This design comes from an exercise in tuning for small area and a short achievable clock period on the open sky130 flow, not from production work. Function was checked by simulation only, so behaviour that the tests miss may differ from the original. Some runs may be left out. An edit can pass the tests and still lose a function that they never use.

### design.v
module bcdToBinary(
	input [12:0]operand,  
	output reg [10:0]binaryOperand
);
always @(operand) 
	begin
		if(operand[12] == 0)
		begin
			binaryOperand <= ((operand[11:8]* 8'b1100100) + (operand[7:4] * 4'b1010) + operand[3:0]);
		end
		else
			binaryOperand[10:0] <= (~((operand[11:8]* 8'b1100100) + (operand[7:4] * 4'b1010) + operand[3:0]) + 1'b1);
	end
endmodule
module binaryToBcd(
	input [20:0]binaryAnswer,  
	input sign,
	output wire [24:0]bcdAnswer
);
	reg [3:0]ones;
	reg [3:0]tens;
	reg [3:0]hundreds;
	reg [3:0]thousands;
	reg [3:0]tenThousands;
	reg [3:0]hundredThousands;
	assign bcdAnswer = {sign, hundredThousands, tenThousands, thousands, hundreds, tens, ones};
	integer i;
	always @(binaryAnswer)
		begin
			ones = 4'b0000;
			tens = 4'b0000;
			hundreds = 4'b0000;
			thousands = 4'b0000;
			tenThousands = 4'b0000;
			hundredThousands = 4'b0000;
			for(i = 19; i >= 0; i=i-1) 
			begin
				if(hundredThousands >= 5)
					hundredThousands = hundredThousands + 3;
				if(tenThousands >= 5)
					tenThousands = tenThousands + 3;
				if(thousands >= 5)
					thousands = thousands + 3;
				if(hundreds >= 5)	
					hundreds = hundreds + 3;
				if(tens >= 5)
					tens = tens + 3;
				if(ones >= 5)
					ones = ones + 3;
				hundredThousands = hundredThousands << 1;
				hundredThousands[0] = tenThousands[3];
				tenThousands = tenThousands << 1;
				tenThousands[0] = thousands[3];
				thousands = thousands << 1;
				thousands[0] = hundreds[3];
				hundreds = hundreds << 1;
				hundreds[0] = tens[3];
				tens = tens << 1;
				tens[0] = ones[3];
				ones = ones << 1;
				ones[0] = binaryAnswer[i]; 
			end
		end
endmodule
 module seg7 (number, hex);
	input [3:0]number;
	output reg [0:6]hex;
	always@(number)
		case(number)  
			4'b0000: hex = 7'b1000000;  
			4'b0001: hex = 7'b1111001;  
			4'b0010: hex = 7'b0100100;  
			4'b0011: hex = 7'b0110000;  
			4'b0100: hex = 7'b0011001;  
			4'b0101: hex = 7'b0010010;  
			4'b0110: hex = 7'b0000010;  
			4'b0111: hex = 7'b1111000;  
			4'b1000: hex = 7'b0000000;  
			4'b1001: hex = 7'b0011000;  
			4'b1010: hex = 7'b0111111;  
			default: hex = 7'b1111111;  
		endcase 	
endmodule
module calculator(
input Clock,
input [10:0]binaryOperand1,  
input [10:0]binaryOperand2,
input [3:0]operator,
output reg [20:0]answer,
output reg sign
);
	reg [3:0]selectedOperator;
	wire [10:0]normieOperand1 = ~binaryOperand1 + 1'b1; 
	wire [10:0]normieOperand2 = ~binaryOperand2 + 1'b1;
	always @(posedge Clock)
		begin
			case(operator) 
				4'b1101: 
					begin
						sign = (binaryOperand1[10] ^ binaryOperand2[10]);  
						if((binaryOperand1[10] == 0) && (binaryOperand2[10] == 0)) 
							answer = binaryOperand1 * binaryOperand2;
						else if((binaryOperand1[10] == 1) && (binaryOperand2[10] == 0))  
						begin
							answer = normieOperand1 * binaryOperand2; 
						end
						else if((binaryOperand1[10] == 0) && (binaryOperand2[10] == 1))  
						begin
							answer = binaryOperand1 * normieOperand2;
						end
						else if ((binaryOperand1[10] == 1) && (binaryOperand2[10] == 1)) 
							answer = (normieOperand1 * normieOperand2);
					end
				4'b1110: 
					begin
						answer = {{10{binaryOperand1[10]}}, binaryOperand1} - {{10{binaryOperand2[10]}}, binaryOperand2}; 
						if (answer[20] == 1)
						begin
							sign = 1;  
							answer = ~answer + 1'b1;  
						end
						else
							sign = 0; 
					end
				4'b1111: 
					begin
						answer = {{10{binaryOperand1[10]}}, binaryOperand1} + {{10{binaryOperand2[10]}}, binaryOperand2}; 
						if (answer[20] == 1)
						begin
							sign = 1;  
							answer = ~answer + 1'b1;  
						end
						else
							sign = 0; 
					end
				default: answer = answer;
			endcase
		end
endmodule
module calc_core (
	input clk,
	input [12:0] op_a,       
	input [12:0] op_b,       
	input [3:0] operator,    
	output [6:0] hex0,       
	output [6:0] hex1,
	output [6:0] hex2,
	output [6:0] hex3,
	output [6:0] hex4,
	output [6:0] hex5,       
	output [6:0] hex6        
);
	wire [10:0] binaryOperand1;
	wire [10:0] binaryOperand2;
	wire [20:0] binaryAnswer;
	wire sign;
	wire [24:0] bcdAnswer;
	bcdToBinary u_bin1 (op_a, binaryOperand1);
	bcdToBinary u_bin2 (op_b, binaryOperand2);
	calculator u_calc (clk, binaryOperand1, binaryOperand2, operator, binaryAnswer, sign);
	binaryToBcd u_bcd (binaryAnswer, sign, bcdAnswer);
	wire [3:0] signDigit = bcdAnswer[24] ? 4'b1010 : 4'b0000;
	seg7 u_seg0 (bcdAnswer[3:0], hex0);
	seg7 u_seg1 (bcdAnswer[7:4], hex1);
	seg7 u_seg2 (bcdAnswer[11:8], hex2);
	seg7 u_seg3 (bcdAnswer[15:12], hex3);
	seg7 u_seg4 (bcdAnswer[19:16], hex4);
	seg7 u_seg5 (bcdAnswer[23:20], hex5);
	seg7 u_seg6 (signDigit, hex6);
endmodule
### run.sh
#!/bin/bash
# synth_recipe.tcl (not shown) runs the flow's synth.tcl, then flattens the netlist and writes it again
# the make line also repeats each setting of config.mk as NAME=value (left out here)
make -C /OpenROAD-flow-scripts/flow DESIGN_CONFIG=/design/flow/config.mk WORK_HOME=/design/flow/orfs CLKGATE_MAP_FILE= SYNTH_SCRIPT=/design/flow/synth_recipe.tcl finish
### config.mk
export PLATFORM = sky130hd
export DESIGN_NAME = calc_core
export DESIGN_NICKNAME = calc_core
export VERILOG_FILES = /design/flow/design.v
export SDC_FILE = /design/flow/constraint.sdc
export NUM_CORES = 4
export LEC_CHECK = 0
export CAP_MARGIN = 20
export CORE_MARGIN = 2
export CORE_UTILIZATION = 40
export SLEW_MARGIN = 20
### constraint.sdc
create_clock -name core_clock -period 20.0 [get_ports {clk}]
set_input_delay 4.0000 -clock core_clock [delete_from_list [all_inputs] [get_ports {clk}]]
set_output_delay 4.0000 -clock core_clock [all_outputs]
set_load 0.01 [all_outputs]
### Cell area per tile, run 1

27 x 27 tiles, from black (low) to pale yellow (high), 0 to 100% covered.
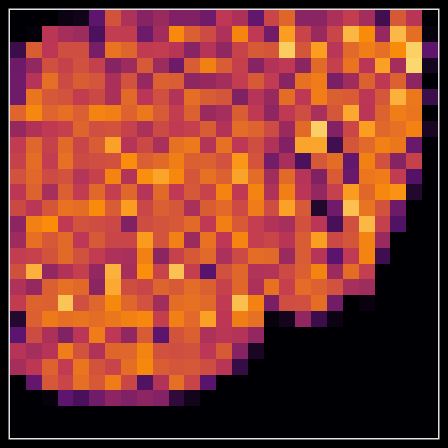
nearly empty tiles: 22%
mean over tiles: 42%
tiles over 75% full: 5.1%
emptiest ninth of the die: south-east
final core utilization: 45.27%
starting density of the core: 40.30%
core area: 71240 um2

### PDN straps and rails, run 1

Pins as bars on the die edge.
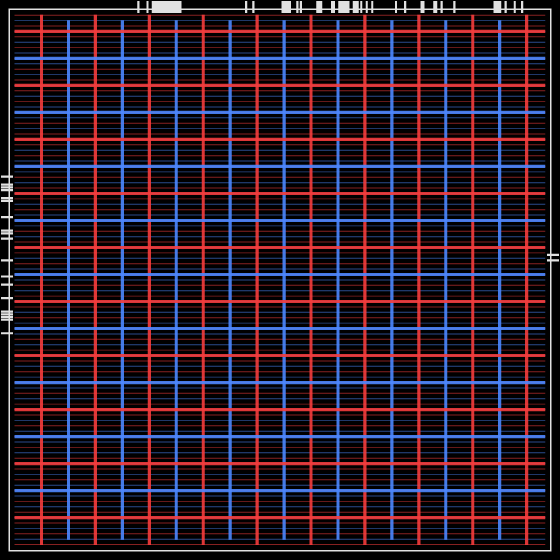
legend:
  VDD:
    color: blue
  VSS:
    color: red
met1 rails: 99
rows: 98
Chip Width: 271.9 um
chip height: 271.9 um

==> flow_metrics.tcl, run 1 <==
set metrics [dict create \
    status "finished clean" \
    cp.required_ns 16.00 \
    critPathMaxStageDelay_ns 0.55 \
    num_vias 26800 \
    layout_commonest_cell "inv_1" \
    slew_headroom_pct 26.00 \
    ys_warn_count 4 \
    crit_top_cell "inv_1" \
    synth_top_flop_cell "edfxtp_1" \
    io_pins 80 \
    grt_pass1_wl_um 133100 \
    grt-ovfl-total 0 \
    post_cts_buffers 12 \
    whs_endpoint "u_calc.sign" \
    synth-compound-area-share_pct 21.04 \
    grt_pass1_vias 25700 \
    path_delay_family "compound AO/OA/AOI/OAI gates" \
    antenna_found_initial 1 \
    fin_crit_sh_pct 95.86 \
    grt-busiest-layer "met2" \
    clk_path_buf_depth 2 \
    port_buffers 79 \
    synth_area_leaders "fa_1, ha_1, inv_1" \
    cts_resized 33 \
    hp-class "in2reg" \
    dieArea_um2 73930 \
    globalplace.congestion 0.8931 \
    viasPerCell 5.504 \
    min_period_ns 19.17 \
    syn-cell-area_um2 28710 \
    fmax_mhz 52.16 \
    synthTopCellsByCount "inv_1, nand2_1, nor2_1, ha_1, fa_1" \
    final_cell_area_um2 32250 \
    drt_iter0_drc 1785 \
    cts_sinks 21 \
    end_kind "output port" \
    track_usage_pct 21.82 \
    num_antenna_cells 0 \
    fin_tns_setup_ns 0 \
    dp.cells 4804 \
    setup_viol 0 \
    hold_violations 0 \
    crit_slowest_cell "or4_4" \
    synthMuxAreaShare_pct 2.432 \
    drc 0 \
    area_growth_pct 12.34 \
    layout_common_cells "inv_1, nand2_1, nor2_1, fa_1, ha_1" \
    hold_depth 3 \
    pre_cts_ws_ns -0.4521 \
    ys_async_sr_fraction_pct 0 \
    synth_cell_types 128 \
    dr.pass1.iters 5 \
    synth_top_area_share_pct 22.87 \
    ys_seq_elements 21 \
    fp-row-count 98 \
    routedWlPerCell_um 16.86 \
    cp_num_buf_inv 16 \
    stdcell_count 4869 \
    grtUsageMet2_pct 37.36 \
    final_layout_size_suffix_gt1_share_pct 11.46 \
    synth_edf_count 21 \
    cp-start-kind "register" \
    synth_top_family_by_area "adder cells" \
    cts_buffers 3 \
    drt_wl_total_um 82090 \
    cts.clk_slew.worst_paths_ns 0.06 \
    synth_seq_area_share_pct 2.197 \
    setup_ws_ns 0.8276 \
    synth.most_common_cell "inv_1" \
    clockRootBuffer "clkbuf_16" \
    cts_max_level 1 \
    yosysTopAreaCell "fa_1" \
    synthAdderAreaFrac_pct 37.49 \
    synth_nets 4510 \
    drv_slew 0 \
    synthSimpleGateAreaFrac_pct 19.62 \
    holdBufCountCts 0 \
    synth-xor-area-share_pct 6.869 \
    cap_violations 0 \
    setup.worst_path.class "reg2out" \
    cts_tree "done" \
    timing.hold.ws_ns 4.513 \
]
### Congestion heat map, run 1

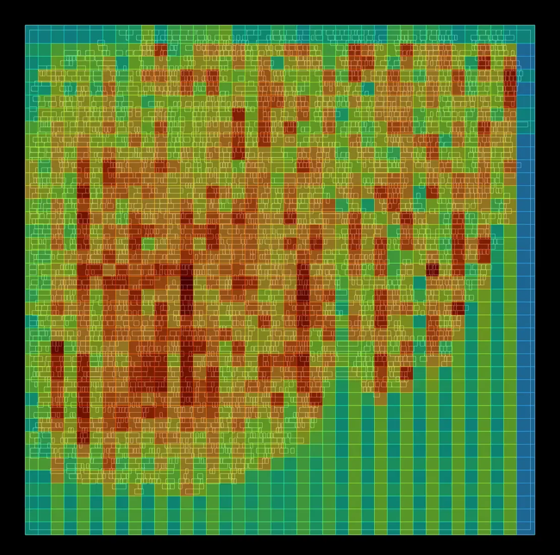
M1 GR Usage: 29.18%
GR Util met3: 1.684%

[run 1: state kept, by name, summed over array words and instances, names as in the netlist]
signal and cells:
u_calc.sign 1, u_calc.answer 20
[run 1: routing by layer]
| layer | routed length, um | part of all wire (%) |
|---|---|---|
| met3 | 3282 | 4.0 |
| met2 | 38960 | 47 |
| met4 | 2885 | 3.5 |
| met5 | 0 | 0 |
| met1 | 36960 | 45 |
[run 1: worst max-delay path by stage]
stage               slack (ns)              start  cells after the start  endpoint
CTS                      -0.04  u_calc.answer[18]                     81   hex4[5]
global route             -0.16  u_calc.answer[18]                     85   hex4[5]
finish                    0.83  u_calc.answer[18]                     82   hex4[5]
floorplan                 0.05  u_calc.answer[18]                     88   hex5[3]
detailed placement       -0.45  u_calc.answer[18]                     87   hex5[0]
global placement         -0.14  u_calc.answer[17]                     84   hex4[5]
[run 1: layout make-up]
type / instances / area, um2
flip-flops and latches: 21 / 630.6
inverters: 600 / 2255
fillers: 7165 / 38990
repair buffers: 268 / 2226
multi-input cells: 3026 / 25870
well taps: 950 / 1189
clock buffers: 4 / 78.83
## Run 2: what changed since run 1
==> design.v (replaced) <==
module bcdToBinary(
	input [11:0] digits,
	output [9:0] mag
);
	assign mag = digits[11:8] * 7'd100 + digits[7:4] * 4'd10 + digits[3:0];
endmodule
module binaryToBcd(
	input [19:0] bin,
	output [23:0] bcd
);
	reg [43:0] s;
	integer i, d;
	always @(*) begin
		s = {24'd0, bin};
		for (i = 0; i < 20; i = i + 1) begin
			for (d = 0; d < 6; d = d + 1)
				if (s[20 + 4*d +: 4] >= 4'd5)
					s[20 + 4*d +: 4] = s[20 + 4*d +: 4] + 4'd3;
			s = s << 1;
		end
	end
	assign bcd = s[43:20];
endmodule
module seg7 (
	input [3:0] number,
	output reg [6:0] hex
);
	always @(*)
		case (number)
			4'd0: hex = 7'b1000000;
			4'd1: hex = 7'b1111001;
			4'd2: hex = 7'b0100100;
			4'd3: hex = 7'b0110000;
			4'd4: hex = 7'b0011001;
			4'd5: hex = 7'b0010010;
			4'd6: hex = 7'b0000010;
			4'd7: hex = 7'b1111000;
			4'd8: hex = 7'b0000000;
			4'd9: hex = 7'b0011000;
			default: hex = 7'bxxxxxxx;
		endcase
endmodule
module calculator(
	input Clock,
	input signA,
	input [9:0] magA,
	input signB,
	input [9:0] magB,
	input [3:0] operator,
	output reg [19:0] answer,
	output reg sign
);
	wire isMul = (operator == 4'd13);
	wire load = (operator[3:2] == 2'b11) && (operator[1:0] != 2'b00);
	wire [19:0] prod = magA * magB;
	wire negA = signA && (magA != 10'd0);
	wire negB = signB && (magB != 10'd0);
	wire subB = negB ^ (operator[1:0] == 2'b10);
	wire [11:0] va = negA ? -{2'b00, magA} : {2'b00, magA};
	wire [11:0] vb = subB ? -{2'b00, magB} : {2'b00, magB};
	wire [11:0] sum = va + vb;
	wire [10:0] sumMag = sum[11] ? -sum[10:0] : sum[10:0];
	always @(posedge Clock)
		if (load) begin
			if (isMul) begin
				answer <= prod;
				sign <= negA ^ negB;
			end else begin
				answer <= {9'd0, sumMag};
				sign <= sum[11];
			end
		end
endmodule
module calc_core (
	input clk,
	input [12:0] op_a,       
	input [12:0] op_b,       
	input [3:0] operator,    
	output [6:0] hex0,       
	output [6:0] hex1,
	output [6:0] hex2,
	output [6:0] hex3,
	output [6:0] hex4,
	output [6:0] hex5,       
	output [6:0] hex6        
);
	wire [9:0] magA, magB;
	bcdToBinary u_bin1 (op_a[11:0], magA);
	bcdToBinary u_bin2 (op_b[11:0], magB);
	wire [19:0] answer;
	wire sign;
	calculator u_calc (clk, op_a[12], magA, op_b[12], magB, operator, answer, sign);
	wire [23:0] bcd;
	binaryToBcd u_bcd (answer, bcd);
	seg7 u_seg0 (bcd[3:0], hex0);
	seg7 u_seg1 (bcd[7:4], hex1);
	seg7 u_seg2 (bcd[11:8], hex2);
	seg7 u_seg3 (bcd[15:12], hex3);
	seg7 u_seg4 (bcd[19:16], hex4);
	seg7 u_seg5 (bcd[23:20], hex5);
	assign hex6 = sign ? 7'b0111111 : 7'b1000000;
endmodule
### Logic cells by family, run 2

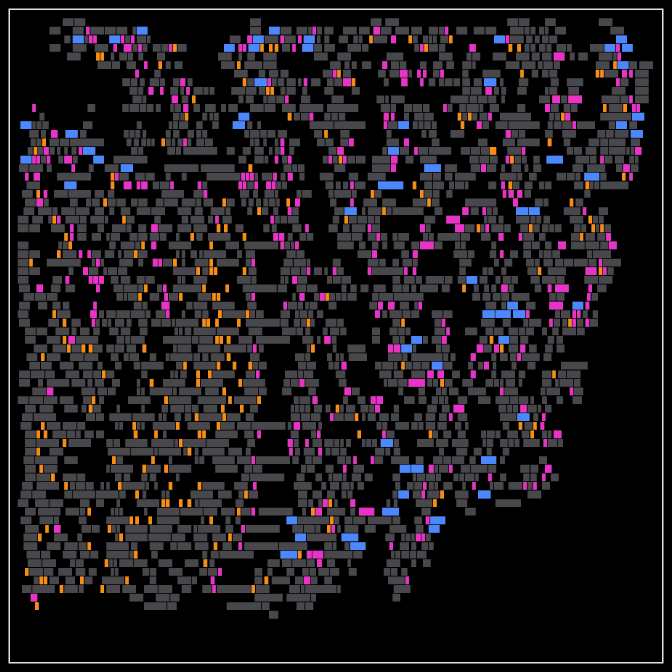
legend:
  nor cells:
    color: magenta
    cells: 286
    where: spread over the die
  mux cells:
    color: blue
    cells: 62
    where: spread over the die
  inv cells:
    color: orange
    cells: 211
    where: spread over the die
fraction of area in multi-input gates: 80.10%
most common cell after layout, fill and taps aside: inv_1
Final Non-Filler Cells: 2815

### Routing view, run 2

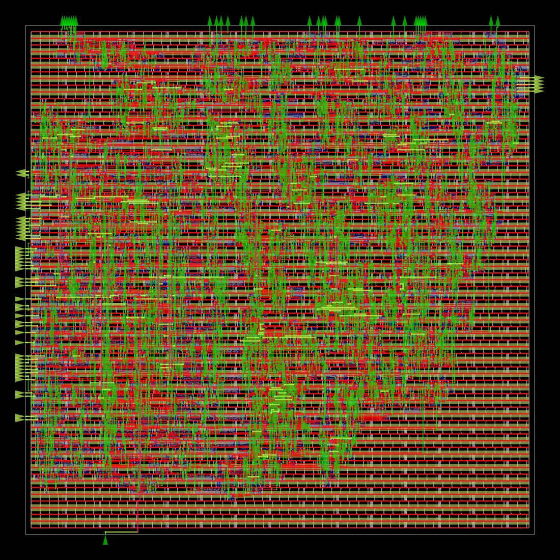
Post-Route M1 WL: 19050 um
WL met2: 20280 um
Vias: 16310
routed wl met3: 974 um

==> run 2 against run 1 <==
Net effect: still clean; area after synthesis decreased by 43%; sequential cell count unchanged; fmax increased by 0.27%; cell count decreased by 42%; global-route usage decreased by 3.1 points; worst hold slack improved by 0.18 ns; utilization increased by 0.66 points; via count decreased by 39%; synthesized cell count decreased by 42%; worst setup slack improved by 0.051 ns; die area decreased by 42%.
==> flow_metrics.tcl, run 2 <==
set metrics [dict create \
    crit_slowest_cell "or4_4" \
    synthAdderAreaFrac_pct 23.08 \
    synth.most_common_cell "inv_1" \
    seqCellArea_um2 630.6 \
    hold_depth 5 \
    synthSimpleGateAreaFrac_pct 22.76 \
    final_layout_size_suffix_gt1_share_pct 13.14 \
    synth_seq_area_share_pct 3.845 \
    cp.depth 70 \
    path_delay_family "compound AO/OA/AOI/OAI gates" \
    synth_top_flop_cell "edfxtp_1" \
    clockRootBuffer "clkbuf_16" \
    status "finished clean" \
    synthMuxAreaShare_pct 4.189 \
    drt_iter0_drc 1173 \
    drc 0 \
    start_util_pct 40.35 \
    fin_util_pct 45.93 \
    crit_end "hex3[5]" \
    fin_crit_sh_pct 95.61 \
    viasPerCell 5.795 \
    syn-cell-area_um2 16400 \
    grt_pass1_vias 15510 \
    cts_sinks 21 \
    top_layer "met4" \
    fmax_mhz 52.30 \
    antenna_found_initial 0 \
    io_pins 80 \
    drt_wl_total_um 40760 \
    setup_viol 0 \
    cts_max_level 1 \
    die_y_um 206.5 \
    cts_buffers 3 \
    area_growth_pct 13.83 \
    largest_register_ff_count 20 \
    grt_pass1_wl_um 69900 \
    synth_top_family_by_area "compound AO/OA/AOI/OAI gates" \
    synth_cell_types 142 \
    synth_top_area_share_pct 14.04 \
    yosysTopAreaCell "ha_1" \
    clk_path_buf_depth 2 \
    ys_async_sr_fraction_pct 0 \
    cp_num_buf_inv 12 \
    min_period_ns 19.12 \
    num_antenna_cells 0 \
    synth_area_leaders "ha_1, fa_1, inv_1" \
    cp-start-kind "register" \
    holdBufCountCts 0 \
    multi_input_area_um2 14950 \
    ys_warn_count 3 \
    core_area_um2 40650 \
    fp-row-count 74 \
    synth_edf_count 21 \
    die_w_um 206.5 \
    cts_tree "done" \
    ys_seq_elements 21 \
    final_cell_area_um2 18670 \
    drv_slew 0 \
    grt-busiest-layer "met2" \
    dr.pass1.iters 6 \
    gr-usage-met3_pct 0.6623 \
    synthTopCellsByCount "inv_1, nand2_1, ha_1, nor2_1, a21oi_1" \
]
[run 2: through the flow]
step / instances / TNS (ns) / setup WS [ns] / hold slack (ns)
6_report: 2815 / 0 / 0.8784 / 4.694
3_5_place_dp: 2789 / -3.960 / -0.5472 / 4.951
2_1_floorplan: 2206 / 0 / 0.7893 / 4.358
3_3_place_gp: 2789 / 0 / 0.2549 / 4.945
4_1_cts: 2796 / 0 / 0.05267 / 4.693
5_1_grt: 2815 / -0.4683 / -0.2154 / 4.720
[run 2: area by class of cell]
type,instances,share of cell area [%]
clock buffers,3,0.4021
clock inverters,1,0.02681
inverters,211,4.256
multi-input cells,1871,80.10
flip-flops and latches,21,3.378
well taps,532,3.566
repair buffers,176,8.271
[run 2: repair_timing]
item / CTS / global route
buffers inserted: 3 / 18
gates cloned: 0 / 1
pin swaps: 4 / 13
gates resized for setup: 13 / 86
endpoints found under the setup margin: 35 / 35
## Run 3: files that changed since run 2, shown whole
==> design.v <==
module bcdToBinary(
	input [11:0] d,
	output [9:0] mag
);
	wire w1 = d[4] ^ d[9];
	wire w2 = d[4] & d[9];
	wire w3 = d[5] ^ d[10];
	wire w4 = d[5] & d[10];
	wire w5 = d[8] ^ d[6];
	wire w6 = d[8] & d[6];
	wire w7 = d[8] ^ d[9];
	wire w8 = d[8] & d[9];
	wire w9 = d[8] ^ d[5];
	wire w10 = d[8] & d[5];
	wire w11 = w1 ^ d[6] ^ d[3];
	wire w12 = (w1 & d[6]) | (w1 & d[3]) | (d[6] & d[3]);
	wire w13 = w2 ^ w3 ^ d[7];
	wire w14 = (w2 & w3) | (w2 & d[7]) | (w3 & d[7]);
	wire w15 = w4 ^ w5 ^ d[11];
	wire w16 = (w4 & w5) | (w4 & d[11]) | (w5 & d[11]);
	wire w17 = w6 ^ w7 ^ d[7];
	wire w18 = (w6 & w7) | (w6 & d[7]) | (w7 & d[7]);
	wire w19 = w8 ^ d[9] ^ d[10];
	wire w20 = (w8 & d[9]) | (w8 & d[10]) | (d[9] & d[10]);
	wire w21 = d[10] ^ d[11];
	wire w22 = d[10] & d[11];
	assign mag = {w22, w20, w18, w16, w14, w12, w10, w9, d[4], d[0]} + {d[11], w21, w19, w17, w15, w13, w11, d[2], d[1], 1'b0};
endmodule
module binaryToBcd(
	input [19:0] bin,
	output [23:0] bcd
);
	function [3:0] add3;
		input [3:0] d;
		begin
			add3[3] = d[3] | (d[2] & d[0]) | (d[2] & d[1]);
			add3[2] = (d[3] & d[0]) | (d[2] & ~d[1] & ~d[0]);
			add3[1] = (d[3] & ~d[0]) | (~d[2] & d[1]) | (d[1] & d[0]);
			add3[0] = (d[3] & ~d[0]) | (~d[3] & ~d[2] & d[0]) | (d[2] & d[1] & ~d[0]);
		end
	endfunction
	reg [43:0] s;
	integer i, d;
	always @(*) begin
		s = {24'd0, bin};
		for (i = 0; i < 20; i = i + 1) begin
			for (d = 0; d < 6; d = d + 1)
				s[20 + 4*d +: 4] = add3(s[20 + 4*d +: 4]);
			s = s << 1;
		end
	end
	assign bcd = s[43:20];
endmodule
module seg7 (
	input [3:0] number,
	output reg [6:0] hex
);
	always @(*)
		case (number)
			4'd0: hex = 7'b1000000;
			4'd1: hex = 7'b1111001;
			4'd2: hex = 7'b0100100;
			4'd3: hex = 7'b0110000;
			4'd4: hex = 7'b0011001;
			4'd5: hex = 7'b0010010;
			4'd6: hex = 7'b0000010;
			4'd7: hex = 7'b1111000;
			4'd8: hex = 7'b0000000;
			4'd9: hex = 7'b0011000;
			default: hex = 7'b1111111;
		endcase
endmodule
module calculator(
	input Clock,
	input signA,
	input zeroA,             
	input [9:0] magA,
	input signB,
	input zeroB,
	input [9:0] magB,
	input sameMag,           
	input [3:0] operator,
	output reg [19:0] answer,
	output reg sign
);
	wire isMul = (operator == 4'd13);
	wire load = (operator[3:2] == 2'b11) && (operator[1:0] != 2'b00);
	wire [19:0] prod;
	multiplier u_mul (magA, magB, prod);
	wire negA = signA & ~zeroA;
	wire negB = signB & ~zeroB;
	wire effB = negB ^ (operator[1:0] == 2'b10);
	wire diff = negA ^ effB;                  
	wire [11:0] t = {2'b00, magA} + ({2'b00, magB} ^ {12{diff}}) + {11'd0, diff};
	wire borrow = diff & t[11];              
	wire [10:0] sumMag = borrow ? (~t[10:0] + 11'd1) : t[10:0];
	wire sumSign = borrow ? effB : (negA & ~(diff & sameMag));
	always @(posedge Clock)
		if (load) begin
			if (isMul) begin
				answer <= prod;
				sign <= negA ^ negB;
			end else begin
				answer <= {9'd0, sumMag};
				sign <= sumSign;
			end
		end
endmodule
module multiplier(
	input [9:0] a,
	input [9:0] b,
	output [19:0] p
);
	wire pp0_0 = a[0] & b[0];
	wire pp0_1 = a[0] & b[1];
	wire pp0_2 = a[0] & b[2];
	wire pp0_3 = a[0] & b[3];
	wire pp0_4 = a[0] & b[4];
	wire pp0_5 = a[0] & b[5];
	wire pp0_6 = a[0] & b[6];
	wire pp0_7 = a[0] & b[7];
	wire pp0_8 = a[0] & b[8];
	wire pp0_9 = a[0] & b[9];
	wire pp1_0 = a[1] & b[0];
	wire pp1_1 = a[1] & b[1];
	wire pp1_2 = a[1] & b[2];
	wire pp1_3 = a[1] & b[3];
	wire pp1_4 = a[1] & b[4];
	wire pp1_5 = a[1] & b[5];
	wire pp1_6 = a[1] & b[6];
	wire pp1_7 = a[1] & b[7];
	wire pp1_8 = a[1] & b[8];
	wire pp1_9 = a[1] & b[9];
	wire pp2_0 = a[2] & b[0];
	wire pp2_1 = a[2] & b[1];
	wire pp2_2 = a[2] & b[2];
	wire pp2_3 = a[2] & b[3];
	wire pp2_4 = a[2] & b[4];
	wire pp2_5 = a[2] & b[5];
	wire pp2_6 = a[2] & b[6];
	wire pp2_7 = a[2] & b[7];
	wire pp2_8 = a[2] & b[8];
	wire pp2_9 = a[2] & b[9];
	wire pp3_0 = a[3] & b[0];
	wire pp3_1 = a[3] & b[1];
	wire pp3_2 = a[3] & b[2];
	wire pp3_3 = a[3] & b[3];
	wire pp3_4 = a[3] & b[4];
	wire pp3_5 = a[3] & b[5];
	wire pp3_6 = a[3] & b[6];
	wire pp3_7 = a[3] & b[7];
	wire pp3_8 = a[3] & b[8];
	wire pp3_9 = a[3] & b[9];
	wire pp4_0 = a[4] & b[0];
	wire pp4_1 = a[4] & b[1];
	wire pp4_2 = a[4] & b[2];
	wire pp4_3 = a[4] & b[3];
	wire pp4_4 = a[4] & b[4];
	wire pp4_5 = a[4] & b[5];
	wire pp4_6 = a[4] & b[6];
	wire pp4_7 = a[4] & b[7];
	wire pp4_8 = a[4] & b[8];
	wire pp4_9 = a[4] & b[9];
	wire pp5_0 = a[5] & b[0];
	wire pp5_1 = a[5] & b[1];
	wire pp5_2 = a[5] & b[2];
	wire pp5_3 = a[5] & b[3];
	wire pp5_4 = a[5] & b[4];
	wire pp5_5 = a[5] & b[5];
	wire pp5_6 = a[5] & b[6];
	wire pp5_7 = a[5] & b[7];
	wire pp5_8 = a[5] & b[8];
	wire pp5_9 = a[5] & b[9];
	wire pp6_0 = a[6] & b[0];
	wire pp6_1 = a[6] & b[1];
	wire pp6_2 = a[6] & b[2];
	wire pp6_3 = a[6] & b[3];
	wire pp6_4 = a[6] & b[4];
	wire pp6_5 = a[6] & b[5];
	wire pp6_6 = a[6] & b[6];
	wire pp6_7 = a[6] & b[7];
	wire pp6_8 = a[6] & b[8];
	wire pp6_9 = a[6] & b[9];
	wire pp7_0 = a[7] & b[0];
	wire pp7_1 = a[7] & b[1];
	wire pp7_2 = a[7] & b[2];
	wire pp7_3 = a[7] & b[3];
	wire pp7_4 = a[7] & b[4];
	wire pp7_5 = a[7] & b[5];
	wire pp7_6 = a[7] & b[6];
	wire pp7_7 = a[7] & b[7];
	wire pp7_8 = a[7] & b[8];
	wire pp7_9 = a[7] & b[9];
	wire pp8_0 = a[8] & b[0];
	wire pp8_1 = a[8] & b[1];
	wire pp8_2 = a[8] & b[2];
	wire pp8_3 = a[8] & b[3];
	wire pp8_4 = a[8] & b[4];
	wire pp8_5 = a[8] & b[5];
	wire pp8_6 = a[8] & b[6];
	wire pp8_7 = a[8] & b[7];
	wire pp8_8 = a[8] & b[8];
	wire pp8_9 = a[8] & b[9];
	wire pp9_0 = a[9] & b[0];
	wire pp9_1 = a[9] & b[1];
	wire pp9_2 = a[9] & b[2];
	wire pp9_3 = a[9] & b[3];
	wire pp9_4 = a[9] & b[4];
	wire pp9_5 = a[9] & b[5];
	wire pp9_6 = a[9] & b[6];
	wire pp9_7 = a[9] & b[7];
	wire pp9_8 = a[9] & b[8];
	wire pp9_9 = a[9] & b[9];
	wire m1 = pp0_9 ^ pp1_8;
	wire m2 = pp0_9 & pp1_8;
	wire m3 = pp1_9 ^ pp2_8;
	wire m4 = pp1_9 & pp2_8;
	wire m5 = pp0_6 ^ pp1_5;
	wire m6 = pp0_6 & pp1_5;
	wire m7 = pp0_7 ^ pp1_6 ^ pp2_5;
	wire m8 = (pp0_7 & pp1_6) | (pp0_7 & pp2_5) | (pp1_6 & pp2_5);
	wire m9 = pp3_4 ^ pp4_3;
	wire m10 = pp3_4 & pp4_3;
	wire m11 = pp0_8 ^ pp1_7 ^ pp2_6;
	wire m12 = (pp0_8 & pp1_7) | (pp0_8 & pp2_6) | (pp1_7 & pp2_6);
	wire m13 = pp3_5 ^ pp4_4 ^ pp5_3;
	wire m14 = (pp3_5 & pp4_4) | (pp3_5 & pp5_3) | (pp4_4 & pp5_3);
	wire m15 = pp6_2 ^ pp7_1;
	wire m16 = pp6_2 & pp7_1;
	wire m17 = m1 ^ pp2_7 ^ pp3_6;
	wire m18 = (m1 & pp2_7) | (m1 & pp3_6) | (pp2_7 & pp3_6);
	wire m19 = pp4_5 ^ pp5_4 ^ pp6_3;
	wire m20 = (pp4_5 & pp5_4) | (pp4_5 & pp6_3) | (pp5_4 & pp6_3);
	wire m21 = pp7_2 ^ pp8_1 ^ pp9_0;
	wire m22 = (pp7_2 & pp8_1) | (pp7_2 & pp9_0) | (pp8_1 & pp9_0);
	wire m23 = m2 ^ m3 ^ pp3_7;
	wire m24 = (m2 & m3) | (m2 & pp3_7) | (m3 & pp3_7);
	wire m25 = pp4_6 ^ pp5_5 ^ pp6_4;
	wire m26 = (pp4_6 & pp5_5) | (pp4_6 & pp6_4) | (pp5_5 & pp6_4);
	wire m27 = pp7_3 ^ pp8_2 ^ pp9_1;
	wire m28 = (pp7_3 & pp8_2) | (pp7_3 & pp9_1) | (pp8_2 & pp9_1);
	wire m29 = m4 ^ pp2_9 ^ pp3_8;
	wire m30 = (m4 & pp2_9) | (m4 & pp3_8) | (pp2_9 & pp3_8);
	wire m31 = pp4_7 ^ pp5_6 ^ pp6_5;
	wire m32 = (pp4_7 & pp5_6) | (pp4_7 & pp6_5) | (pp5_6 & pp6_5);
	wire m33 = pp7_4 ^ pp8_3 ^ pp9_2;
	wire m34 = (pp7_4 & pp8_3) | (pp7_4 & pp9_2) | (pp8_3 & pp9_2);
	wire m35 = pp3_9 ^ pp4_8 ^ pp5_7;
	wire m36 = (pp3_9 & pp4_8) | (pp3_9 & pp5_7) | (pp4_8 & pp5_7);
	wire m37 = pp6_6 ^ pp7_5 ^ pp8_4;
	wire m38 = (pp6_6 & pp7_5) | (pp6_6 & pp8_4) | (pp7_5 & pp8_4);
	wire m39 = pp4_9 ^ pp5_8 ^ pp6_7;
	wire m40 = (pp4_9 & pp5_8) | (pp4_9 & pp6_7) | (pp5_8 & pp6_7);
	wire m41 = pp0_4 ^ pp1_3;
	wire m42 = pp0_4 & pp1_3;
	wire m43 = pp0_5 ^ pp1_4 ^ pp2_3;
	wire m44 = (pp0_5 & pp1_4) | (pp0_5 & pp2_3) | (pp1_4 & pp2_3);
	wire m45 = pp3_2 ^ pp4_1;
	wire m46 = pp3_2 & pp4_1;
	wire m47 = m5 ^ pp2_4 ^ pp3_3;
	wire m48 = (m5 & pp2_4) | (m5 & pp3_3) | (pp2_4 & pp3_3);
	wire m49 = pp4_2 ^ pp5_1 ^ pp6_0;
	wire m50 = (pp4_2 & pp5_1) | (pp4_2 & pp6_0) | (pp5_1 & pp6_0);
	wire m51 = m6 ^ m7 ^ m9;
	wire m52 = (m6 & m7) | (m6 & m9) | (m7 & m9);
	wire m53 = pp5_2 ^ pp6_1 ^ pp7_0;
	wire m54 = (pp5_2 & pp6_1) | (pp5_2 & pp7_0) | (pp6_1 & pp7_0);
	wire m55 = m8 ^ m10 ^ m11;
	wire m56 = (m8 & m10) | (m8 & m11) | (m10 & m11);
	wire m57 = m13 ^ m15 ^ pp8_0;
	wire m58 = (m13 & m15) | (m13 & pp8_0) | (m15 & pp8_0);
	wire m59 = m12 ^ m14 ^ m16;
	wire m60 = (m12 & m14) | (m12 & m16) | (m14 & m16);
	wire m61 = m17 ^ m19 ^ m21;
	wire m62 = (m17 & m19) | (m17 & m21) | (m19 & m21);
	wire m63 = m18 ^ m20 ^ m22;
	wire m64 = (m18 & m20) | (m18 & m22) | (m20 & m22);
	wire m65 = m23 ^ m25 ^ m27;
	wire m66 = (m23 & m25) | (m23 & m27) | (m25 & m27);
	wire m67 = m24 ^ m26 ^ m28;
	wire m68 = (m24 & m26) | (m24 & m28) | (m26 & m28);
	wire m69 = m29 ^ m31 ^ m33;
	wire m70 = (m29 & m31) | (m29 & m33) | (m31 & m33);
	wire m71 = m30 ^ m32 ^ m34;
	wire m72 = (m30 & m32) | (m30 & m34) | (m32 & m34);
	wire m73 = m35 ^ m37 ^ pp9_3;
	wire m74 = (m35 & m37) | (m35 & pp9_3) | (m37 & pp9_3);
	wire m75 = m36 ^ m38 ^ m39;
	wire m76 = (m36 & m38) | (m36 & m39) | (m38 & m39);
	wire m77 = pp7_6 ^ pp8_5 ^ pp9_4;
	wire m78 = (pp7_6 & pp8_5) | (pp7_6 & pp9_4) | (pp8_5 & pp9_4);
	wire m79 = m40 ^ pp5_9 ^ pp6_8;
	wire m80 = (m40 & pp5_9) | (m40 & pp6_8) | (pp5_9 & pp6_8);
	wire m81 = pp7_7 ^ pp8_6 ^ pp9_5;
	wire m82 = (pp7_7 & pp8_6) | (pp7_7 & pp9_5) | (pp8_6 & pp9_5);
	wire m83 = pp6_9 ^ pp7_8 ^ pp8_7;
	wire m84 = (pp6_9 & pp7_8) | (pp6_9 & pp8_7) | (pp7_8 & pp8_7);
	wire m85 = pp0_3 ^ pp1_2;
	wire m86 = pp0_3 & pp1_2;
	wire m87 = m41 ^ pp2_2 ^ pp3_1;
	wire m88 = (m41 & pp2_2) | (m41 & pp3_1) | (pp2_2 & pp3_1);
	wire m89 = m42 ^ m43 ^ m45;
	wire m90 = (m42 & m43) | (m42 & m45) | (m43 & m45);
	wire m91 = m44 ^ m46 ^ m47;
	wire m92 = (m44 & m46) | (m44 & m47) | (m46 & m47);
	wire m93 = m48 ^ m50 ^ m51;
	wire m94 = (m48 & m50) | (m48 & m51) | (m50 & m51);
	wire m95 = m52 ^ m54 ^ m55;
	wire m96 = (m52 & m54) | (m52 & m55) | (m54 & m55);
	wire m97 = m56 ^ m58 ^ m59;
	wire m98 = (m56 & m58) | (m56 & m59) | (m58 & m59);
	wire m99 = m60 ^ m62 ^ m63;
	wire m100 = (m60 & m62) | (m60 & m63) | (m62 & m63);
	wire m101 = m64 ^ m66 ^ m67;
	wire m102 = (m64 & m66) | (m64 & m67) | (m66 & m67);
	wire m103 = m68 ^ m70 ^ m71;
	wire m104 = (m68 & m70) | (m68 & m71) | (m70 & m71);
	wire m105 = m72 ^ m74 ^ m75;
	wire m106 = (m72 & m74) | (m72 & m75) | (m74 & m75);
	wire m107 = m76 ^ m78 ^ m79;
	wire m108 = (m76 & m78) | (m76 & m79) | (m78 & m79);
	wire m109 = m80 ^ m82 ^ m83;
	wire m110 = (m80 & m82) | (m80 & m83) | (m82 & m83);
	wire m111 = m84 ^ pp7_9 ^ pp8_8;
	wire m112 = (m84 & pp7_9) | (m84 & pp8_8) | (pp7_9 & pp8_8);
	wire m113 = pp0_2 ^ pp1_1;
	wire m114 = pp0_2 & pp1_1;
	wire m115 = m85 ^ pp2_1 ^ pp3_0;
	wire m116 = (m85 & pp2_1) | (m85 & pp3_0) | (pp2_1 & pp3_0);
	wire m117 = m86 ^ m87 ^ pp4_0;
	wire m118 = (m86 & m87) | (m86 & pp4_0) | (m87 & pp4_0);
	wire m119 = m88 ^ m89 ^ pp5_0;
	wire m120 = (m88 & m89) | (m88 & pp5_0) | (m89 & pp5_0);
	wire m121 = m90 ^ m91 ^ m49;
	wire m122 = (m90 & m91) | (m90 & m49) | (m91 & m49);
	wire m123 = m92 ^ m93 ^ m53;
	wire m124 = (m92 & m93) | (m92 & m53) | (m93 & m53);
	wire m125 = m94 ^ m95 ^ m57;
	wire m126 = (m94 & m95) | (m94 & m57) | (m95 & m57);
	wire m127 = m96 ^ m97 ^ m61;
	wire m128 = (m96 & m97) | (m96 & m61) | (m97 & m61);
	wire m129 = m98 ^ m99 ^ m65;
	wire m130 = (m98 & m99) | (m98 & m65) | (m99 & m65);
	wire m131 = m100 ^ m101 ^ m69;
	wire m132 = (m100 & m101) | (m100 & m69) | (m101 & m69);
	wire m133 = m102 ^ m103 ^ m73;
	wire m134 = (m102 & m103) | (m102 & m73) | (m103 & m73);
	wire m135 = m104 ^ m105 ^ m77;
	wire m136 = (m104 & m105) | (m104 & m77) | (m105 & m77);
	wire m137 = m106 ^ m107 ^ m81;
	wire m138 = (m106 & m107) | (m106 & m81) | (m107 & m81);
	wire m139 = m108 ^ m109 ^ pp9_6;
	wire m140 = (m108 & m109) | (m108 & pp9_6) | (m109 & pp9_6);
	wire m141 = m110 ^ m111 ^ pp9_7;
	wire m142 = (m110 & m111) | (m110 & pp9_7) | (m111 & pp9_7);
	wire m143 = m112 ^ pp8_9 ^ pp9_8;
	wire m144 = (m112 & pp8_9) | (m112 & pp9_8) | (pp8_9 & pp9_8);
	assign p = {1'b0, m144, m142, m140, m138, m136, m134, m132, m130, m128, m126, m124, m122, m120, m118, m116, m114, m113, pp0_1, pp0_0} + {1'b0, pp9_9, m143, m141, m139, m137, m135, m133, m131, m129, m127, m125, m123, m121, m119, m117, m115, pp2_0, pp1_0, 1'b0};
endmodule
module calc_core (
	input clk,
	input [12:0] op_a,       
	input [12:0] op_b,       
	input [3:0] operator,    
	output [6:0] hex0,       
	output [6:0] hex1,
	output [6:0] hex2,
	output [6:0] hex3,
	output [6:0] hex4,
	output [6:0] hex5,       
	output [6:0] hex6        
);
	wire [9:0] magA, magB;
	bcdToBinary u_bin1 (op_a[11:0], magA);
	bcdToBinary u_bin2 (op_b[11:0], magB);
	wire zeroA = (op_a[11:0] == 12'd0);
	wire zeroB = (op_b[11:0] == 12'd0);
	wire sameMag = (op_a[11:0] == op_b[11:0]);
	wire [19:0] answer;
	wire sign;
	calculator u_calc (clk, op_a[12], zeroA, magA, op_b[12], zeroB, magB, sameMag, operator, answer, sign);
	wire [23:0] bcd;
	binaryToBcd u_bcd (answer, bcd);
	seg7 u_seg0 (bcd[3:0], hex0);
	seg7 u_seg1 (bcd[7:4], hex1);
	seg7 u_seg2 (bcd[11:8], hex2);
	seg7 u_seg3 (bcd[15:12], hex3);
	seg7 u_seg4 (bcd[19:16], hex4);
	seg7 u_seg5 (bcd[23:20], hex5);
	assign hex6 = sign ? 7'b0111111 : 7'b1000000;
endmodule
### Port wiring, run 3

Bar = 50 um.
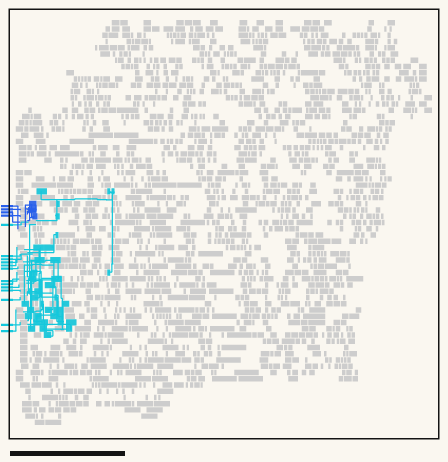
legend:
  `op_b`:
    color: cyan
    bits: 13
    direction: input
    edge: west
    end_cells: 39
    buffers: 13
    wire: 678 um
  `operator`:
    color: blue
    bits: 4
    direction: input
    edge: west
    end_cells: 3
    buffers: 4
    wire: 76.9 um
IO Count: 80
IO buf count: 79

### Logic cells by family, run 3

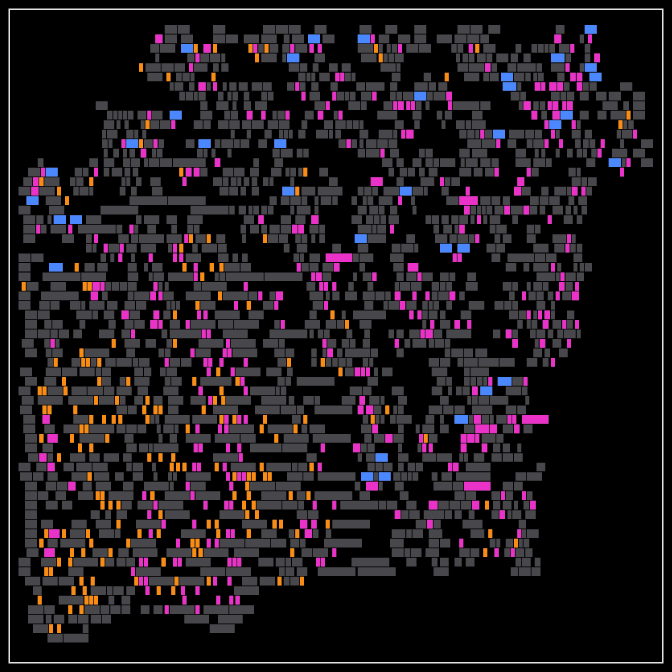
most common cell after layout, fill and taps aside: nor2_1
fraction of area in multi-input gates: 79.87%
Final Non-Filler Cells: 2303

==> run 3 against run 2 <==
Net effect: still clean on timing, DRC and antenna; sequential cell count stayed put; via count is 16% lower; non-clock buffer count is 76 lower; wire length is 14% lower; final area is 23% lower; cell count is 18% lower; critical endpoint is now hex2[3]; largest cell class unchanged.
==> flow_metrics.tcl, run 3 <==
set metrics [dict create \
    status "finished clean" \
    hold_violations 0 \
    rsz0062_at_grt "no" \
    grt_pass1_vias 12710 \
    synth.most_common_cell "nor2_1" \
    cts_buffers 3 \
    track_usage_pct 19.35 \
    die_y_um 186.4 \
    dp.cells 2299 \
    globalplace.congestion 0.8929 \
    final_layout_size_suffix_gt1_share_pct 6.072 \
    clk_path_buf_depth 2 \
    synth_nets 2059 \
    fp-row-count 66 \
    cp.depth 28 \
    final_cell_area_um2 14380 \
    synth_top_flop_cell "edfxtp_1" \
    routedWlPerCell_um 15.28 \
    ys_warn_count 3 \
    grt_pass1_wl_um 59550 \
    synth_cell_types 123 \
    nets 2060 \
    crit_fanout 28 \
    crit_top_cell "inv_1" \
    grt-ovfl-total 0 \
    synth_area_leaders "fa_1, ha_1, nor2_1" \
    min-delay-start "op_b[12]" \
    crit_end "hex2[3]" \
    ys_async_sr_fraction_pct 0 \
    synthTopCellsByCount "nor2_1, inv_1, nand2_1, a21oi_1, ha_1" \
    die_w_um 186.4 \
    holdBufCountCts 0 \
    setup.worst_path.class "reg2out" \
    drt_iter0_drc 1058 \
    setup_ws_ns 6.071 \
    synthesis.instances 1861 \
    drt_wl_total_um 35190 \
    fin_tns_setup_ns 0 \
    cts.clk_slew.worst_paths_ns 0.06 \
    place_area_um2 14300 \
    hpwl_um 27340 \
    syn-cell-area_um2 13310 \
    setup_viol 0 \
    slew_headroom_pct 25.87 \
    final_antenna_net_count 0 \
    antenna_found_initial 0 \
    crit_slowest_cell "edfxtp_1" \
    critPathMaxStageDelay_ns 0.91 \
    cp-start-kind "register" \
    cts_tree "done" \
    grt_max_degree 35 \
    dr.pass1.iters 6 \
    core_area_um2 32620 \
    num_vias 13690 \
    fin_crit_sh_pct 69.65 \
    cts_resized 0 \
    path_delay_family "compound AO/OA/AOI/OAI gates" \
    cts_sinks 21 \
    critPathLaunch "u_calc.answer[19]" \
    worst_slew_pin_slew_ns 1.112 \
    synth_edf_count 21 \
    fmax_mhz 71.79 \
    hp-class "in2reg" \
    whs_endpoint "u_calc.sign" \
    synth_top_area_share_pct 11.28 \
    synth_seq_area_share_pct 4.736 \
    cp.required_ns 16.00 \
    drc 0 \
    area_growth_pct 7.997 \
    viasPerCell 5.945 \
    dieArea_um2 34760 \
    cts_max_level 1 \
    cap_violations 0 \
    num_antenna_cells 0 \
    clockRootBuffer "clkbuf_16" \
    ys_seq_elements 21 \
    syn_area_per_cell_um2 7.154 \
    min_period_ns 13.93 \
    layout_common_cells "nor2_1, inv_1, nand2_1, a21oi_1, ha_1" \
    drv_slew 0 \
    critPathArrivalTime_ns 9.93 \
    post_cts_buffers 0 \
    largest_register_ff_count 20 \
    fin_util_pct 44.08 \
    pre_cts_ws_ns 6.506 \
    end_kind "output port" \
    cp_num_buf_inv 5 \
    yosysTopAreaCell "fa_1" \
    start_util_pct 40.82 \
    hold_depth 6 \
    timing.hold.ws_ns 4.630 \
]
-- run 3: cell types whose count changed in the layout (fill, tap and decap cells not counted), sizes merged, moves of 15 or more --
cell | previous run | this run
and2 | 76 | 16
mux2 | 22 | 5
nor2 | 173 | 222
xnor2 | 87 | 47
a21oi | 153 | 119
nand3 | 73 | 58
buf | 97 | 21
ha | 184 | 92
inv | 207 | 180
-- run 3: layer usage --
layer  global-route usage [%]  part of all wire (%)  up-vias
met3                    1.016                   3.5       41
li1                         -                     -     6768
met4                    3.415                   1.3        0
met2                    35.15                    49      366
met5                        0                     0        -
met1                    25.54                    46     6517
-- run 3: cell families after synthesis --
family	Yosys count	synth area share, %
buffers and inverters	286	9.031
AND/OR/NAND/NOR	688	25.42
multiplexers	35	2.678
AO/OA/AOI/OAI	569	31.81
XOR/XNOR	84	5.526
flip-flops	21	4.736
adder cells (fa/ha/maj)	178	20.80
-- run 3: area by class of cell --
type	count	area (um2)
Multi-Input combinational cell	1554	11480
Clock buffer	4	78.83
Tap cell	442	553.0
Timing Repair Buffer	100	948.4
Sequential cell	21	630.6
Fill cell	3343	18240
Inverter	182	683.2
## Run 4: what changed since run 3
--- a/config.mk
+++ b/config.mk
@@ -5,6 +5,7 @@
 export SDC_FILE = /design/flow/constraint.sdc
 export NUM_CORES = 4
 export LEC_CHECK = 0
+export ABC_AREA = 1
 export CAP_MARGIN = 20
 export CORE_MARGIN = 2
 export CORE_UTILIZATION = 40
### Routing view, run 4

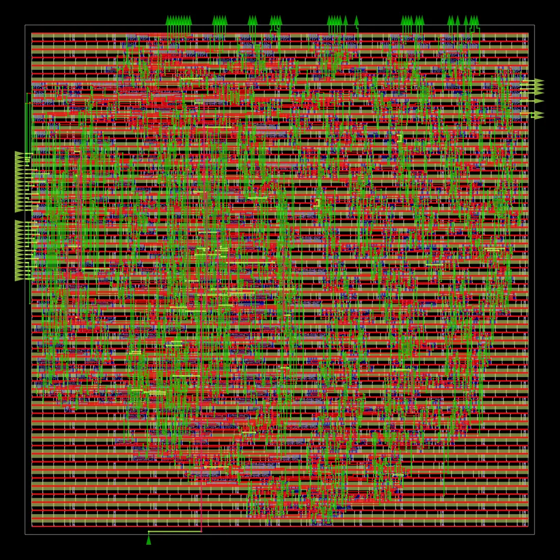
WL met2: 13260 um
drt total wl: 26200 um
Post-Route M1 WL: 12170 um

==> run 4 against run 3 <==
Net effect: first-iteration DRC count decreased by 55%; cell count is 0.65% higher; non-clock buffer count shrank 13; global-route usage shrank 1.1 points; still clean on timing, DRC and antenna; count of clock-buffer cells in the layout fell by 1; fmax up 21%; sequential share of layout area grew 0.65 points.
==> flow_metrics.tcl, run 4 <==
set metrics [dict create \
    status "finished clean" \
    die_y_um 171.4 \
    num_vias 11250 \
    synth_top_flop_cell "edfxtp_1" \
    synthMuxAreaShare_pct 0 \
    io_pins 80 \
    final_cell_area_um2 12530 \
    min_period_ns 11.56 \
    critPathArrivalTime_ns 11.67 \
    grt_pass1_vias 10640 \
    fin_tns_setup_ns 0 \
    fmax_mhz 86.53 \
    synthAdderAreaFrac_pct 23.66 \
    cp_num_buf_inv 10 \
    synth_top_family_by_area "simple AND/OR/NAND/NOR gates" \
    fin_crit_sh_pct 57.78 \
    place_area_um2 12450 \
    routedWlPerCell_um 11.30 \
    cap_violations 0 \
    cp-start-kind "input pin" \
    setup_ws_ns 8.443 \
    cts_tree "done" \
    post_cts_buffers 0 \
    globalplace.congestion 0.8788 \
    worst_slew_pin_slew_ns 1.084 \
    dieArea_um2 29390 \
    clockRootBuffer "clkbuf_16" \
    ys_async_sr_fraction_pct 0 \
    slew_headroom_pct 27.48 \
    layout_common_cells "nand2_1, inv_1, nor2_1, nand3_1, ha_1" \
    synth-xor-area-share_pct 3.046 \
    track_usage_pct 18.21 \
    path_delay_family "adder cells" \
    synth_edf_count 21 \
    end_kind "register" \
    syn-cell-area_um2 11210 \
    viasPerCell 4.853 \
    synth_cell_types 42 \
    synthTopCellsByCount "nand2_1, inv_1, nor2_1, nand3_1, ha_1" \
    crit_fanout 11 \
    crit_slowest_cell "xor2_1" \
    drc 0 \
    synth.most_common_cell "nand2_1" \
    synth_nets 2065 \
    cp.required_ns 20.11 \
    setup.worst_path.class "in2reg" \
    holdBufCountCts 0 \
    fp-row-count 61 \
    port_buffers 79 \
    grt_max_degree 22 \
    num_antenna_cells 0 \
    final_layout_size_suffix_gt1_share_pct 11.96 \
    hpwl_um 22660 \
    critPathLaunch "op_b[4]" \
    layout_commonest_cell "nand2_1" \
    final_antenna_net_count 0 \
    drt_iter0_drc 471 \
    synth-compound-area-share_pct 11.47 \
    grt_pass1_wl_um 45750 \
    antenna_found_initial 0 \
    synth_area_leaders "nand2_1, fa_1, ha_1" \
    nets 2139 \
    rsz0062_at_grt "no" \
    synth_top_area_share_pct 15.53 \
    synthSimpleGateAreaFrac_pct 44.19 \
    largest_register_ff_count 20 \
    ys_warn_count 3 \
    stdcell_count 2318 \
]
### Cell area per tile, run 4

17 x 17 tiles, from black (low) to pale yellow (high), 0 to 100% covered.
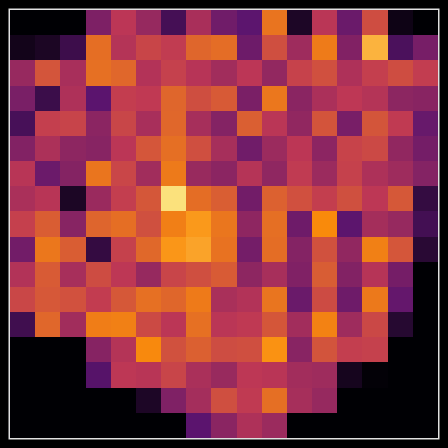
final core utilization: 45.23%
core area: 27710 um2
starting density of the core: 40.47%

## run 4: metal layers
layer  vias up  share of wire, %  track usage [%]
met4         0               1.5            3.574
met2       119                51            35.01
met3        24               1.4           0.4832
li1       6034                 -                -
met1      5072                46            22.61
met5         -                 0                0
## run 4: worst min-delay path by stage
stage / depth (start not counted) / to / startpoint
after CTS: 4 / u_calc.sign / op_b[12]
after detailed placement: 4 / u_calc.sign / op_b[12]
after global placement: 4 / u_calc.sign / op_b[12]
after global routing: 4 / u_calc.sign / op_b[12]
after floorplan: 3 / u_calc.answer[0] / op_b[0]
final: 4 / u_calc.sign / op_b[12]
## run 4: final cells by class
type,instances,area (um2)
sequential,21,630.6
clock inverter,1,5.005
timing repair buffer,87,850.8
inverter,334,1254
clock buffer,3,75.07
multi-input combinational,1494,9244
fill,2924,15170
tap,378,473.0
## Run 5: what changed since run 4
--- a/design.v
+++ b/design.v
@@ -32,12 +32,15 @@
 );
 	function [3:0] add3;
 		input [3:0] d;
-		begin
-			add3[3] = d[3] | (d[2] & d[0]) | (d[2] & d[1]);
-			add3[2] = (d[3] & d[0]) | (d[2] & ~d[1] & ~d[0]);
-			add3[1] = (d[3] & ~d[0]) | (~d[2] & d[1]) | (d[1] & d[0]);
-			add3[0] = (d[3] & ~d[0]) | (~d[3] & ~d[2] & d[0]) | (d[2] & d[1] & ~d[0]);
-		end
+		case (d)
+			4'd5: add3 = 4'd8;
+			4'd6: add3 = 4'd9;
+			4'd7: add3 = 4'd10;
+			4'd8: add3 = 4'd11;
+			4'd9: add3 = 4'd12;
+			4'd10, 4'd11, 4'd12, 4'd13, 4'd14, 4'd15: add3 = 4'bxxxx;
+			default: add3 = d;
+		endcase
 	endfunction
 	reg [43:0] s;
 	integer i, d;
--- a/config.mk
+++ b/config.mk
@@ -8,5 +8,5 @@
 export ABC_AREA = 1
 export CAP_MARGIN = 20
 export CORE_MARGIN = 2
-export CORE_UTILIZATION = 40
+export CORE_UTILIZATION = 60
 export SLEW_MARGIN = 20
### Routing view, run 5

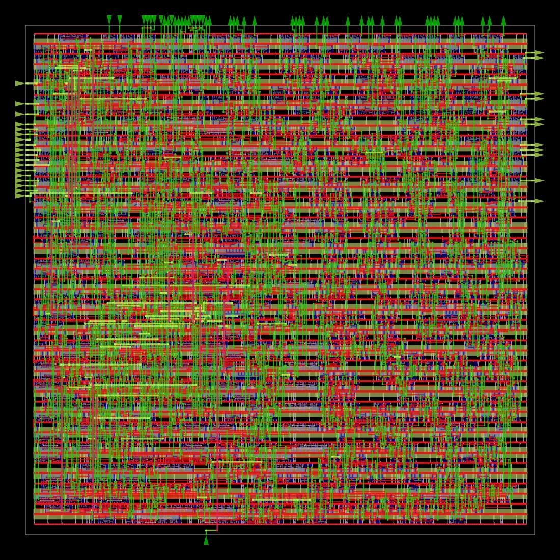
Post-Route M1 WL: 10060 um
WL met2: 11740 um
routed wl met3: 576 um

==> run 5 against run 4 <==
Net effect: critical endpoint is now u_calc.answer[19]; die area fell by 38%; first-iteration DRC count fell by 5.1%; worst setup slack improved by 0.12 ns; sequential share of layout area rose by 0.47 points; final area fell by 8.5%; critical path type unchanged; still clean.
==> flow_metrics.tcl, run 5 <==
set metrics [dict create \
    yosysTopAreaCell "fa_1" \
    cts_sinks 21 \
    cts_resized 0 \
    die_y_um 135.4 \
    ys_seq_elements 21 \
    layout_commonest_cell "nand2_1" \
    synth_top_area_share_pct 14.48 \
    crit_top_cell "inv_1" \
    die_w_um 135.4 \
    nets 1976 \
    cp-start-kind "input pin" \
    grt_pass1_vias 9621 \
    synth_nets 1907 \
    antenna_found_initial 0 \
    viasPerCell 5.197 \
    num_antenna_cells 0 \
    stdcell_count 1992 \
    dr.pass1.iters 5 \
    synth-xor-area-share_pct 3.126 \
    cts.clk_slew.worst_paths_ns 0.06 \
    drv_slew 0 \
    setup_viol 0 \
    setup_ws_ns 8.565 \
    ys_warn_count 3 \
    critPathMaxStageDelay_ns 0.60 \
    crit_fanout 8 \
    multi_input_area_um2 8242 \
    fillers 1628 \
    drt_wl_total_um 22770 \
    hp-class "in2reg" \
    final_layout_size_suffix_gt1_share_pct 10.70 \
    synth_area_leaders "fa_1, nand2_1, ha_1" \
    area_growth_pct 10.60 \
    setup.worst_path.class "in2reg" \
    hold_violations 0 \
    rsz0062_at_grt "no" \
    critPathArrivalTime_ns 11.46 \
    cap_violations 0 \
    drt_iter0_drc 447 \
    worst_slew_pin_slew_ns 1.088 \
    dp.cells 1988 \
    crit_slowest_cell "xor2_1" \
    final_cell_area_um2 11460 \
    grt-ovfl-total 0 \
    timing.hold.ws_ns 4.694 \
    final_antenna_net_count 0 \
    syn_area_per_cell_um2 6.101 \
    track_usage_pct 25.33 \
    grt_max_degree 25 \
    ys_async_sr_fraction_pct 0 \
    status "finished clean" \
    dieArea_um2 18340 \
    grt_pass1_wl_um 39470 \
    fin_tns_setup_ns 0 \
    cts_buffers 3 \
    min_period_ns 11.44 \
    port_buffers 79 \
    synthesis.instances 1699 \
    globalplace.congestion 0.8977 \
    layout_common_cells "nand2_1, inv_1, nor2_1, nand3_1, ha_1" \
    drc 0 \
    fin_crit_sh_pct 57.18 \
    routedWlPerCell_um 11.43 \
    synth_cell_types 51 \
    clk_path_buf_depth 2 \
    synth-compound-area-share_pct 14.46 \
    num_vias 10350 \
    end_kind "register" \
    syn-cell-area_um2 10370 \
    synthSimpleGateAreaFrac_pct 34.97 \
    synth_top_flop_cell "edfxtp_1" \
    clockRootBuffer "clkbuf_16" \
    synth_edf_count 21 \
    fmax_mhz 87.45 \
    largest_register_ff_count 20 \
    synthAdderAreaFrac_pct 26.80 \
    slew_headroom_pct 27.23 \
    synth_seq_area_share_pct 6.083 \
    fp-row-count 48 \
    cts_tree "done" \
    hpwl_um 20000 \
    cts_max_level 1 \
    pre_cts_ws_ns 8.247 \
    synthTopCellsByCount "nand2_1, inv_1, nor2_1, nand3_1, ha_1" \
    place_area_um2 11380 \
    synth_top_family_by_area "simple AND/OR/NAND/NOR gates" \
    synthMuxAreaShare_pct 0 \
    seqCellArea_um2 630.6 \
    cp.required_ns 20.02 \
    synth.most_common_cell "nand2_1" \
    post_cts_buffers 0 \
    io_pins 80 \
    holdBufCountCts 0 \
]
### Cell area per tile, run 5

14 x 14 tiles, from black (low) to pale yellow (high), 0 to 100% covered.
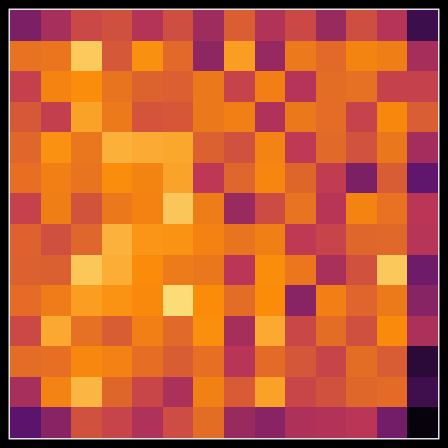
starting density of the core: 60.56%
final core utilization: 66.98%
core area: 17120 um2

## run 5: area by class of cell
cell class	instances	share of cell area [%]
Multi-Input combinational cell	1282	71.89
Clock buffer	3	0.6548
Sequential cell	21	5.500
Inverter	379	12.41
Timing Repair Buffer	81	7.028
Clock inverter	1	0.06548
Tap cell	225	2.456
## run 5: layer usage
layer	global-route usage, %	part of all wire [%]
met5	0	0
met4	5.845	1.7
met1	30.30	44
met2	49.72	52
met3	1.048	2.5
## run 5: final timing paths
| check | start | end | slack (ns) | cells past startpoint |
|---|---|---|---|---|
| worst min-delay path | operator[3] | u_calc.sign | 4.69 | 4 |
| worst max-delay path | op_b[4] | u_calc.answer[19] | 8.56 | 41 |
## run 5: critical path, delay by kind of cell
kind,cells,cell delay (ns)
AO/OA/AOI/OAI,9,1.26
XOR/XNOR,1,0.60
adder cells (fa/ha/maj),9,3.61
buffers and inverters,10,1.11
AND/OR/NAND/NOR,12,0.87
## Run 6: what changed since run 5
==> flow/run.sh (new file) <==
#!/bin/bash
# Own layout flow: the standard ORFS flow, with synthesis mapping the
# logic with flow/abc_area.script and without extracting adder cells.
set -euo pipefail
WORK=$(pwd)
rm -rf "$WORK/scripts_own"
cp -r "$FLOW_HOME/scripts" "$WORK/scripts_own"
cp "$WORK/flow/abc_area.script" "$WORK/scripts_own/abc_area.script"
EXTRA=""
[ -f "$WORK/flow/extra.txt" ] && EXTRA=$(cat "$WORK/flow/extra.txt")
bash standard.sh finish ABC_AREA=1 ADDER_MAP_FILE= SCRIPTS_DIR="$WORK/scripts_own" $EXTRA > "$WORK/flow_make.log" 2>&1
==> flow/abc_area.script (new file) <==
strash
dch
amap
topo
stime -c
buffer -c
upsize -c
dnsize -c
==> standard.sh (new file) <==
#!/bin/bash
# synth_recipe.tcl (not shown) runs the flow's synth.tcl, then flattens the netlist and writes it again
# the make line also repeats each setting of config.mk as NAME=value (left out here)
make -C /OpenROAD-flow-scripts/flow DESIGN_CONFIG=/design/flow/config.mk WORK_HOME=/design/flow/orfs CLKGATE_MAP_FILE= SYNTH_SCRIPT=/design/flow/synth_recipe.tcl "${@:-finish}"
removed: run.sh
==> run 6 against run 5 <==
Net effect: worst hold slack worse by 0.034 ns; first-iteration DRC count is 85% higher; sequential cell count stayed put; critical path depth rose by 31; still clean; global-route usage up 4.3 points; critical endpoint is now hex0[0]; area after synthesis is 19% lower; final area down 17%; utilization up 1.7 points; non-clock buffer count grew 10; via count up 3.0%; cell count down 8.1%; sequential share of layout area grew 1.2 points.
==> flow_metrics.tcl, run 6 <==
set metrics [dict create \
    seqCellArea_um2 630.6 \
    synth.most_common_cell "nor2_1" \
    clkCellAreaFrac_pct 0.8460 \
    top_layer "met4" \
    final_layout_size_suffix_gt1_share_pct 7.571 \
    nets 1683 \
    status "finished clean" \
    drt-met1-wl_um 10340 \
    synth_top_area_share_pct 20.11 \
    fin_tns_setup_ns 0 \
    port_buffers 79 \
    clockRootBuffer "clkbuf_16" \
    routedWlPerCell_um 12.45 \
    cap_violations 0 \
    syn_area_per_cell_um2 5.306 \
    dieArea_um2 14960 \
    syn-cell-area_um2 8399 \
    post_cts_buffers 0 \
    crit_top_cell "nor2_1" \
    largest_register_ff_count 20 \
    wl_met3_um 1135 \
    grt_pass1_vias 8843 \
    hp-class "in2reg" \
    drt_wl_total_um 22790 \
    sh_seq_area_pct 6.662 \
    synth_top_flop_cell "edfxtp_1" \
    cts.clk_slew.worst_paths_ns 0.06 \
    clkbuf_count 3 \
    fp-row-count 43 \
    synthSimpleGateAreaFrac_pct 37.23 \
    fin_crit_sh_pct 81.50 \
    slew_headroom_pct 42.25 \
    timing.hold.ws_ns 4.660 \
    globalplace.congestion 0.9458 \
    taps 180 \
    num_vias 10670 \
    dr.pass1.iters 6 \
    synthTopCellsByCount "nor2_1, a21oi_1, nand2_1, o21ai_0, inv_1" \
    crit_slowest_cell "clkdlybuf4s50_1" \
    cp.required_ns 16.00 \
    multi_input_area_um2 6988 \
    synthesis.instances 1583 \
    hpwl_um 18510 \
    fin_util_pct 68.72 \
    cp-start-kind "register" \
    track_usage_pct 29.64 \
    drc 0 \
    layout_commonest_cell "nor2_1" \
    synth-compound-area-share_pct 45.51 \
    gr-usage-met3_pct 1.673 \
    holdBufCountCts 0 \
    synth_edf_count 21 \
    worst_slew_pin_slew_ns 0.8663 \
    area_growth_pct 12.69 \
    fmax_mhz 61.35 \
    ys_async_sr_fraction_pct 0 \
    num_antenna_cells 0 \
    nMultiInputCombCells 1360 \
    cts_resized 0 \
    grtUsageMet2_pct 54.24 \
    synthAdderAreaFrac_pct 0 \
    seq_cells 21 \
    ys_warn_count 3 \
    grt_max_degree 22 \
    cts_tree "done" \
    fillers 1343 \
    synth_cell_types 64 \
    routed-wl-met2_um 10870 \
    cts_max_level 1 \
    cts_buffers 3 \
    dominant_cells "multi-input combinational cells" \
    place_area_um2 9382 \
    min_period_ns 16.30 \
    layout_common_cells "nor2_1, a21oi_1, nand2_1, o21ai_0, inv_1" \
    buffers 91 \
    ys_seq_elements 21 \
    inv_count 175 \
    viasPerCell 5.825 \
    rsz0062_at_grt "no" \
    drt_iter0_drc 825 \
    pre_cts_ws_ns 4.175 \
    synth_nets 1614 \
    setup_ws_ns 3.701 \
    critPathArrivalTime_ns 12.30 \
    synth-xor-area-share_pct 0.4171 \
    yosysTopAreaCell "nor2_1" \
    critPathMaxStageDelay_ns 0.55 \
    clk_path_buf_depth 2 \
    final_antenna_net_count 0 \
    synthMuxAreaShare_pct 0 \
    grt_pass1_wl_um 38010 \
    grt-ovfl-total 0 \
    synth_area_leaders "nor2_1, a21oi_1, o21ai_0" \
    end_kind "output port" \
    buffer_area_share_pct 9.306 \
    final_cell_area_um2 9465 \
    met1_usage_pct 37.87 \
    dp.cells 1827 \
    synth_seq_area_share_pct 7.508 \
    antenna_found_initial 0 \
    hold_violations 0 \
    grt-busiest-layer "met2" \
    start_util_pct 60.98 \
    synth_top_family_by_area "compound AO/OA/AOI/OAI gates" \
    setup.worst_path.class "reg2out" \
    setup_viol 0 \
    cts_sinks 21 \
    drv_slew 0 \
    crit_fanout 7 \
    io_pins 80 \
]
[run 6: cell count changes after synthesis, moves of 33 or more]
| cell | delta |
|---|---|
| nor2_1 | +262 |
| nand3_1 | -123 |
| o22ai_1 | +72 |
| nand2_1 | -205 |
| inv_1 | -185 |
| a21oi_1 | +117 |
| ha_1 | -102 |
| fa_1 | -75 |
| o21a_1 | +33 |
| nand2_2 | -42 |
| o21ai_0 | +89 |
[run 6: final timing paths]
path / from / depth (start not counted) / slack (ns) / end
max: u_calc.answer[17] / 72 / 3.70 / hex0[0]
min: op_b[12] / 4 / 4.66 / u_calc.sign
[run 6: worst max-delay path: cells and delay by family, from the launching register on]
family / cells / cell delay (ns)
buffers and inverters: 14 / 1.92
DFF: 1 / 0.42
and+or+nand+nor: 33 / 4.15
AOI/OAI and AO/OA: 25 / 5.54
### PDN straps and rails, run 6

Pins as bars on the die edge.
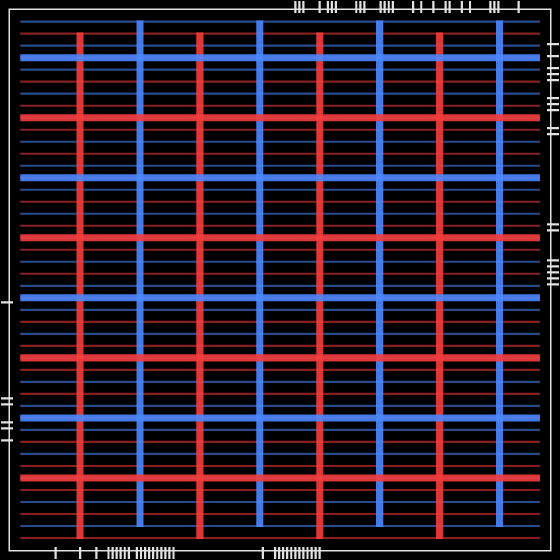
Chip Width: 122.3 um
core area: 13770 um2
chip height: 122.3 um

### Logic cells by family, run 6

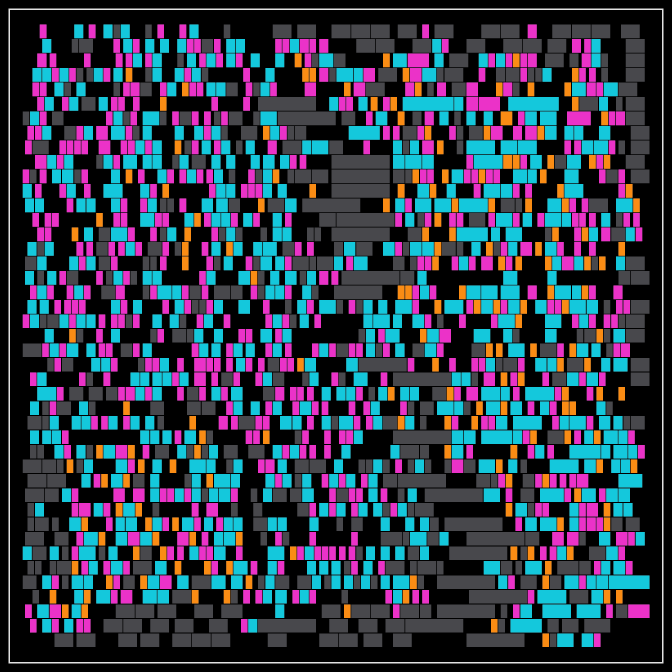
fraction of area in multi-input gates: 73.83%
Final Non-Filler Cells: 1831

## Run 7: what changed since run 6
==> flow/abc_area.script (replaced) <==
strash
dch
map -B 0.9
topo
stime -c
buffer -c
upsize -c
dnsize -c
==> run 7 against run 6 <==
Net effect: worst setup slack better by 5.6 ns; count of clock-buffer cells in the layout stayed put; area after synthesis is 22% higher; worst hold slack worse by 0.19 ns; critical endpoint is now hex2[5].
==> flow_metrics.tcl, run 7 <==
set metrics [dict create \
    status "finished clean" \
    grt_max_degree 21 \
    final_layout_size_suffix_gt1_share_pct 10.45 \
    cp.depth 49 \
    num_antenna_cells 0 \
    cp_num_buf_inv 7 \
    whs_endpoint "u_calc.sign" \
    timing.hold.ws_ns 4.469 \
    grt_pass1_vias 10130 \
    area_growth_pct 10.01 \
    layout_commonest_cell "nand2_1" \
    synthMuxAreaShare_pct 0.09766 \
    ys_warn_count 3 \
    synth_nets 2081 \
    largest_register_ff_count 20 \
    min-delay-start "operator[3]" \
    ys_seq_elements 21 \
    drt_iter0_drc 621 \
    synth-xor-area-share_pct 9.827 \
    seq_cells 21 \
    drv_slew 0 \
    cts_tree "done" \
    globalplace.congestion 0.9656 \
    slew_headroom_pct 29.33 \
    drt_wl_total_um 23960 \
    synthAdderAreaFrac_pct 0.09766 \
    synth-compound-area-share_pct 16.10 \
    holdBufCountCts 0 \
    crit_fanout 7 \
    dominant_cells "multi-input combinational cells" \
    synth_seq_area_share_pct 6.152 \
    buffer_area_share_pct 7.213 \
    setup.worst_path.class "reg2out" \
    clkbuf_count 3 \
    fp-row-count 47 \
    fin_util_pct 67.75 \
    synth_top_area_share_pct 23.03 \
    critPathMaxStageDelay_ns 0.54 \
    fmax_mhz 93.21 \
    syn-cell-area_um2 10250 \
    dr.pass1.iters 5 \
    cts_buffers 3 \
    final_cell_area_um2 11280 \
    end_kind "output port" \
    synthSimpleGateAreaFrac_pct 52.19 \
    synth_cell_types 51 \
    layout_common_cells "nand2_1, inv_1, nor2_1, nand3_1, xor2_1" \
    worst_slew_pin_slew_ns 1.056 \
    cap_violations 0 \
    cts.clk_slew.worst_paths_ns 0.07 \
    buffers 82 \
    start_util_pct 61.59 \
    setup_ws_ns 9.271 \
    crit_slowest_cell "clkdlybuf4s50_1" \
    cts_sinks 21 \
    cp-start-kind "register" \
    path_delay_family "simple AND/OR/NAND/NOR gates" \
    seqCellArea_um2 630.6 \
    track_usage_pct 26.21 \
    num_vias 11790 \
    syn_area_per_cell_um2 5.000 \
    place_area_um2 11200 \
    clk_path_buf_depth 2 \
    clockRootBuffer "clkbuf_16" \
    final_antenna_net_count 0 \
    crit_top_cell "nand2_1" \
    routedWlPerCell_um 10.30 \
    hp-class "in2reg" \
    hpwl_um 20070 \
    hold_violations 0 \
    rsz0062_at_grt "no" \
    synthTopCellsByCount "nand2_1, inv_1, nor2_1, nand3_1, xor2_1" \
    viasPerCell 5.070 \
    dieArea_um2 18140 \
    fin_crit_sh_pct 53.64 \
    synth_top_family_by_area "simple AND/OR/NAND/NOR gates" \
    nets 2138 \
]
==> run 7: changes by cell type after synthesis, moves of 23 or more <==
cell	before	now
a21oi_1	194	72
inv_1	128	337
nand2_1	175	629
nand2_2	1	57
nand3_1	6	133
nand3_2	0	23
nor2_1	450	261
o21a_1	36	1
o21ai_0	142	80
o22ai_1	80	16
xnor2_1	3	26
xor2_1	1	89
==> run 7: how the worst max path moves through the flow <==
| stage | end | from |
|---|---|---|
| 2_1_floorplan | hex4[5] | u_calc.answer[17] |
| 3_3_place_gp | u_calc.answer[8] | op_b[10] |
| 3_5_place_dp | hex2[5] | u_calc.answer[17] |
| 4_1_cts | hex0[5] | u_calc.answer[17] |
| 5_1_grt | hex0[0] | u_calc.answer[17] |
| 6_report | hex2[5] | u_calc.answer[17] |
==> run 7: tightest hold or removal path: cells and delay by family <==
family,cells,cell delay [ns]
simple gates,1,0.11
compound gates,1,0.07
buf+inv,1,0.40
==> run 7: metal layers <==
layer / track usage, % / wire length [um] / vias up
li1: - / - / 6506
met1: 35.04 / 11720 / 5055
met2: 46.47 / 10950 / 207
met3: 1.802 / 952 / 24
met4: 5.205 / 340 / 0
met5: 0 / 0 / -
### PDN straps and rails, run 7

Pins as bars on the die edge.
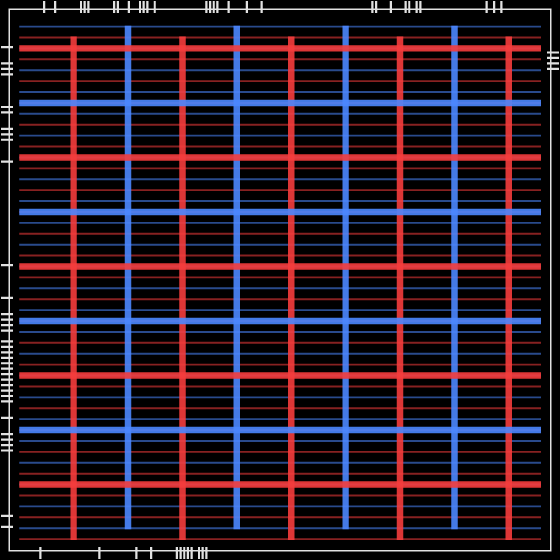
legend:
  VSS:
    color: red
  VDD:
    color: blue
met5 straps: 9
met4 straps: 9
met1 rails: 48
rows: 47
signal pins: 80
core area: 16640 um2
Chip Width: 134.7 um
chip height: 134.7 um

### Logic cells by family, run 7

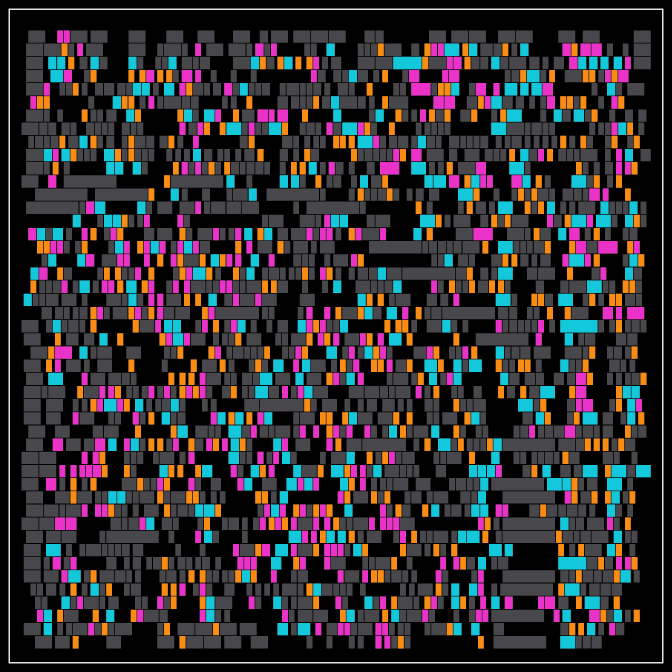
legend:
  inv cells:
    color: orange
    cells: 384
    where: spread over the die
  nor cells:
    color: magenta
    cells: 315
    where: spread over the die
  aoi and oai cells:
    color: cyan
    cells: 266
    where: spread over the die
fraction of area in multi-input gates: 71.26%
Final Non-Filler Cells: 2326

--- run 8 (changed files replaced; the others as in run 7) ---
==> design.v <==
module bcdToBinary(
	input [11:0] d,
	output [9:0] mag
);
	wire w1 = d[4] ^ d[9];
	wire w2 = d[4] & d[9];
	wire w3 = d[5] ^ d[10];
	wire w4 = d[5] & d[10];
	wire w5 = d[8] ^ d[6];
	wire w6 = d[8] & d[6];
	wire w7 = d[8] ^ d[9];
	wire w8 = d[8] & d[9];
	wire w9 = d[8] ^ d[5];
	wire w10 = d[8] & d[5];
	wire w11 = w1 ^ d[6] ^ d[3];
	wire w12 = (w1 & d[6]) | (w1 & d[3]) | (d[6] & d[3]);
	wire w13 = w2 ^ w3 ^ d[7];
	wire w14 = (w2 & w3) | (w2 & d[7]) | (w3 & d[7]);
	wire w15 = w4 ^ w5 ^ d[11];
	wire w16 = (w4 & w5) | (w4 & d[11]) | (w5 & d[11]);
	wire w17 = w6 ^ w7 ^ d[7];
	wire w18 = (w6 & w7) | (w6 & d[7]) | (w7 & d[7]);
	wire w19 = w8 ^ d[9] ^ d[10];
	wire w20 = (w8 & d[9]) | (w8 & d[10]) | (d[9] & d[10]);
	wire w21 = d[10] ^ d[11];
	wire w22 = d[10] & d[11];
	assign mag = {w22, w20, w18, w16, w14, w12, w10, w9, d[4], d[0]} + {d[11], w21, w19, w17, w15, w13, w11, d[2], d[1], 1'b0};
endmodule
module binaryToBcd(
	input [19:0] bin,
	output [23:0] bcd
);
	function [3:0] add3;
		input [3:0] d;
		case (d)
			4'd5: add3 = 4'd8;
			4'd6: add3 = 4'd9;
			4'd7: add3 = 4'd10;
			4'd8: add3 = 4'd11;
			4'd9: add3 = 4'd12;
			4'd10, 4'd11, 4'd12, 4'd13, 4'd14, 4'd15: add3 = 4'bxxxx;
			default: add3 = d;
		endcase
	endfunction
	reg [43:0] s;
	integer i, d;
	always @(*) begin
		s = {24'd0, bin};
		for (i = 0; i < 20; i = i + 1) begin
			for (d = 0; d < 6; d = d + 1)
				s[20 + 4*d +: 4] = add3(s[20 + 4*d +: 4]);
			s = s << 1;
		end
	end
	assign bcd = s[43:20];
endmodule
module seg7 (
	input [3:0] number,
	output reg [6:0] hex
);
	always @(*)
		case (number)
			4'd0: hex = 7'b1000000;
			4'd1: hex = 7'b1111001;
			4'd2: hex = 7'b0100100;
			4'd3: hex = 7'b0110000;
			4'd4: hex = 7'b0011001;
			4'd5: hex = 7'b0010010;
			4'd6: hex = 7'b0000010;
			4'd7: hex = 7'b1111000;
			4'd8: hex = 7'b0000000;
			4'd9: hex = 7'b0011000;
			default: hex = 7'b1111111;
		endcase
endmodule
module calculator(
	input Clock,
	input signA,
	input zeroA,             
	input [9:0] magA,
	input signB,
	input zeroB,
	input [9:0] magB,
	input sameMag,           
	input lessMag,           
	input [3:0] operator,
	output reg [19:0] answer,
	output reg sign
);
	wire isMul = (operator == 4'd13);
	wire load = (operator[3:2] == 2'b11) && (operator[1:0] != 2'b00);
	wire negA = signA & ~zeroA;
	wire negB = signB & ~zeroB;
	wire effB = negB ^ (operator[1:0] == 2'b10);
	wire diff = ~isMul & (negA ^ effB);      
	wire swap = diff & lessMag;               
	wire invB = diff & ~lessMag;              
	wire [9:0] y = isMul ? magB : {{9{swap}}, 1'b1};
	wire [9:0] r = {10{~isMul}} & (magB ^ {10{invB}});
	wire [19:0] p;
	multiplier u_mul (magA, y, r, invB, p);
	wire [19:0] next = {p[19:10] & {10{~diff}}, p[9:0]};
	wire nextSign = isMul ? (negA ^ negB) :
	                diff ? (swap ? effB : (negA & ~sameMag)) : negA;
	always @(posedge Clock)
		if (load) begin
			answer <= next;
			sign <= nextSign;
		end
endmodule
module multiplier(
	input [9:0] a,
	input [9:0] b,
	input [9:0] r,
	input cin,
	output [19:0] p
);
	wire pp0_0 = a[0] & b[0];
	wire pp0_1 = a[0] & b[1];
	wire pp0_2 = a[0] & b[2];
	wire pp0_3 = a[0] & b[3];
	wire pp0_4 = a[0] & b[4];
	wire pp0_5 = a[0] & b[5];
	wire pp0_6 = a[0] & b[6];
	wire pp0_7 = a[0] & b[7];
	wire pp0_8 = a[0] & b[8];
	wire pp0_9 = a[0] & b[9];
	wire pp1_0 = a[1] & b[0];
	wire pp1_1 = a[1] & b[1];
	wire pp1_2 = a[1] & b[2];
	wire pp1_3 = a[1] & b[3];
	wire pp1_4 = a[1] & b[4];
	wire pp1_5 = a[1] & b[5];
	wire pp1_6 = a[1] & b[6];
	wire pp1_7 = a[1] & b[7];
	wire pp1_8 = a[1] & b[8];
	wire pp1_9 = a[1] & b[9];
	wire pp2_0 = a[2] & b[0];
	wire pp2_1 = a[2] & b[1];
	wire pp2_2 = a[2] & b[2];
	wire pp2_3 = a[2] & b[3];
	wire pp2_4 = a[2] & b[4];
	wire pp2_5 = a[2] & b[5];
	wire pp2_6 = a[2] & b[6];
	wire pp2_7 = a[2] & b[7];
	wire pp2_8 = a[2] & b[8];
	wire pp2_9 = a[2] & b[9];
	wire pp3_0 = a[3] & b[0];
	wire pp3_1 = a[3] & b[1];
	wire pp3_2 = a[3] & b[2];
	wire pp3_3 = a[3] & b[3];
	wire pp3_4 = a[3] & b[4];
	wire pp3_5 = a[3] & b[5];
	wire pp3_6 = a[3] & b[6];
	wire pp3_7 = a[3] & b[7];
	wire pp3_8 = a[3] & b[8];
	wire pp3_9 = a[3] & b[9];
	wire pp4_0 = a[4] & b[0];
	wire pp4_1 = a[4] & b[1];
	wire pp4_2 = a[4] & b[2];
	wire pp4_3 = a[4] & b[3];
	wire pp4_4 = a[4] & b[4];
	wire pp4_5 = a[4] & b[5];
	wire pp4_6 = a[4] & b[6];
	wire pp4_7 = a[4] & b[7];
	wire pp4_8 = a[4] & b[8];
	wire pp4_9 = a[4] & b[9];
	wire pp5_0 = a[5] & b[0];
	wire pp5_1 = a[5] & b[1];
	wire pp5_2 = a[5] & b[2];
	wire pp5_3 = a[5] & b[3];
	wire pp5_4 = a[5] & b[4];
	wire pp5_5 = a[5] & b[5];
	wire pp5_6 = a[5] & b[6];
	wire pp5_7 = a[5] & b[7];
	wire pp5_8 = a[5] & b[8];
	wire pp5_9 = a[5] & b[9];
	wire pp6_0 = a[6] & b[0];
	wire pp6_1 = a[6] & b[1];
	wire pp6_2 = a[6] & b[2];
	wire pp6_3 = a[6] & b[3];
	wire pp6_4 = a[6] & b[4];
	wire pp6_5 = a[6] & b[5];
	wire pp6_6 = a[6] & b[6];
	wire pp6_7 = a[6] & b[7];
	wire pp6_8 = a[6] & b[8];
	wire pp6_9 = a[6] & b[9];
	wire pp7_0 = a[7] & b[0];
	wire pp7_1 = a[7] & b[1];
	wire pp7_2 = a[7] & b[2];
	wire pp7_3 = a[7] & b[3];
	wire pp7_4 = a[7] & b[4];
	wire pp7_5 = a[7] & b[5];
	wire pp7_6 = a[7] & b[6];
	wire pp7_7 = a[7] & b[7];
	wire pp7_8 = a[7] & b[8];
	wire pp7_9 = a[7] & b[9];
	wire pp8_0 = a[8] & b[0];
	wire pp8_1 = a[8] & b[1];
	wire pp8_2 = a[8] & b[2];
	wire pp8_3 = a[8] & b[3];
	wire pp8_4 = a[8] & b[4];
	wire pp8_5 = a[8] & b[5];
	wire pp8_6 = a[8] & b[6];
	wire pp8_7 = a[8] & b[7];
	wire pp8_8 = a[8] & b[8];
	wire pp8_9 = a[8] & b[9];
	wire pp9_0 = a[9] & b[0];
	wire pp9_1 = a[9] & b[1];
	wire pp9_2 = a[9] & b[2];
	wire pp9_3 = a[9] & b[3];
	wire pp9_4 = a[9] & b[4];
	wire pp9_5 = a[9] & b[5];
	wire pp9_6 = a[9] & b[6];
	wire pp9_7 = a[9] & b[7];
	wire pp9_8 = a[9] & b[8];
	wire pp9_9 = a[9] & b[9];
	wire m1 = pp0_8 ^ pp1_7;
	wire m2 = pp0_8 & pp1_7;
	wire m3 = pp0_9 ^ pp1_8 ^ pp2_7;
	wire m4 = (pp0_9 & pp1_8) | (pp0_9 & pp2_7) | (pp1_8 & pp2_7);
	wire m5 = pp3_6 ^ pp4_5;
	wire m6 = pp3_6 & pp4_5;
	wire m7 = pp1_9 ^ pp2_8 ^ pp3_7;
	wire m8 = (pp1_9 & pp2_8) | (pp1_9 & pp3_7) | (pp2_8 & pp3_7);
	wire m9 = pp0_5 ^ pp1_4;
	wire m10 = pp0_5 & pp1_4;
	wire m11 = pp0_6 ^ pp1_5 ^ pp2_4;
	wire m12 = (pp0_6 & pp1_5) | (pp0_6 & pp2_4) | (pp1_5 & pp2_4);
	wire m13 = pp3_3 ^ pp4_2;
	wire m14 = pp3_3 & pp4_2;
	wire m15 = pp0_7 ^ pp1_6 ^ pp2_5;
	wire m16 = (pp0_7 & pp1_6) | (pp0_7 & pp2_5) | (pp1_6 & pp2_5);
	wire m17 = pp3_4 ^ pp4_3 ^ pp5_2;
	wire m18 = (pp3_4 & pp4_3) | (pp3_4 & pp5_2) | (pp4_3 & pp5_2);
	wire m19 = pp6_1 ^ pp7_0;
	wire m20 = pp6_1 & pp7_0;
	wire m21 = m1 ^ pp2_6 ^ pp3_5;
	wire m22 = (m1 & pp2_6) | (m1 & pp3_5) | (pp2_6 & pp3_5);
	wire m23 = pp4_4 ^ pp5_3 ^ pp6_2;
	wire m24 = (pp4_4 & pp5_3) | (pp4_4 & pp6_2) | (pp5_3 & pp6_2);
	wire m25 = pp7_1 ^ pp8_0 ^ r[8];
	wire m26 = (pp7_1 & pp8_0) | (pp7_1 & r[8]) | (pp8_0 & r[8]);
	wire m27 = m2 ^ m3 ^ m5;
	wire m28 = (m2 & m3) | (m2 & m5) | (m3 & m5);
	wire m29 = pp5_4 ^ pp6_3 ^ pp7_2;
	wire m30 = (pp5_4 & pp6_3) | (pp5_4 & pp7_2) | (pp6_3 & pp7_2);
	wire m31 = pp8_1 ^ pp9_0 ^ r[9];
	wire m32 = (pp8_1 & pp9_0) | (pp8_1 & r[9]) | (pp9_0 & r[9]);
	wire m33 = m4 ^ m6 ^ m7;
	wire m34 = (m4 & m6) | (m4 & m7) | (m6 & m7);
	wire m35 = pp4_6 ^ pp5_5 ^ pp6_4;
	wire m36 = (pp4_6 & pp5_5) | (pp4_6 & pp6_4) | (pp5_5 & pp6_4);
	wire m37 = pp7_3 ^ pp8_2 ^ pp9_1;
	wire m38 = (pp7_3 & pp8_2) | (pp7_3 & pp9_1) | (pp8_2 & pp9_1);
	wire m39 = m8 ^ pp2_9 ^ pp3_8;
	wire m40 = (m8 & pp2_9) | (m8 & pp3_8) | (pp2_9 & pp3_8);
	wire m41 = pp4_7 ^ pp5_6 ^ pp6_5;
	wire m42 = (pp4_7 & pp5_6) | (pp4_7 & pp6_5) | (pp5_6 & pp6_5);
	wire m43 = pp7_4 ^ pp8_3 ^ pp9_2;
	wire m44 = (pp7_4 & pp8_3) | (pp7_4 & pp9_2) | (pp8_3 & pp9_2);
	wire m45 = pp3_9 ^ pp4_8 ^ pp5_7;
	wire m46 = (pp3_9 & pp4_8) | (pp3_9 & pp5_7) | (pp4_8 & pp5_7);
	wire m47 = pp6_6 ^ pp7_5 ^ pp8_4;
	wire m48 = (pp6_6 & pp7_5) | (pp6_6 & pp8_4) | (pp7_5 & pp8_4);
	wire m49 = pp4_9 ^ pp5_8 ^ pp6_7;
	wire m50 = (pp4_9 & pp5_8) | (pp4_9 & pp6_7) | (pp5_8 & pp6_7);
	wire m51 = pp0_3 ^ pp1_2;
	wire m52 = pp0_3 & pp1_2;
	wire m53 = pp0_4 ^ pp1_3 ^ pp2_2;
	wire m54 = (pp0_4 & pp1_3) | (pp0_4 & pp2_2) | (pp1_3 & pp2_2);
	wire m55 = pp3_1 ^ pp4_0;
	wire m56 = pp3_1 & pp4_0;
	wire m57 = m9 ^ pp2_3 ^ pp3_2;
	wire m58 = (m9 & pp2_3) | (m9 & pp3_2) | (pp2_3 & pp3_2);
	wire m59 = pp4_1 ^ pp5_0 ^ r[5];
	wire m60 = (pp4_1 & pp5_0) | (pp4_1 & r[5]) | (pp5_0 & r[5]);
	wire m61 = m10 ^ m11 ^ m13;
	wire m62 = (m10 & m11) | (m10 & m13) | (m11 & m13);
	wire m63 = pp5_1 ^ pp6_0 ^ r[6];
	wire m64 = (pp5_1 & pp6_0) | (pp5_1 & r[6]) | (pp6_0 & r[6]);
	wire m65 = m12 ^ m14 ^ m15;
	wire m66 = (m12 & m14) | (m12 & m15) | (m14 & m15);
	wire m67 = m17 ^ m19 ^ r[7];
	wire m68 = (m17 & m19) | (m17 & r[7]) | (m19 & r[7]);
	wire m69 = m16 ^ m18 ^ m20;
	wire m70 = (m16 & m18) | (m16 & m20) | (m18 & m20);
	wire m71 = m21 ^ m23 ^ m25;
	wire m72 = (m21 & m23) | (m21 & m25) | (m23 & m25);
	wire m73 = m22 ^ m24 ^ m26;
	wire m74 = (m22 & m24) | (m22 & m26) | (m24 & m26);
	wire m75 = m27 ^ m29 ^ m31;
	wire m76 = (m27 & m29) | (m27 & m31) | (m29 & m31);
	wire m77 = m28 ^ m30 ^ m32;
	wire m78 = (m28 & m30) | (m28 & m32) | (m30 & m32);
	wire m79 = m33 ^ m35 ^ m37;
	wire m80 = (m33 & m35) | (m33 & m37) | (m35 & m37);
	wire m81 = m34 ^ m36 ^ m38;
	wire m82 = (m34 & m36) | (m34 & m38) | (m36 & m38);
	wire m83 = m39 ^ m41 ^ m43;
	wire m84 = (m39 & m41) | (m39 & m43) | (m41 & m43);
	wire m85 = m40 ^ m42 ^ m44;
	wire m86 = (m40 & m42) | (m40 & m44) | (m42 & m44);
	wire m87 = m45 ^ m47 ^ pp9_3;
	wire m88 = (m45 & m47) | (m45 & pp9_3) | (m47 & pp9_3);
	wire m89 = m46 ^ m48 ^ m49;
	wire m90 = (m46 & m48) | (m46 & m49) | (m48 & m49);
	wire m91 = pp7_6 ^ pp8_5 ^ pp9_4;
	wire m92 = (pp7_6 & pp8_5) | (pp7_6 & pp9_4) | (pp8_5 & pp9_4);
	wire m93 = m50 ^ pp5_9 ^ pp6_8;
	wire m94 = (m50 & pp5_9) | (m50 & pp6_8) | (pp5_9 & pp6_8);
	wire m95 = pp7_7 ^ pp8_6 ^ pp9_5;
	wire m96 = (pp7_7 & pp8_6) | (pp7_7 & pp9_5) | (pp8_6 & pp9_5);
	wire m97 = pp6_9 ^ pp7_8 ^ pp8_7;
	wire m98 = (pp6_9 & pp7_8) | (pp6_9 & pp8_7) | (pp7_8 & pp8_7);
	wire m99 = pp0_2 ^ pp1_1;
	wire m100 = pp0_2 & pp1_1;
	wire m101 = m51 ^ pp2_1 ^ pp3_0;
	wire m102 = (m51 & pp2_1) | (m51 & pp3_0) | (pp2_1 & pp3_0);
	wire m103 = m52 ^ m53 ^ m55;
	wire m104 = (m52 & m53) | (m52 & m55) | (m53 & m55);
	wire m105 = m54 ^ m56 ^ m57;
	wire m106 = (m54 & m56) | (m54 & m57) | (m56 & m57);
	wire m107 = m58 ^ m60 ^ m61;
	wire m108 = (m58 & m60) | (m58 & m61) | (m60 & m61);
	wire m109 = m62 ^ m64 ^ m65;
	wire m110 = (m62 & m64) | (m62 & m65) | (m64 & m65);
	wire m111 = m66 ^ m68 ^ m69;
	wire m112 = (m66 & m68) | (m66 & m69) | (m68 & m69);
	wire m113 = m70 ^ m72 ^ m73;
	wire m114 = (m70 & m72) | (m70 & m73) | (m72 & m73);
	wire m115 = m74 ^ m76 ^ m77;
	wire m116 = (m74 & m76) | (m74 & m77) | (m76 & m77);
	wire m117 = m78 ^ m80 ^ m81;
	wire m118 = (m78 & m80) | (m78 & m81) | (m80 & m81);
	wire m119 = m82 ^ m84 ^ m85;
	wire m120 = (m82 & m84) | (m82 & m85) | (m84 & m85);
	wire m121 = m86 ^ m88 ^ m89;
	wire m122 = (m86 & m88) | (m86 & m89) | (m88 & m89);
	wire m123 = m90 ^ m92 ^ m93;
	wire m124 = (m90 & m92) | (m90 & m93) | (m92 & m93);
	wire m125 = m94 ^ m96 ^ m97;
	wire m126 = (m94 & m96) | (m94 & m97) | (m96 & m97);
	wire m127 = m98 ^ pp7_9 ^ pp8_8;
	wire m128 = (m98 & pp7_9) | (m98 & pp8_8) | (pp7_9 & pp8_8);
	wire m129 = pp0_0 ^ r[0];
	wire m130 = pp0_0 & r[0];
	wire m131 = pp0_1 ^ pp1_0 ^ r[1];
	wire m132 = (pp0_1 & pp1_0) | (pp0_1 & r[1]) | (pp1_0 & r[1]);
	wire m133 = m99 ^ pp2_0 ^ r[2];
	wire m134 = (m99 & pp2_0) | (m99 & r[2]) | (pp2_0 & r[2]);
	wire m135 = m100 ^ m101 ^ r[3];
	wire m136 = (m100 & m101) | (m100 & r[3]) | (m101 & r[3]);
	wire m137 = m102 ^ m103 ^ r[4];
	wire m138 = (m102 & m103) | (m102 & r[4]) | (m103 & r[4]);
	wire m139 = m104 ^ m105 ^ m59;
	wire m140 = (m104 & m105) | (m104 & m59) | (m105 & m59);
	wire m141 = m106 ^ m107 ^ m63;
	wire m142 = (m106 & m107) | (m106 & m63) | (m107 & m63);
	wire m143 = m108 ^ m109 ^ m67;
	wire m144 = (m108 & m109) | (m108 & m67) | (m109 & m67);
	wire m145 = m110 ^ m111 ^ m71;
	wire m146 = (m110 & m111) | (m110 & m71) | (m111 & m71);
	wire m147 = m112 ^ m113 ^ m75;
	wire m148 = (m112 & m113) | (m112 & m75) | (m113 & m75);
	wire m149 = m114 ^ m115 ^ m79;
	wire m150 = (m114 & m115) | (m114 & m79) | (m115 & m79);
	wire m151 = m116 ^ m117 ^ m83;
	wire m152 = (m116 & m117) | (m116 & m83) | (m117 & m83);
	wire m153 = m118 ^ m119 ^ m87;
	wire m154 = (m118 & m119) | (m118 & m87) | (m119 & m87);
	wire m155 = m120 ^ m121 ^ m91;
	wire m156 = (m120 & m121) | (m120 & m91) | (m121 & m91);
	wire m157 = m122 ^ m123 ^ m95;
	wire m158 = (m122 & m123) | (m122 & m95) | (m123 & m95);
	wire m159 = m124 ^ m125 ^ pp9_6;
	wire m160 = (m124 & m125) | (m124 & pp9_6) | (m125 & pp9_6);
	wire m161 = m126 ^ m127 ^ pp9_7;
	wire m162 = (m126 & m127) | (m126 & pp9_7) | (m127 & pp9_7);
	wire m163 = m128 ^ pp8_9 ^ pp9_8;
	wire m164 = (m128 & pp8_9) | (m128 & pp9_8) | (pp8_9 & pp9_8);
	assign p = {1'b0, m164, m162, m160, m158, m156, m154, m152, m150, m148, m146, m144, m142, m140, m138, m136, m134, m132, m130, m129} + {1'b0, pp9_9, m163, m161, m159, m157, m155, m153, m151, m149, m147, m145, m143, m141, m139, m137, m135, m133, m131, cin};
endmodule
module calc_core (
	input clk,
	input [12:0] op_a,       
	input [12:0] op_b,       
	input [3:0] operator,    
	output [6:0] hex0,       
	output [6:0] hex1,
	output [6:0] hex2,
	output [6:0] hex3,
	output [6:0] hex4,
	output [6:0] hex5,       
	output [6:0] hex6        
);
	wire [9:0] magA, magB;
	bcdToBinary u_bin1 (op_a[11:0], magA);
	bcdToBinary u_bin2 (op_b[11:0], magB);
	wire zeroA = (op_a[11:0] == 12'd0);
	wire zeroB = (op_b[11:0] == 12'd0);
	wire sameMag = (op_a[11:0] == op_b[11:0]);
	wire lessMag = (op_a[11:0] < op_b[11:0]);
	wire [19:0] answer;
	wire sign;
	calculator u_calc (clk, op_a[12], zeroA, magA, op_b[12], zeroB, magB, sameMag, lessMag, operator, answer, sign);
	wire [23:0] bcd;
	binaryToBcd u_bcd (answer, bcd);
	seg7 u_seg0 (bcd[3:0], hex0);
	seg7 u_seg1 (bcd[7:4], hex1);
	seg7 u_seg2 (bcd[11:8], hex2);
	seg7 u_seg3 (bcd[15:12], hex3);
	seg7 u_seg4 (bcd[19:16], hex4);
	seg7 u_seg5 (bcd[23:20], hex5);
	assign hex6 = sign ? 7'b0111111 : 7'b1000000;
endmodule
==> flow/run.sh <==
#!/bin/bash
# Own layout flow: the standard ORFS flow (standard.sh), with synthesis
# mapping logic with flow/abc_area.script and without adder cells, and the
# extra make variables listed one per line in flow/make_args.txt.
set -euo pipefail
WORK=$(pwd)
rm -rf "$WORK/scripts_own"
cp -r "$FLOW_HOME/scripts" "$WORK/scripts_own"
cp "$WORK/flow/abc_area.script" "$WORK/scripts_own/abc_area.script"
ARGS=()
if [ -f "$WORK/flow/make_args.txt" ]; then
  while IFS= read -r line; do
    [ -n "$line" ] && ARGS+=("$line")
  done < "$WORK/flow/make_args.txt"
fi
bash standard.sh finish ABC_AREA=1 ADDER_MAP_FILE= SCRIPTS_DIR="$WORK/scripts_own" "${ARGS[@]}" > "$WORK/flow_make.log" 2>&1
==> flow/make_args.txt <==
BUFFER_PORTS_ARGS=-buffer_cell sky130_fd_sc_hd__buf_2
SETUP_SLACK_MARGIN=11
==> run 8 against run 7 <==
Net effect: the flow now stops in 5_1_grt; synthesized cell count down 0.29%; area after synthesis down 2.8%.
==> flow_metrics.tcl, run 8 <==
set metrics [dict create \
    synthesis.instances 2044 \
    clk_path_buf_depth 2 \
    error_line "[ERROR DPL-0038] Utilization greater than 100%, impossible to legalize" \
    grt_max_degree 22 \
    synth_seq_area_share_pct 6.327 \
    synth_cell_types 51 \
    worst_endpoint "hex3[5]" \
    synth_edf_count 21 \
    stop_stage "5_1_grt" \
    die_w_um 132.9 \
    ys_warn_count 3 \
    io_pins 80 \
    synth.most_common_cell "nand2_1" \
    synth_top_area_share_pct 26.10 \
    globalplace.congestion 0.9351 \
    syn_area_per_cell_um2 4.876 \
    synthTopCellsByCount "nand2_1, inv_1, nor2_1, nand3_1, a21oi_1" \
    ys_seq_elements 21 \
    place_area_um2 11040 \
    die_y_um 132.9 \
    cts_buffers 3 \
    fp-row-count 47 \
    port_buffers 79 \
    worstEpCategory "primary output" \
    dp.cells 2327 \
    pre_cts_ws_ns 9.646 \
    synth_top_flop_cell "edfxtp_1" \
    start_util_pct 60.75 \
    yosysTopAreaCell "nand2_1" \
    syn-cell-area_um2 9967 \
    cts_max_level 1 \
    hpwl_um 21520 \
    synth_nets 2075 \
    clockRootBuffer "clkbuf_16" \
    synth_area_leaders "nand2_1, inv_1, nor2_1" \
    status "stopped before the end" \
    cts_sinks 21 \
    ys_async_sr_fraction_pct 0 \
]
==> run 8: what timing repair did <==
item,CTS
gates resized for setup,535
endpoints found under the setup margin,51
hold endpoints to repair,0
setup buffers,216
cloned,0
pin swaps,225
hold buffers,0
==> run 8: worst max path at each step <==
| stage | start | end | depth (start not counted) |
|---|---|---|---|
| CTS | u_calc.answer[18] | hex3[5] | 52 |
| detailed placement | u_calc.answer[18] | hex2[3] | 61 |
| global placement | u_calc.answer[18] | hex3[5] | 51 |
| floorplan | u_calc.answer[17] | hex2[0] | 59 |
==> run 8: cell families after synthesis <==
logic type / after synthesis / share of synthesized area [%]
and+or+nand+nor: 1216 / 51.08
buffers and inverters: 390 / 14.96
AOI/OAI and AO/OA: 315 / 18.67
xor gates and xnor gates: 102 / 8.963
DFF: 21 / 6.327
## Run 9: what changed since run 8
==> flow/make_args.txt (replaced) <==
BUFFER_PORTS_ARGS=-buffer_cell sky130_fd_sc_hd__buf_2
### PDN straps and rails, run 9

Pins as bars on the die edge.
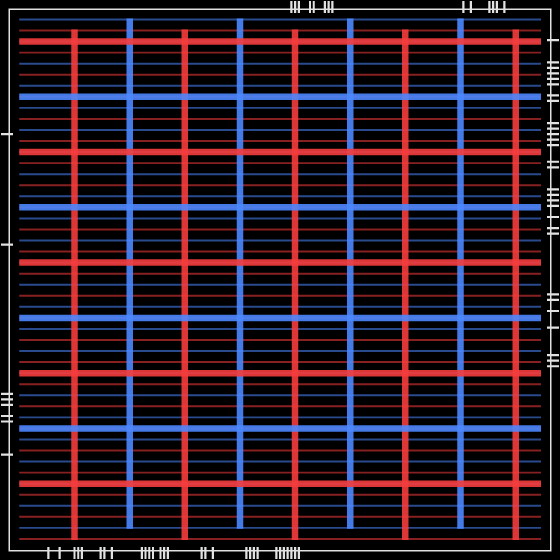
legend:
  VDD:
    color: blue
  VSS:
    color: red
met5 straps: 9
met1 rails: 48
rows: 47
met4 straps: 9
chip height: 132.9 um
core area: 16410 um2

==> run 9 against run 8 <==
Net effect: area after synthesis is the same; synthesized cell count stayed put; the run now finishes clean.
==> flow_metrics.tcl, run 9 <==
set metrics [dict create \
    status "finished clean" \
    clockRootBuffer "clkbuf_16" \
    drv_slew 0 \
    hold_depth 3 \
    end_kind "output port" \
    critPathArrivalTime_ns 6.66 \
    cp.required_ns 16.00 \
    slew_headroom_pct 36.76 \
    hold_violations 0 \
    nets 2143 \
    rsz0062_at_grt "no" \
    crit_fanout 7 \
    pre_cts_ws_ns 9.666 \
    setup.worst_path.class "reg2out" \
    hpwl_um 21280 \
    synth_area_leaders "nand2_1, inv_1, nor2_1" \
    fmax_mhz 93.80 \
    min-delay-start "operator[3]" \
    timing.hold.ws_ns 4.278 \
    cts_sinks 21 \
    cts_tree "done" \
    start_util_pct 60.75 \
    clk_path_buf_depth 2 \
    holdBufCountCts 0 \
    dieArea_um2 17660 \
    drt_wl_total_um 24640 \
    synth.most_common_cell "nand2_1" \
    setup_ws_ns 9.340 \
    routedWlPerCell_um 10.57 \
    num_vias 11850 \
    cts_max_level 1 \
    crit_top_cell "nand2_1" \
    synth_seq_area_share_pct 6.327 \
    crit_end "hex4[5]" \
    critPathLaunch "u_calc.answer[18]" \
    cp.depth 53 \
    dr.pass1.iters 5 \
    synth_top_area_share_pct 26.10 \
    area_growth_pct 6.804 \
    cp-start-kind "register" \
    synthTopCellsByCount "nand2_1, inv_1, nor2_1, nand3_1, a21oi_1" \
    cts.clk_slew.worst_paths_ns 0.05 \
    path_delay_family "simple AND/OR/NAND/NOR gates" \
    viasPerCell 5.083 \
    cts_resized 0 \
    fin_tns_setup_ns 0 \
    final_cell_area_um2 10650 \
    hp-class "in2reg" \
    dp.cells 2327 \
    cap_violations 0 \
    fillers 1706 \
    layout_common_cells "nand2_1, inv_1, nor2_1, nand3_1, a21oi_1" \
    fin_crit_sh_pct 53.30 \
    port_buffers 79 \
    io_pins 80 \
    globalplace.congestion 1.032 \
    drt_iter0_drc 621 \
    syn-cell-area_um2 9967 \
    ys_async_sr_fraction_pct 0 \
    synth_edf_count 21 \
    stdcell_count 2331 \
    min_period_ns 10.66 \
    cp_num_buf_inv 8 \
    antenna_found_initial 0 \
    fin_util_pct 64.88 \
    grt_pass1_wl_um 42170 \
    crit_slowest_cell "edfxtp_1" \
    yosysTopAreaCell "nand2_1" \
    worst_slew_pin_slew_ns 0.9422 \
    critPathMaxStageDelay_ns 0.50 \
    die_w_um 132.9 \
    track_usage_pct 27.48 \
    largest_register_ff_count 20 \
    grt_max_degree 22 \
    cts_buffers 3 \
    synth_nets 2075 \
    ys_warn_count 3 \
    grt-ovfl-total 0 \
    synthesis.instances 2044 \
    final_layout_size_suffix_gt1_share_pct 12.93 \
    drc 0 \
    layout_commonest_cell "nand2_1" \
    grt_pass1_vias 10230 \
    whs_endpoint "u_calc.answer[17]" \
    synth_cell_types 51 \
    ys_seq_elements 21 \
    final_antenna_net_count 0 \
    num_antenna_cells 0 \
    setup_viol 0 \
    synth_top_flop_cell "edfxtp_1" \
    post_cts_buffers 0 \
    syn_area_per_cell_um2 4.876 \
    place_area_um2 10560 \
    fp-row-count 47 \
]
### Port wiring, run 9

Bar = 50 um.
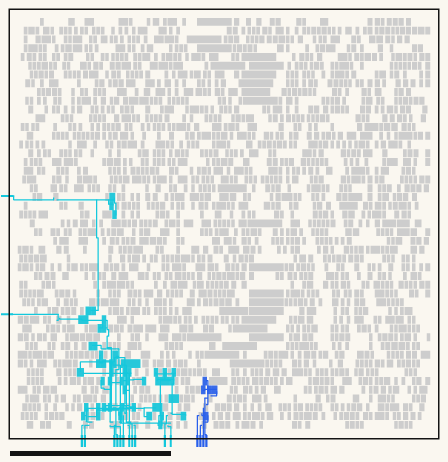
legend:
  `op_b`:
    color: cyan
    bits: 13
    direction: input
    edge: 11 south, 2 west
    end_cells: 48
    buffers: 13
    wire: 540 um
  `operator`:
    color: blue
    bits: 4
    direction: input
    edge: south
    end_cells: 5
    buffers: 4
    wire: 54.5 um

[run 9: kinds of logic after synthesis]
| logic type | count (synthesis) | share of synthesized area [%] |
|---|---|---|
| xor+xnor | 102 | 8.963 |
| buf+inv | 390 | 14.96 |
| simple gates | 1216 | 51.08 |
| compound gates | 315 | 18.67 |
| flops | 21 | 6.327 |
[run 9: layer usage]
layer / up-vias / share of wire (%) / wire [um] / track usage (%)
met5: - / 0 / 0 / 0
met2: 245 / 48 / 11920 / 52.25
met3: 42 / 3.9 / 972 / 0.9195
li1: 6515 / - / - / -
met1: 5047 / 45 / 11110 / 33.47
met4: 0 / 2.6 / 638 / 8.124
[run 9: cell type report]
class	count	area [um2]	area share [%]
multi-input cells	1633	7856	73.80
flip-flops and latches	21	630.6	5.924
well taps	220	275.3	2.586
inverters	373	1400	13.15
clock inverters	1	5.005	0.04701
repair buffers	80	402.9	3.785
clock buffers	3	75.07	0.7052
## Run 10: what changed since run 9
==> flow/make_args.txt (replaced) <==
BUFFER_PORTS_ARGS=-buffer_cell sky130_fd_sc_hd__buf_2
SETUP_SLACK_MARGIN=9.7
--- a/config.mk
+++ b/config.mk
@@ -8,5 +8,5 @@
 export ABC_AREA = 1
 export CAP_MARGIN = 20
 export CORE_MARGIN = 2
-export CORE_UTILIZATION = 60
+export CORE_UTILIZATION = 45
 export SLEW_MARGIN = 20
==> run 10 against run 9 <==
Net effect: wire length increased by 44%; worst hold slack improved by 0.013 ns; first-iteration DRC count up 15%; synthesized cell count did not move; largest cell class unchanged; highest routed layer unchanged.
==> flow_metrics.tcl, run 10 <==
set metrics [dict create \
    status "finished clean" \
    hp-class "in2reg" \
    final_cell_area_um2 14380 \
    grt_pass1_wl_um 47040 \
    pre_cts_ws_ns 9.672 \
    grt_pass1_vias 10970 \
    synthTopCellsByCount "nand2_1, inv_1, nor2_1, nand3_1, a21oi_1" \
    drc 0 \
    cp.required_ns 16.00 \
    fp-row-count 54 \
    cts_tree "done" \
    min_period_ns 11.32 \
    setup.worst_path.class "reg2out" \
    buffer_area_share_pct 10.18 \
    hold_violations 0 \
    dominant_cells "multi-input combinational cells" \
    cts_buffers 3 \
    multi_input_area_share_pct 72.36 \
    worst_slew_pin_slew_ns 0.7459 \
    largest_register_ff_count 20 \
    timing.hold.ws_ns 4.291 \
    synth_top_flop_cell "edfxtp_1" \
    nMultiInputCombCells 1633 \
    final_layout_size_suffix_gt1_share_pct 36.02 \
    ys_warn_count 3 \
    num_antenna_cells 0 \
    holdBufCountCts 0 \
    buffers 204 \
    fin_tns_setup_ns 0 \
    ys_async_sr_fraction_pct 0 \
    hpwl_um 21860 \
    area_growth_pct 44.30 \
    nets 2267 \
    synth_cell_types 51 \
    layout_common_cells "nand2_1, inv_1, nor2_1, nand2_2, buf_4" \
    critPathMaxStageDelay_ns 0.49 \
    cap_violations 0 \
    fin_crit_sh_pct 56.59 \
    synth_area_leaders "nand2_1, inv_1, nor2_1" \
    dr.pass1.iters 5 \
    antenna_found_initial 0 \
    fillers 1855 \
    ys_seq_elements 21 \
    cp_num_buf_inv 9 \
    seq_cells 21 \
    synth.most_common_cell "nand2_1" \
    cp-start-kind "register" \
    synth_seq_area_share_pct 6.327 \
    drt_iter0_drc 712 \
    yosysTopAreaCell "nand2_1" \
    clkCellAreaFrac_pct 0.5568 \
    layout_commonest_cell "nand2_1" \
    viasPerCell 5.322 \
    crit_top_cell "nand2_2" \
    multi_input_area_um2 10410 \
    inv_count 373 \
    synth_nets 2075 \
    track_usage_pct 22.86 \
    dieArea_um2 23360 \
    globalplace.congestion 0.9870 \
    crit_slowest_cell "edfxtp_1" \
    synth_top_area_share_pct 26.10 \
    core_area_um2 21760 \
    drt_wl_total_um 35380 \
    clockRootBuffer "clkbuf_16" \
    clk_path_buf_depth 2 \
]
run 10: cell counts after synthesis:
Identical to the previous run, type by type.
run 10: layer usage:
metal  part of all wire (%)  global-route usage, %
met4                    4.9                  5.511
met1                     40                  28.17
met2                     51                  43.67
met5                      0                      0
met3                    4.0                 0.7939
run 10: logic make-up (layout without fill, tap and decap cells):
kind of cell,Yosys count,after routing,share of synthesized area [%]
flip-flops,21,21,6.327
AND/OR/NAND/NOR,1216,1216,51.08
AO/OA/AOI/OAI,315,315,18.67
XOR/XNOR,102,102,8.963
buffers and inverters,390,581,14.96
run 10: repair_timing:
action / 4_1_cts / 5_1_grt
resized for setup: 194 / 467
setup buffers: 34 / 88
pin swaps: 50 / 179
endpoints found under the setup margin: 42 / 49
run 10: final timing paths:
check	from	to	slack [ns]	depth (start not counted)
max	u_calc.answer[17]	hex1[6]	8.68	56
min	op_b[12]	u_calc.sign	4.29	5
run 10: metrics by stage:
stage	instances	utilization, %
final	2515	66.11
after global routing	2515	66.11
after CTS	2427	53.88
after detailed placement	2389	48.94
after global placement	2389	48.94
after floorplan	2044	-
### Routing view, run 10

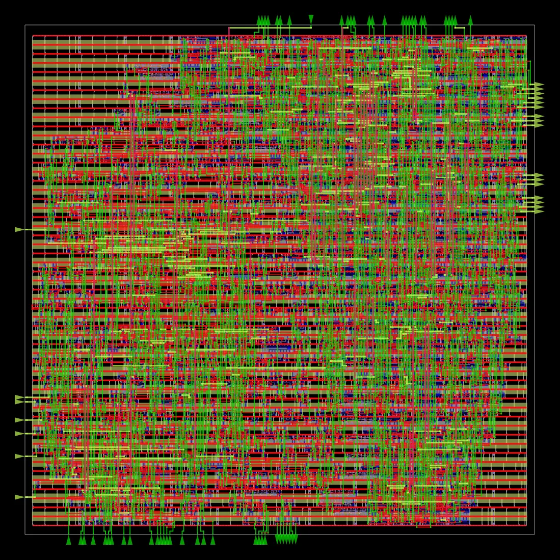
DR top layer: met4
mean routed wirelength per cell: 14.07 um
WL met2: 18080 um
Vias: 13390
Post-Route M1 WL: 14140 um

### Port wiring, run 10

Bar = 50 um.
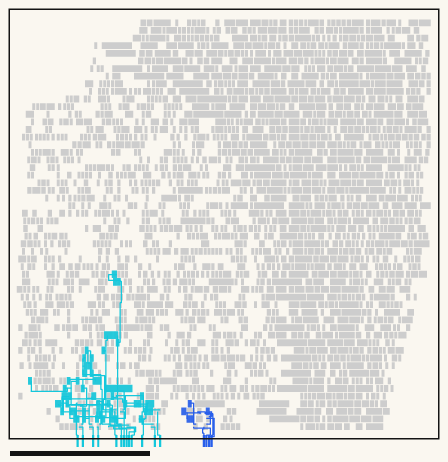
legend:
  `operator`:
    color: blue
    bits: 4
    direction: input
    edge: south
    end_cells: 5
    buffers: 4
    wire: 69.9 um
  `op_b`:
    color: cyan
    bits: 13
    direction: input
    edge: south
    end_cells: 48
    buffers: 13
    wire: 576 um

## Run 11: what changed since run 10
==> flow/make_args.txt (replaced) <==
BUFFER_PORTS_ARGS=-buffer_cell sky130_fd_sc_hd__buf_2
--- a/config.mk
+++ b/config.mk
@@ -8,5 +8,5 @@
 export ABC_AREA = 1
 export CAP_MARGIN = 20
 export CORE_MARGIN = 2
-export CORE_UTILIZATION = 45
+export CORE_UTILIZATION = 75
 export SLEW_MARGIN = 20
### PDN straps and rails, run 11

Pins as bars on the die edge.
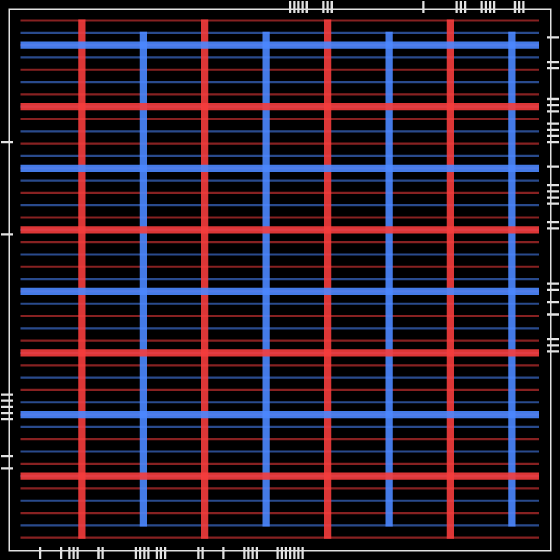
legend:
  VSS:
    color: red
  VDD:
    color: blue
met4 straps: 8
signal pins: 80
met1 rails: 43
met5 straps: 8
rows: 42
Chip Width: 119.3 um
core area: 13090 um2
chip height: 119.3 um

==> run 11 against run 10 <==
Net effect: final area shrank 26%; area after synthesis is the same; first-iteration DRC count grew 68%; critical endpoint is now hex2[0]; still clean on timing, DRC and antenna; via count shrank 4.3%; sequential cell count is the same; global-route usage grew 15 points; die area shrank 39%; fmax grew 3.9%; wire length shrank 22%; cell count shrank 9.1%.
==> flow_metrics.tcl, run 11 <==
set metrics [dict create \
    hp-class "in2reg" \
    yosysTopAreaCell "nand2_1" \
    io_pins 80 \
    synthMuxAreaShare_pct 0 \
    clk_path_buf_depth 2 \
    synth_edf_count 21 \
    synth.most_common_cell "nand2_1" \
    synth_cell_types 51 \
    fillers 980 \
    timing.hold.ws_ns 4.300 \
    layout_commonest_cell "nand2_1" \
    synth_top_area_share_pct 26.10 \
    cts_sinks 21 \
    holdBufCountCts 0 \
    hold_violations 0 \
    synthesis.instances 2044 \
    routedWlPerCell_um 12.07 \
    dr.pass1.iters 6 \
    slew_headroom_pct 33.18 \
    top_layer "met4" \
    grt_pass1_vias 11650 \
    met1_usage_pct 41.83 \
    gr-usage-met3_pct 3.352 \
    largest_register_ff_count 20 \
    synthSimpleGateAreaFrac_pct 51.08 \
    grt_max_degree 22 \
    num_vias 12810 \
    worst_slew_pin_slew_ns 0.9956 \
    synth_area_leaders "nand2_1, inv_1, nor2_1" \
    port_buffers 79 \
    cp.required_ns 16.00 \
    rsz0062_at_grt "no" \
    fmax_mhz 91.83 \
    cts_max_level 1 \
    antenna_found_initial 0 \
    area_growth_pct 6.252 \
    num_antenna_cells 0 \
    synth-compound-area-share_pct 18.67 \
    drt_iter0_drc 1199 \
    crit_top_cell "nand2_1" \
    multi_input_area_um2 7856 \
    critPathLaunch "u_calc.answer[18]" \
    crit_end "hex2[0]" \
    ys_warn_count 3 \
    drt-met1-wl_um 10880 \
    final_antenna_net_count 0 \
    dieArea_um2 14230 \
    ys_seq_elements 21 \
    seqCellArea_um2 630.6 \
    drv_slew 0 \
    start_util_pct 76.17 \
    hpwl_um 22720 \
    hold_depth 3 \
    grt-ovfl-total 0 \
    synth_top_flop_cell "edfxtp_1" \
    status "finished clean" \
    cap_violations 0 \
    fin_tns_setup_ns 0 \
    synth-xor-area-share_pct 8.963 \
    setup_viol 0 \
    synth_seq_area_share_pct 6.327 \
    fin_crit_sh_pct 54.45 \
    grt_pass1_wl_um 47060 \
    ys_async_sr_fraction_pct 0 \
    synth_nets 2075 \
    crit_slowest_cell "edfxtp_1" \
    setup.worst_path.class "reg2out" \
    pre_cts_ws_ns 9.564 \
    nets 2143 \
    globalplace.congestion 1.099 \
    post_cts_buffers 0 \
    viasPerCell 5.602 \
    synthAdderAreaFrac_pct 0 \
    clockRootBuffer "clkbuf_16" \
    cts_tree "done" \
    drc 0 \
    setup_ws_ns 9.110 \
    whs_endpoint "u_calc.sign" \
    min-delay-start "operator[3]" \
    min_period_ns 10.89 \
    cp-start-kind "register" \
    layout_common_cells "nand2_1, inv_1, nor2_1, nand3_1, a21oi_1" \
    critPathMaxStageDelay_ns 0.50 \
    syn_area_per_cell_um2 4.876 \
    final_layout_size_suffix_gt1_share_pct 12.93 \
    cts_resized 0 \
    routed-wl-met2_um 13710 \
    end_kind "output port" \
    cts_buffers 3 \
    synth_top_family_by_area "simple AND/OR/NAND/NOR gates" \
    grtUsageMet2_pct 72.41 \
    synthTopCellsByCount "nand2_1, inv_1, nor2_1, nand3_1, a21oi_1" \
    grt-busiest-layer "met2" \
    critPathArrivalTime_ns 6.89 \
    fp-row-count 42 \
]
### Routing view, run 11

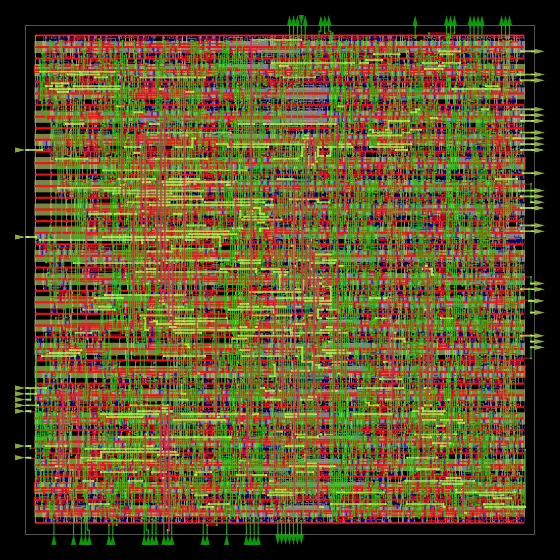
Total GRT Usage: 38.10%
drt total wl: 27600 um
routed wl met3: 1797 um

## run 11: critical path: cells and delay by family, from the launching register on
kind                   cells  cell delay, ns
buffers and inverters     11            0.92
AO/OA/AOI/OAI              5            0.58
flip-flops                 1            0.50
AND/OR/NAND/NOR           42            4.61
## run 11: metrics by stage
stage / instance area (um2) / instances / utilization [%]
after detailed placement: 10500 / 2283 / 80.26
after global routing: 10590 / 2287 / 80.93
after CTS: 10580 / 2287 / 80.88
final: 10590 / 2287 / 80.93
after floorplan: 9967 / 2044 / -
after global placement: 10500 / 2283 / 80.26
## run 11: layout make-up
| class | count | area share, % |
|---|---|---|
| Inverter | 373 | 13.22 |
| Timing Repair Buffer | 80 | 3.804 |
| Clock buffer | 3 | 0.7089 |
| Tap cell | 176 | 2.079 |
| Sequential cell | 21 | 5.955 |
| Clock inverter | 1 | 0.04726 |
| Multi-Input combinational cell | 1633 | 74.18 |

## afterwards: timing with drivers on the ports
How much do the figures lean on ideal ports? The routed layouts below were timed once more, with nothing changed but the port constraints. Step 1: set_driving_cell puts a clkbuf_16 on clk and a buf_2 on each other input, an assumption about the parent block. Step 2, shift: input delay + t, output delay - t, t = (earliest + latest rising clock arrival at the registers) / 2. This alone moves slack from input paths to output paths. a / b / c = ideal / step 1 / step 2; a / b = the first two.
| run | t (ns) | slack for setup (ns) | worst setup path after step 2 | latest minus earliest clock arrival (ns) |
|---|---|---|---|---|
| run 1 | 0.315 | 0.828 / 0.777 / 1.092 | register to output | 0.006 / 0.006 |
| run 2 | 0.305 | 0.878 / 0.836 / 1.141 | register to output | 0.013 / 0.012 |
| run 3 | 0.298 | 6.071 / 6.032 / 6.330 | register to output | 0.008 / 0.008 |
| run 4 | 0.298 | 8.443 / 8.463 / 8.164 | input to register | 0.007 / 0.007 |
| run 5 | 0.290 | 8.565 / 8.575 / 8.285 | input to register | 0.004 / 0.004 |
| run 6 | 0.290 | 3.701 / 3.668 / 3.959 | register to output | 0.008 / 0.009 |
| run 7 | 0.309 | 9.271 / 9.230 / 9.539 | register to output | 0.012 / 0.012 |
| run 9 | 0.291 | 9.340 / 9.306 / 9.597 | register to output | 0.003 / 0.003 |
| run 10 | 0.300 | 8.682 / 8.641 / 8.941 | register to output | 0.006 / 0.006 |
| run 11 | 0.304 | 9.110 / 9.070 / 9.348 | input to register | 0.008 / 0.007 |
After both steps every run listed still meets setup and hold. For run 5, which loses most, drivers alone change the setup slack by +0.010 ns; drivers and shift together by -0.280 ns.
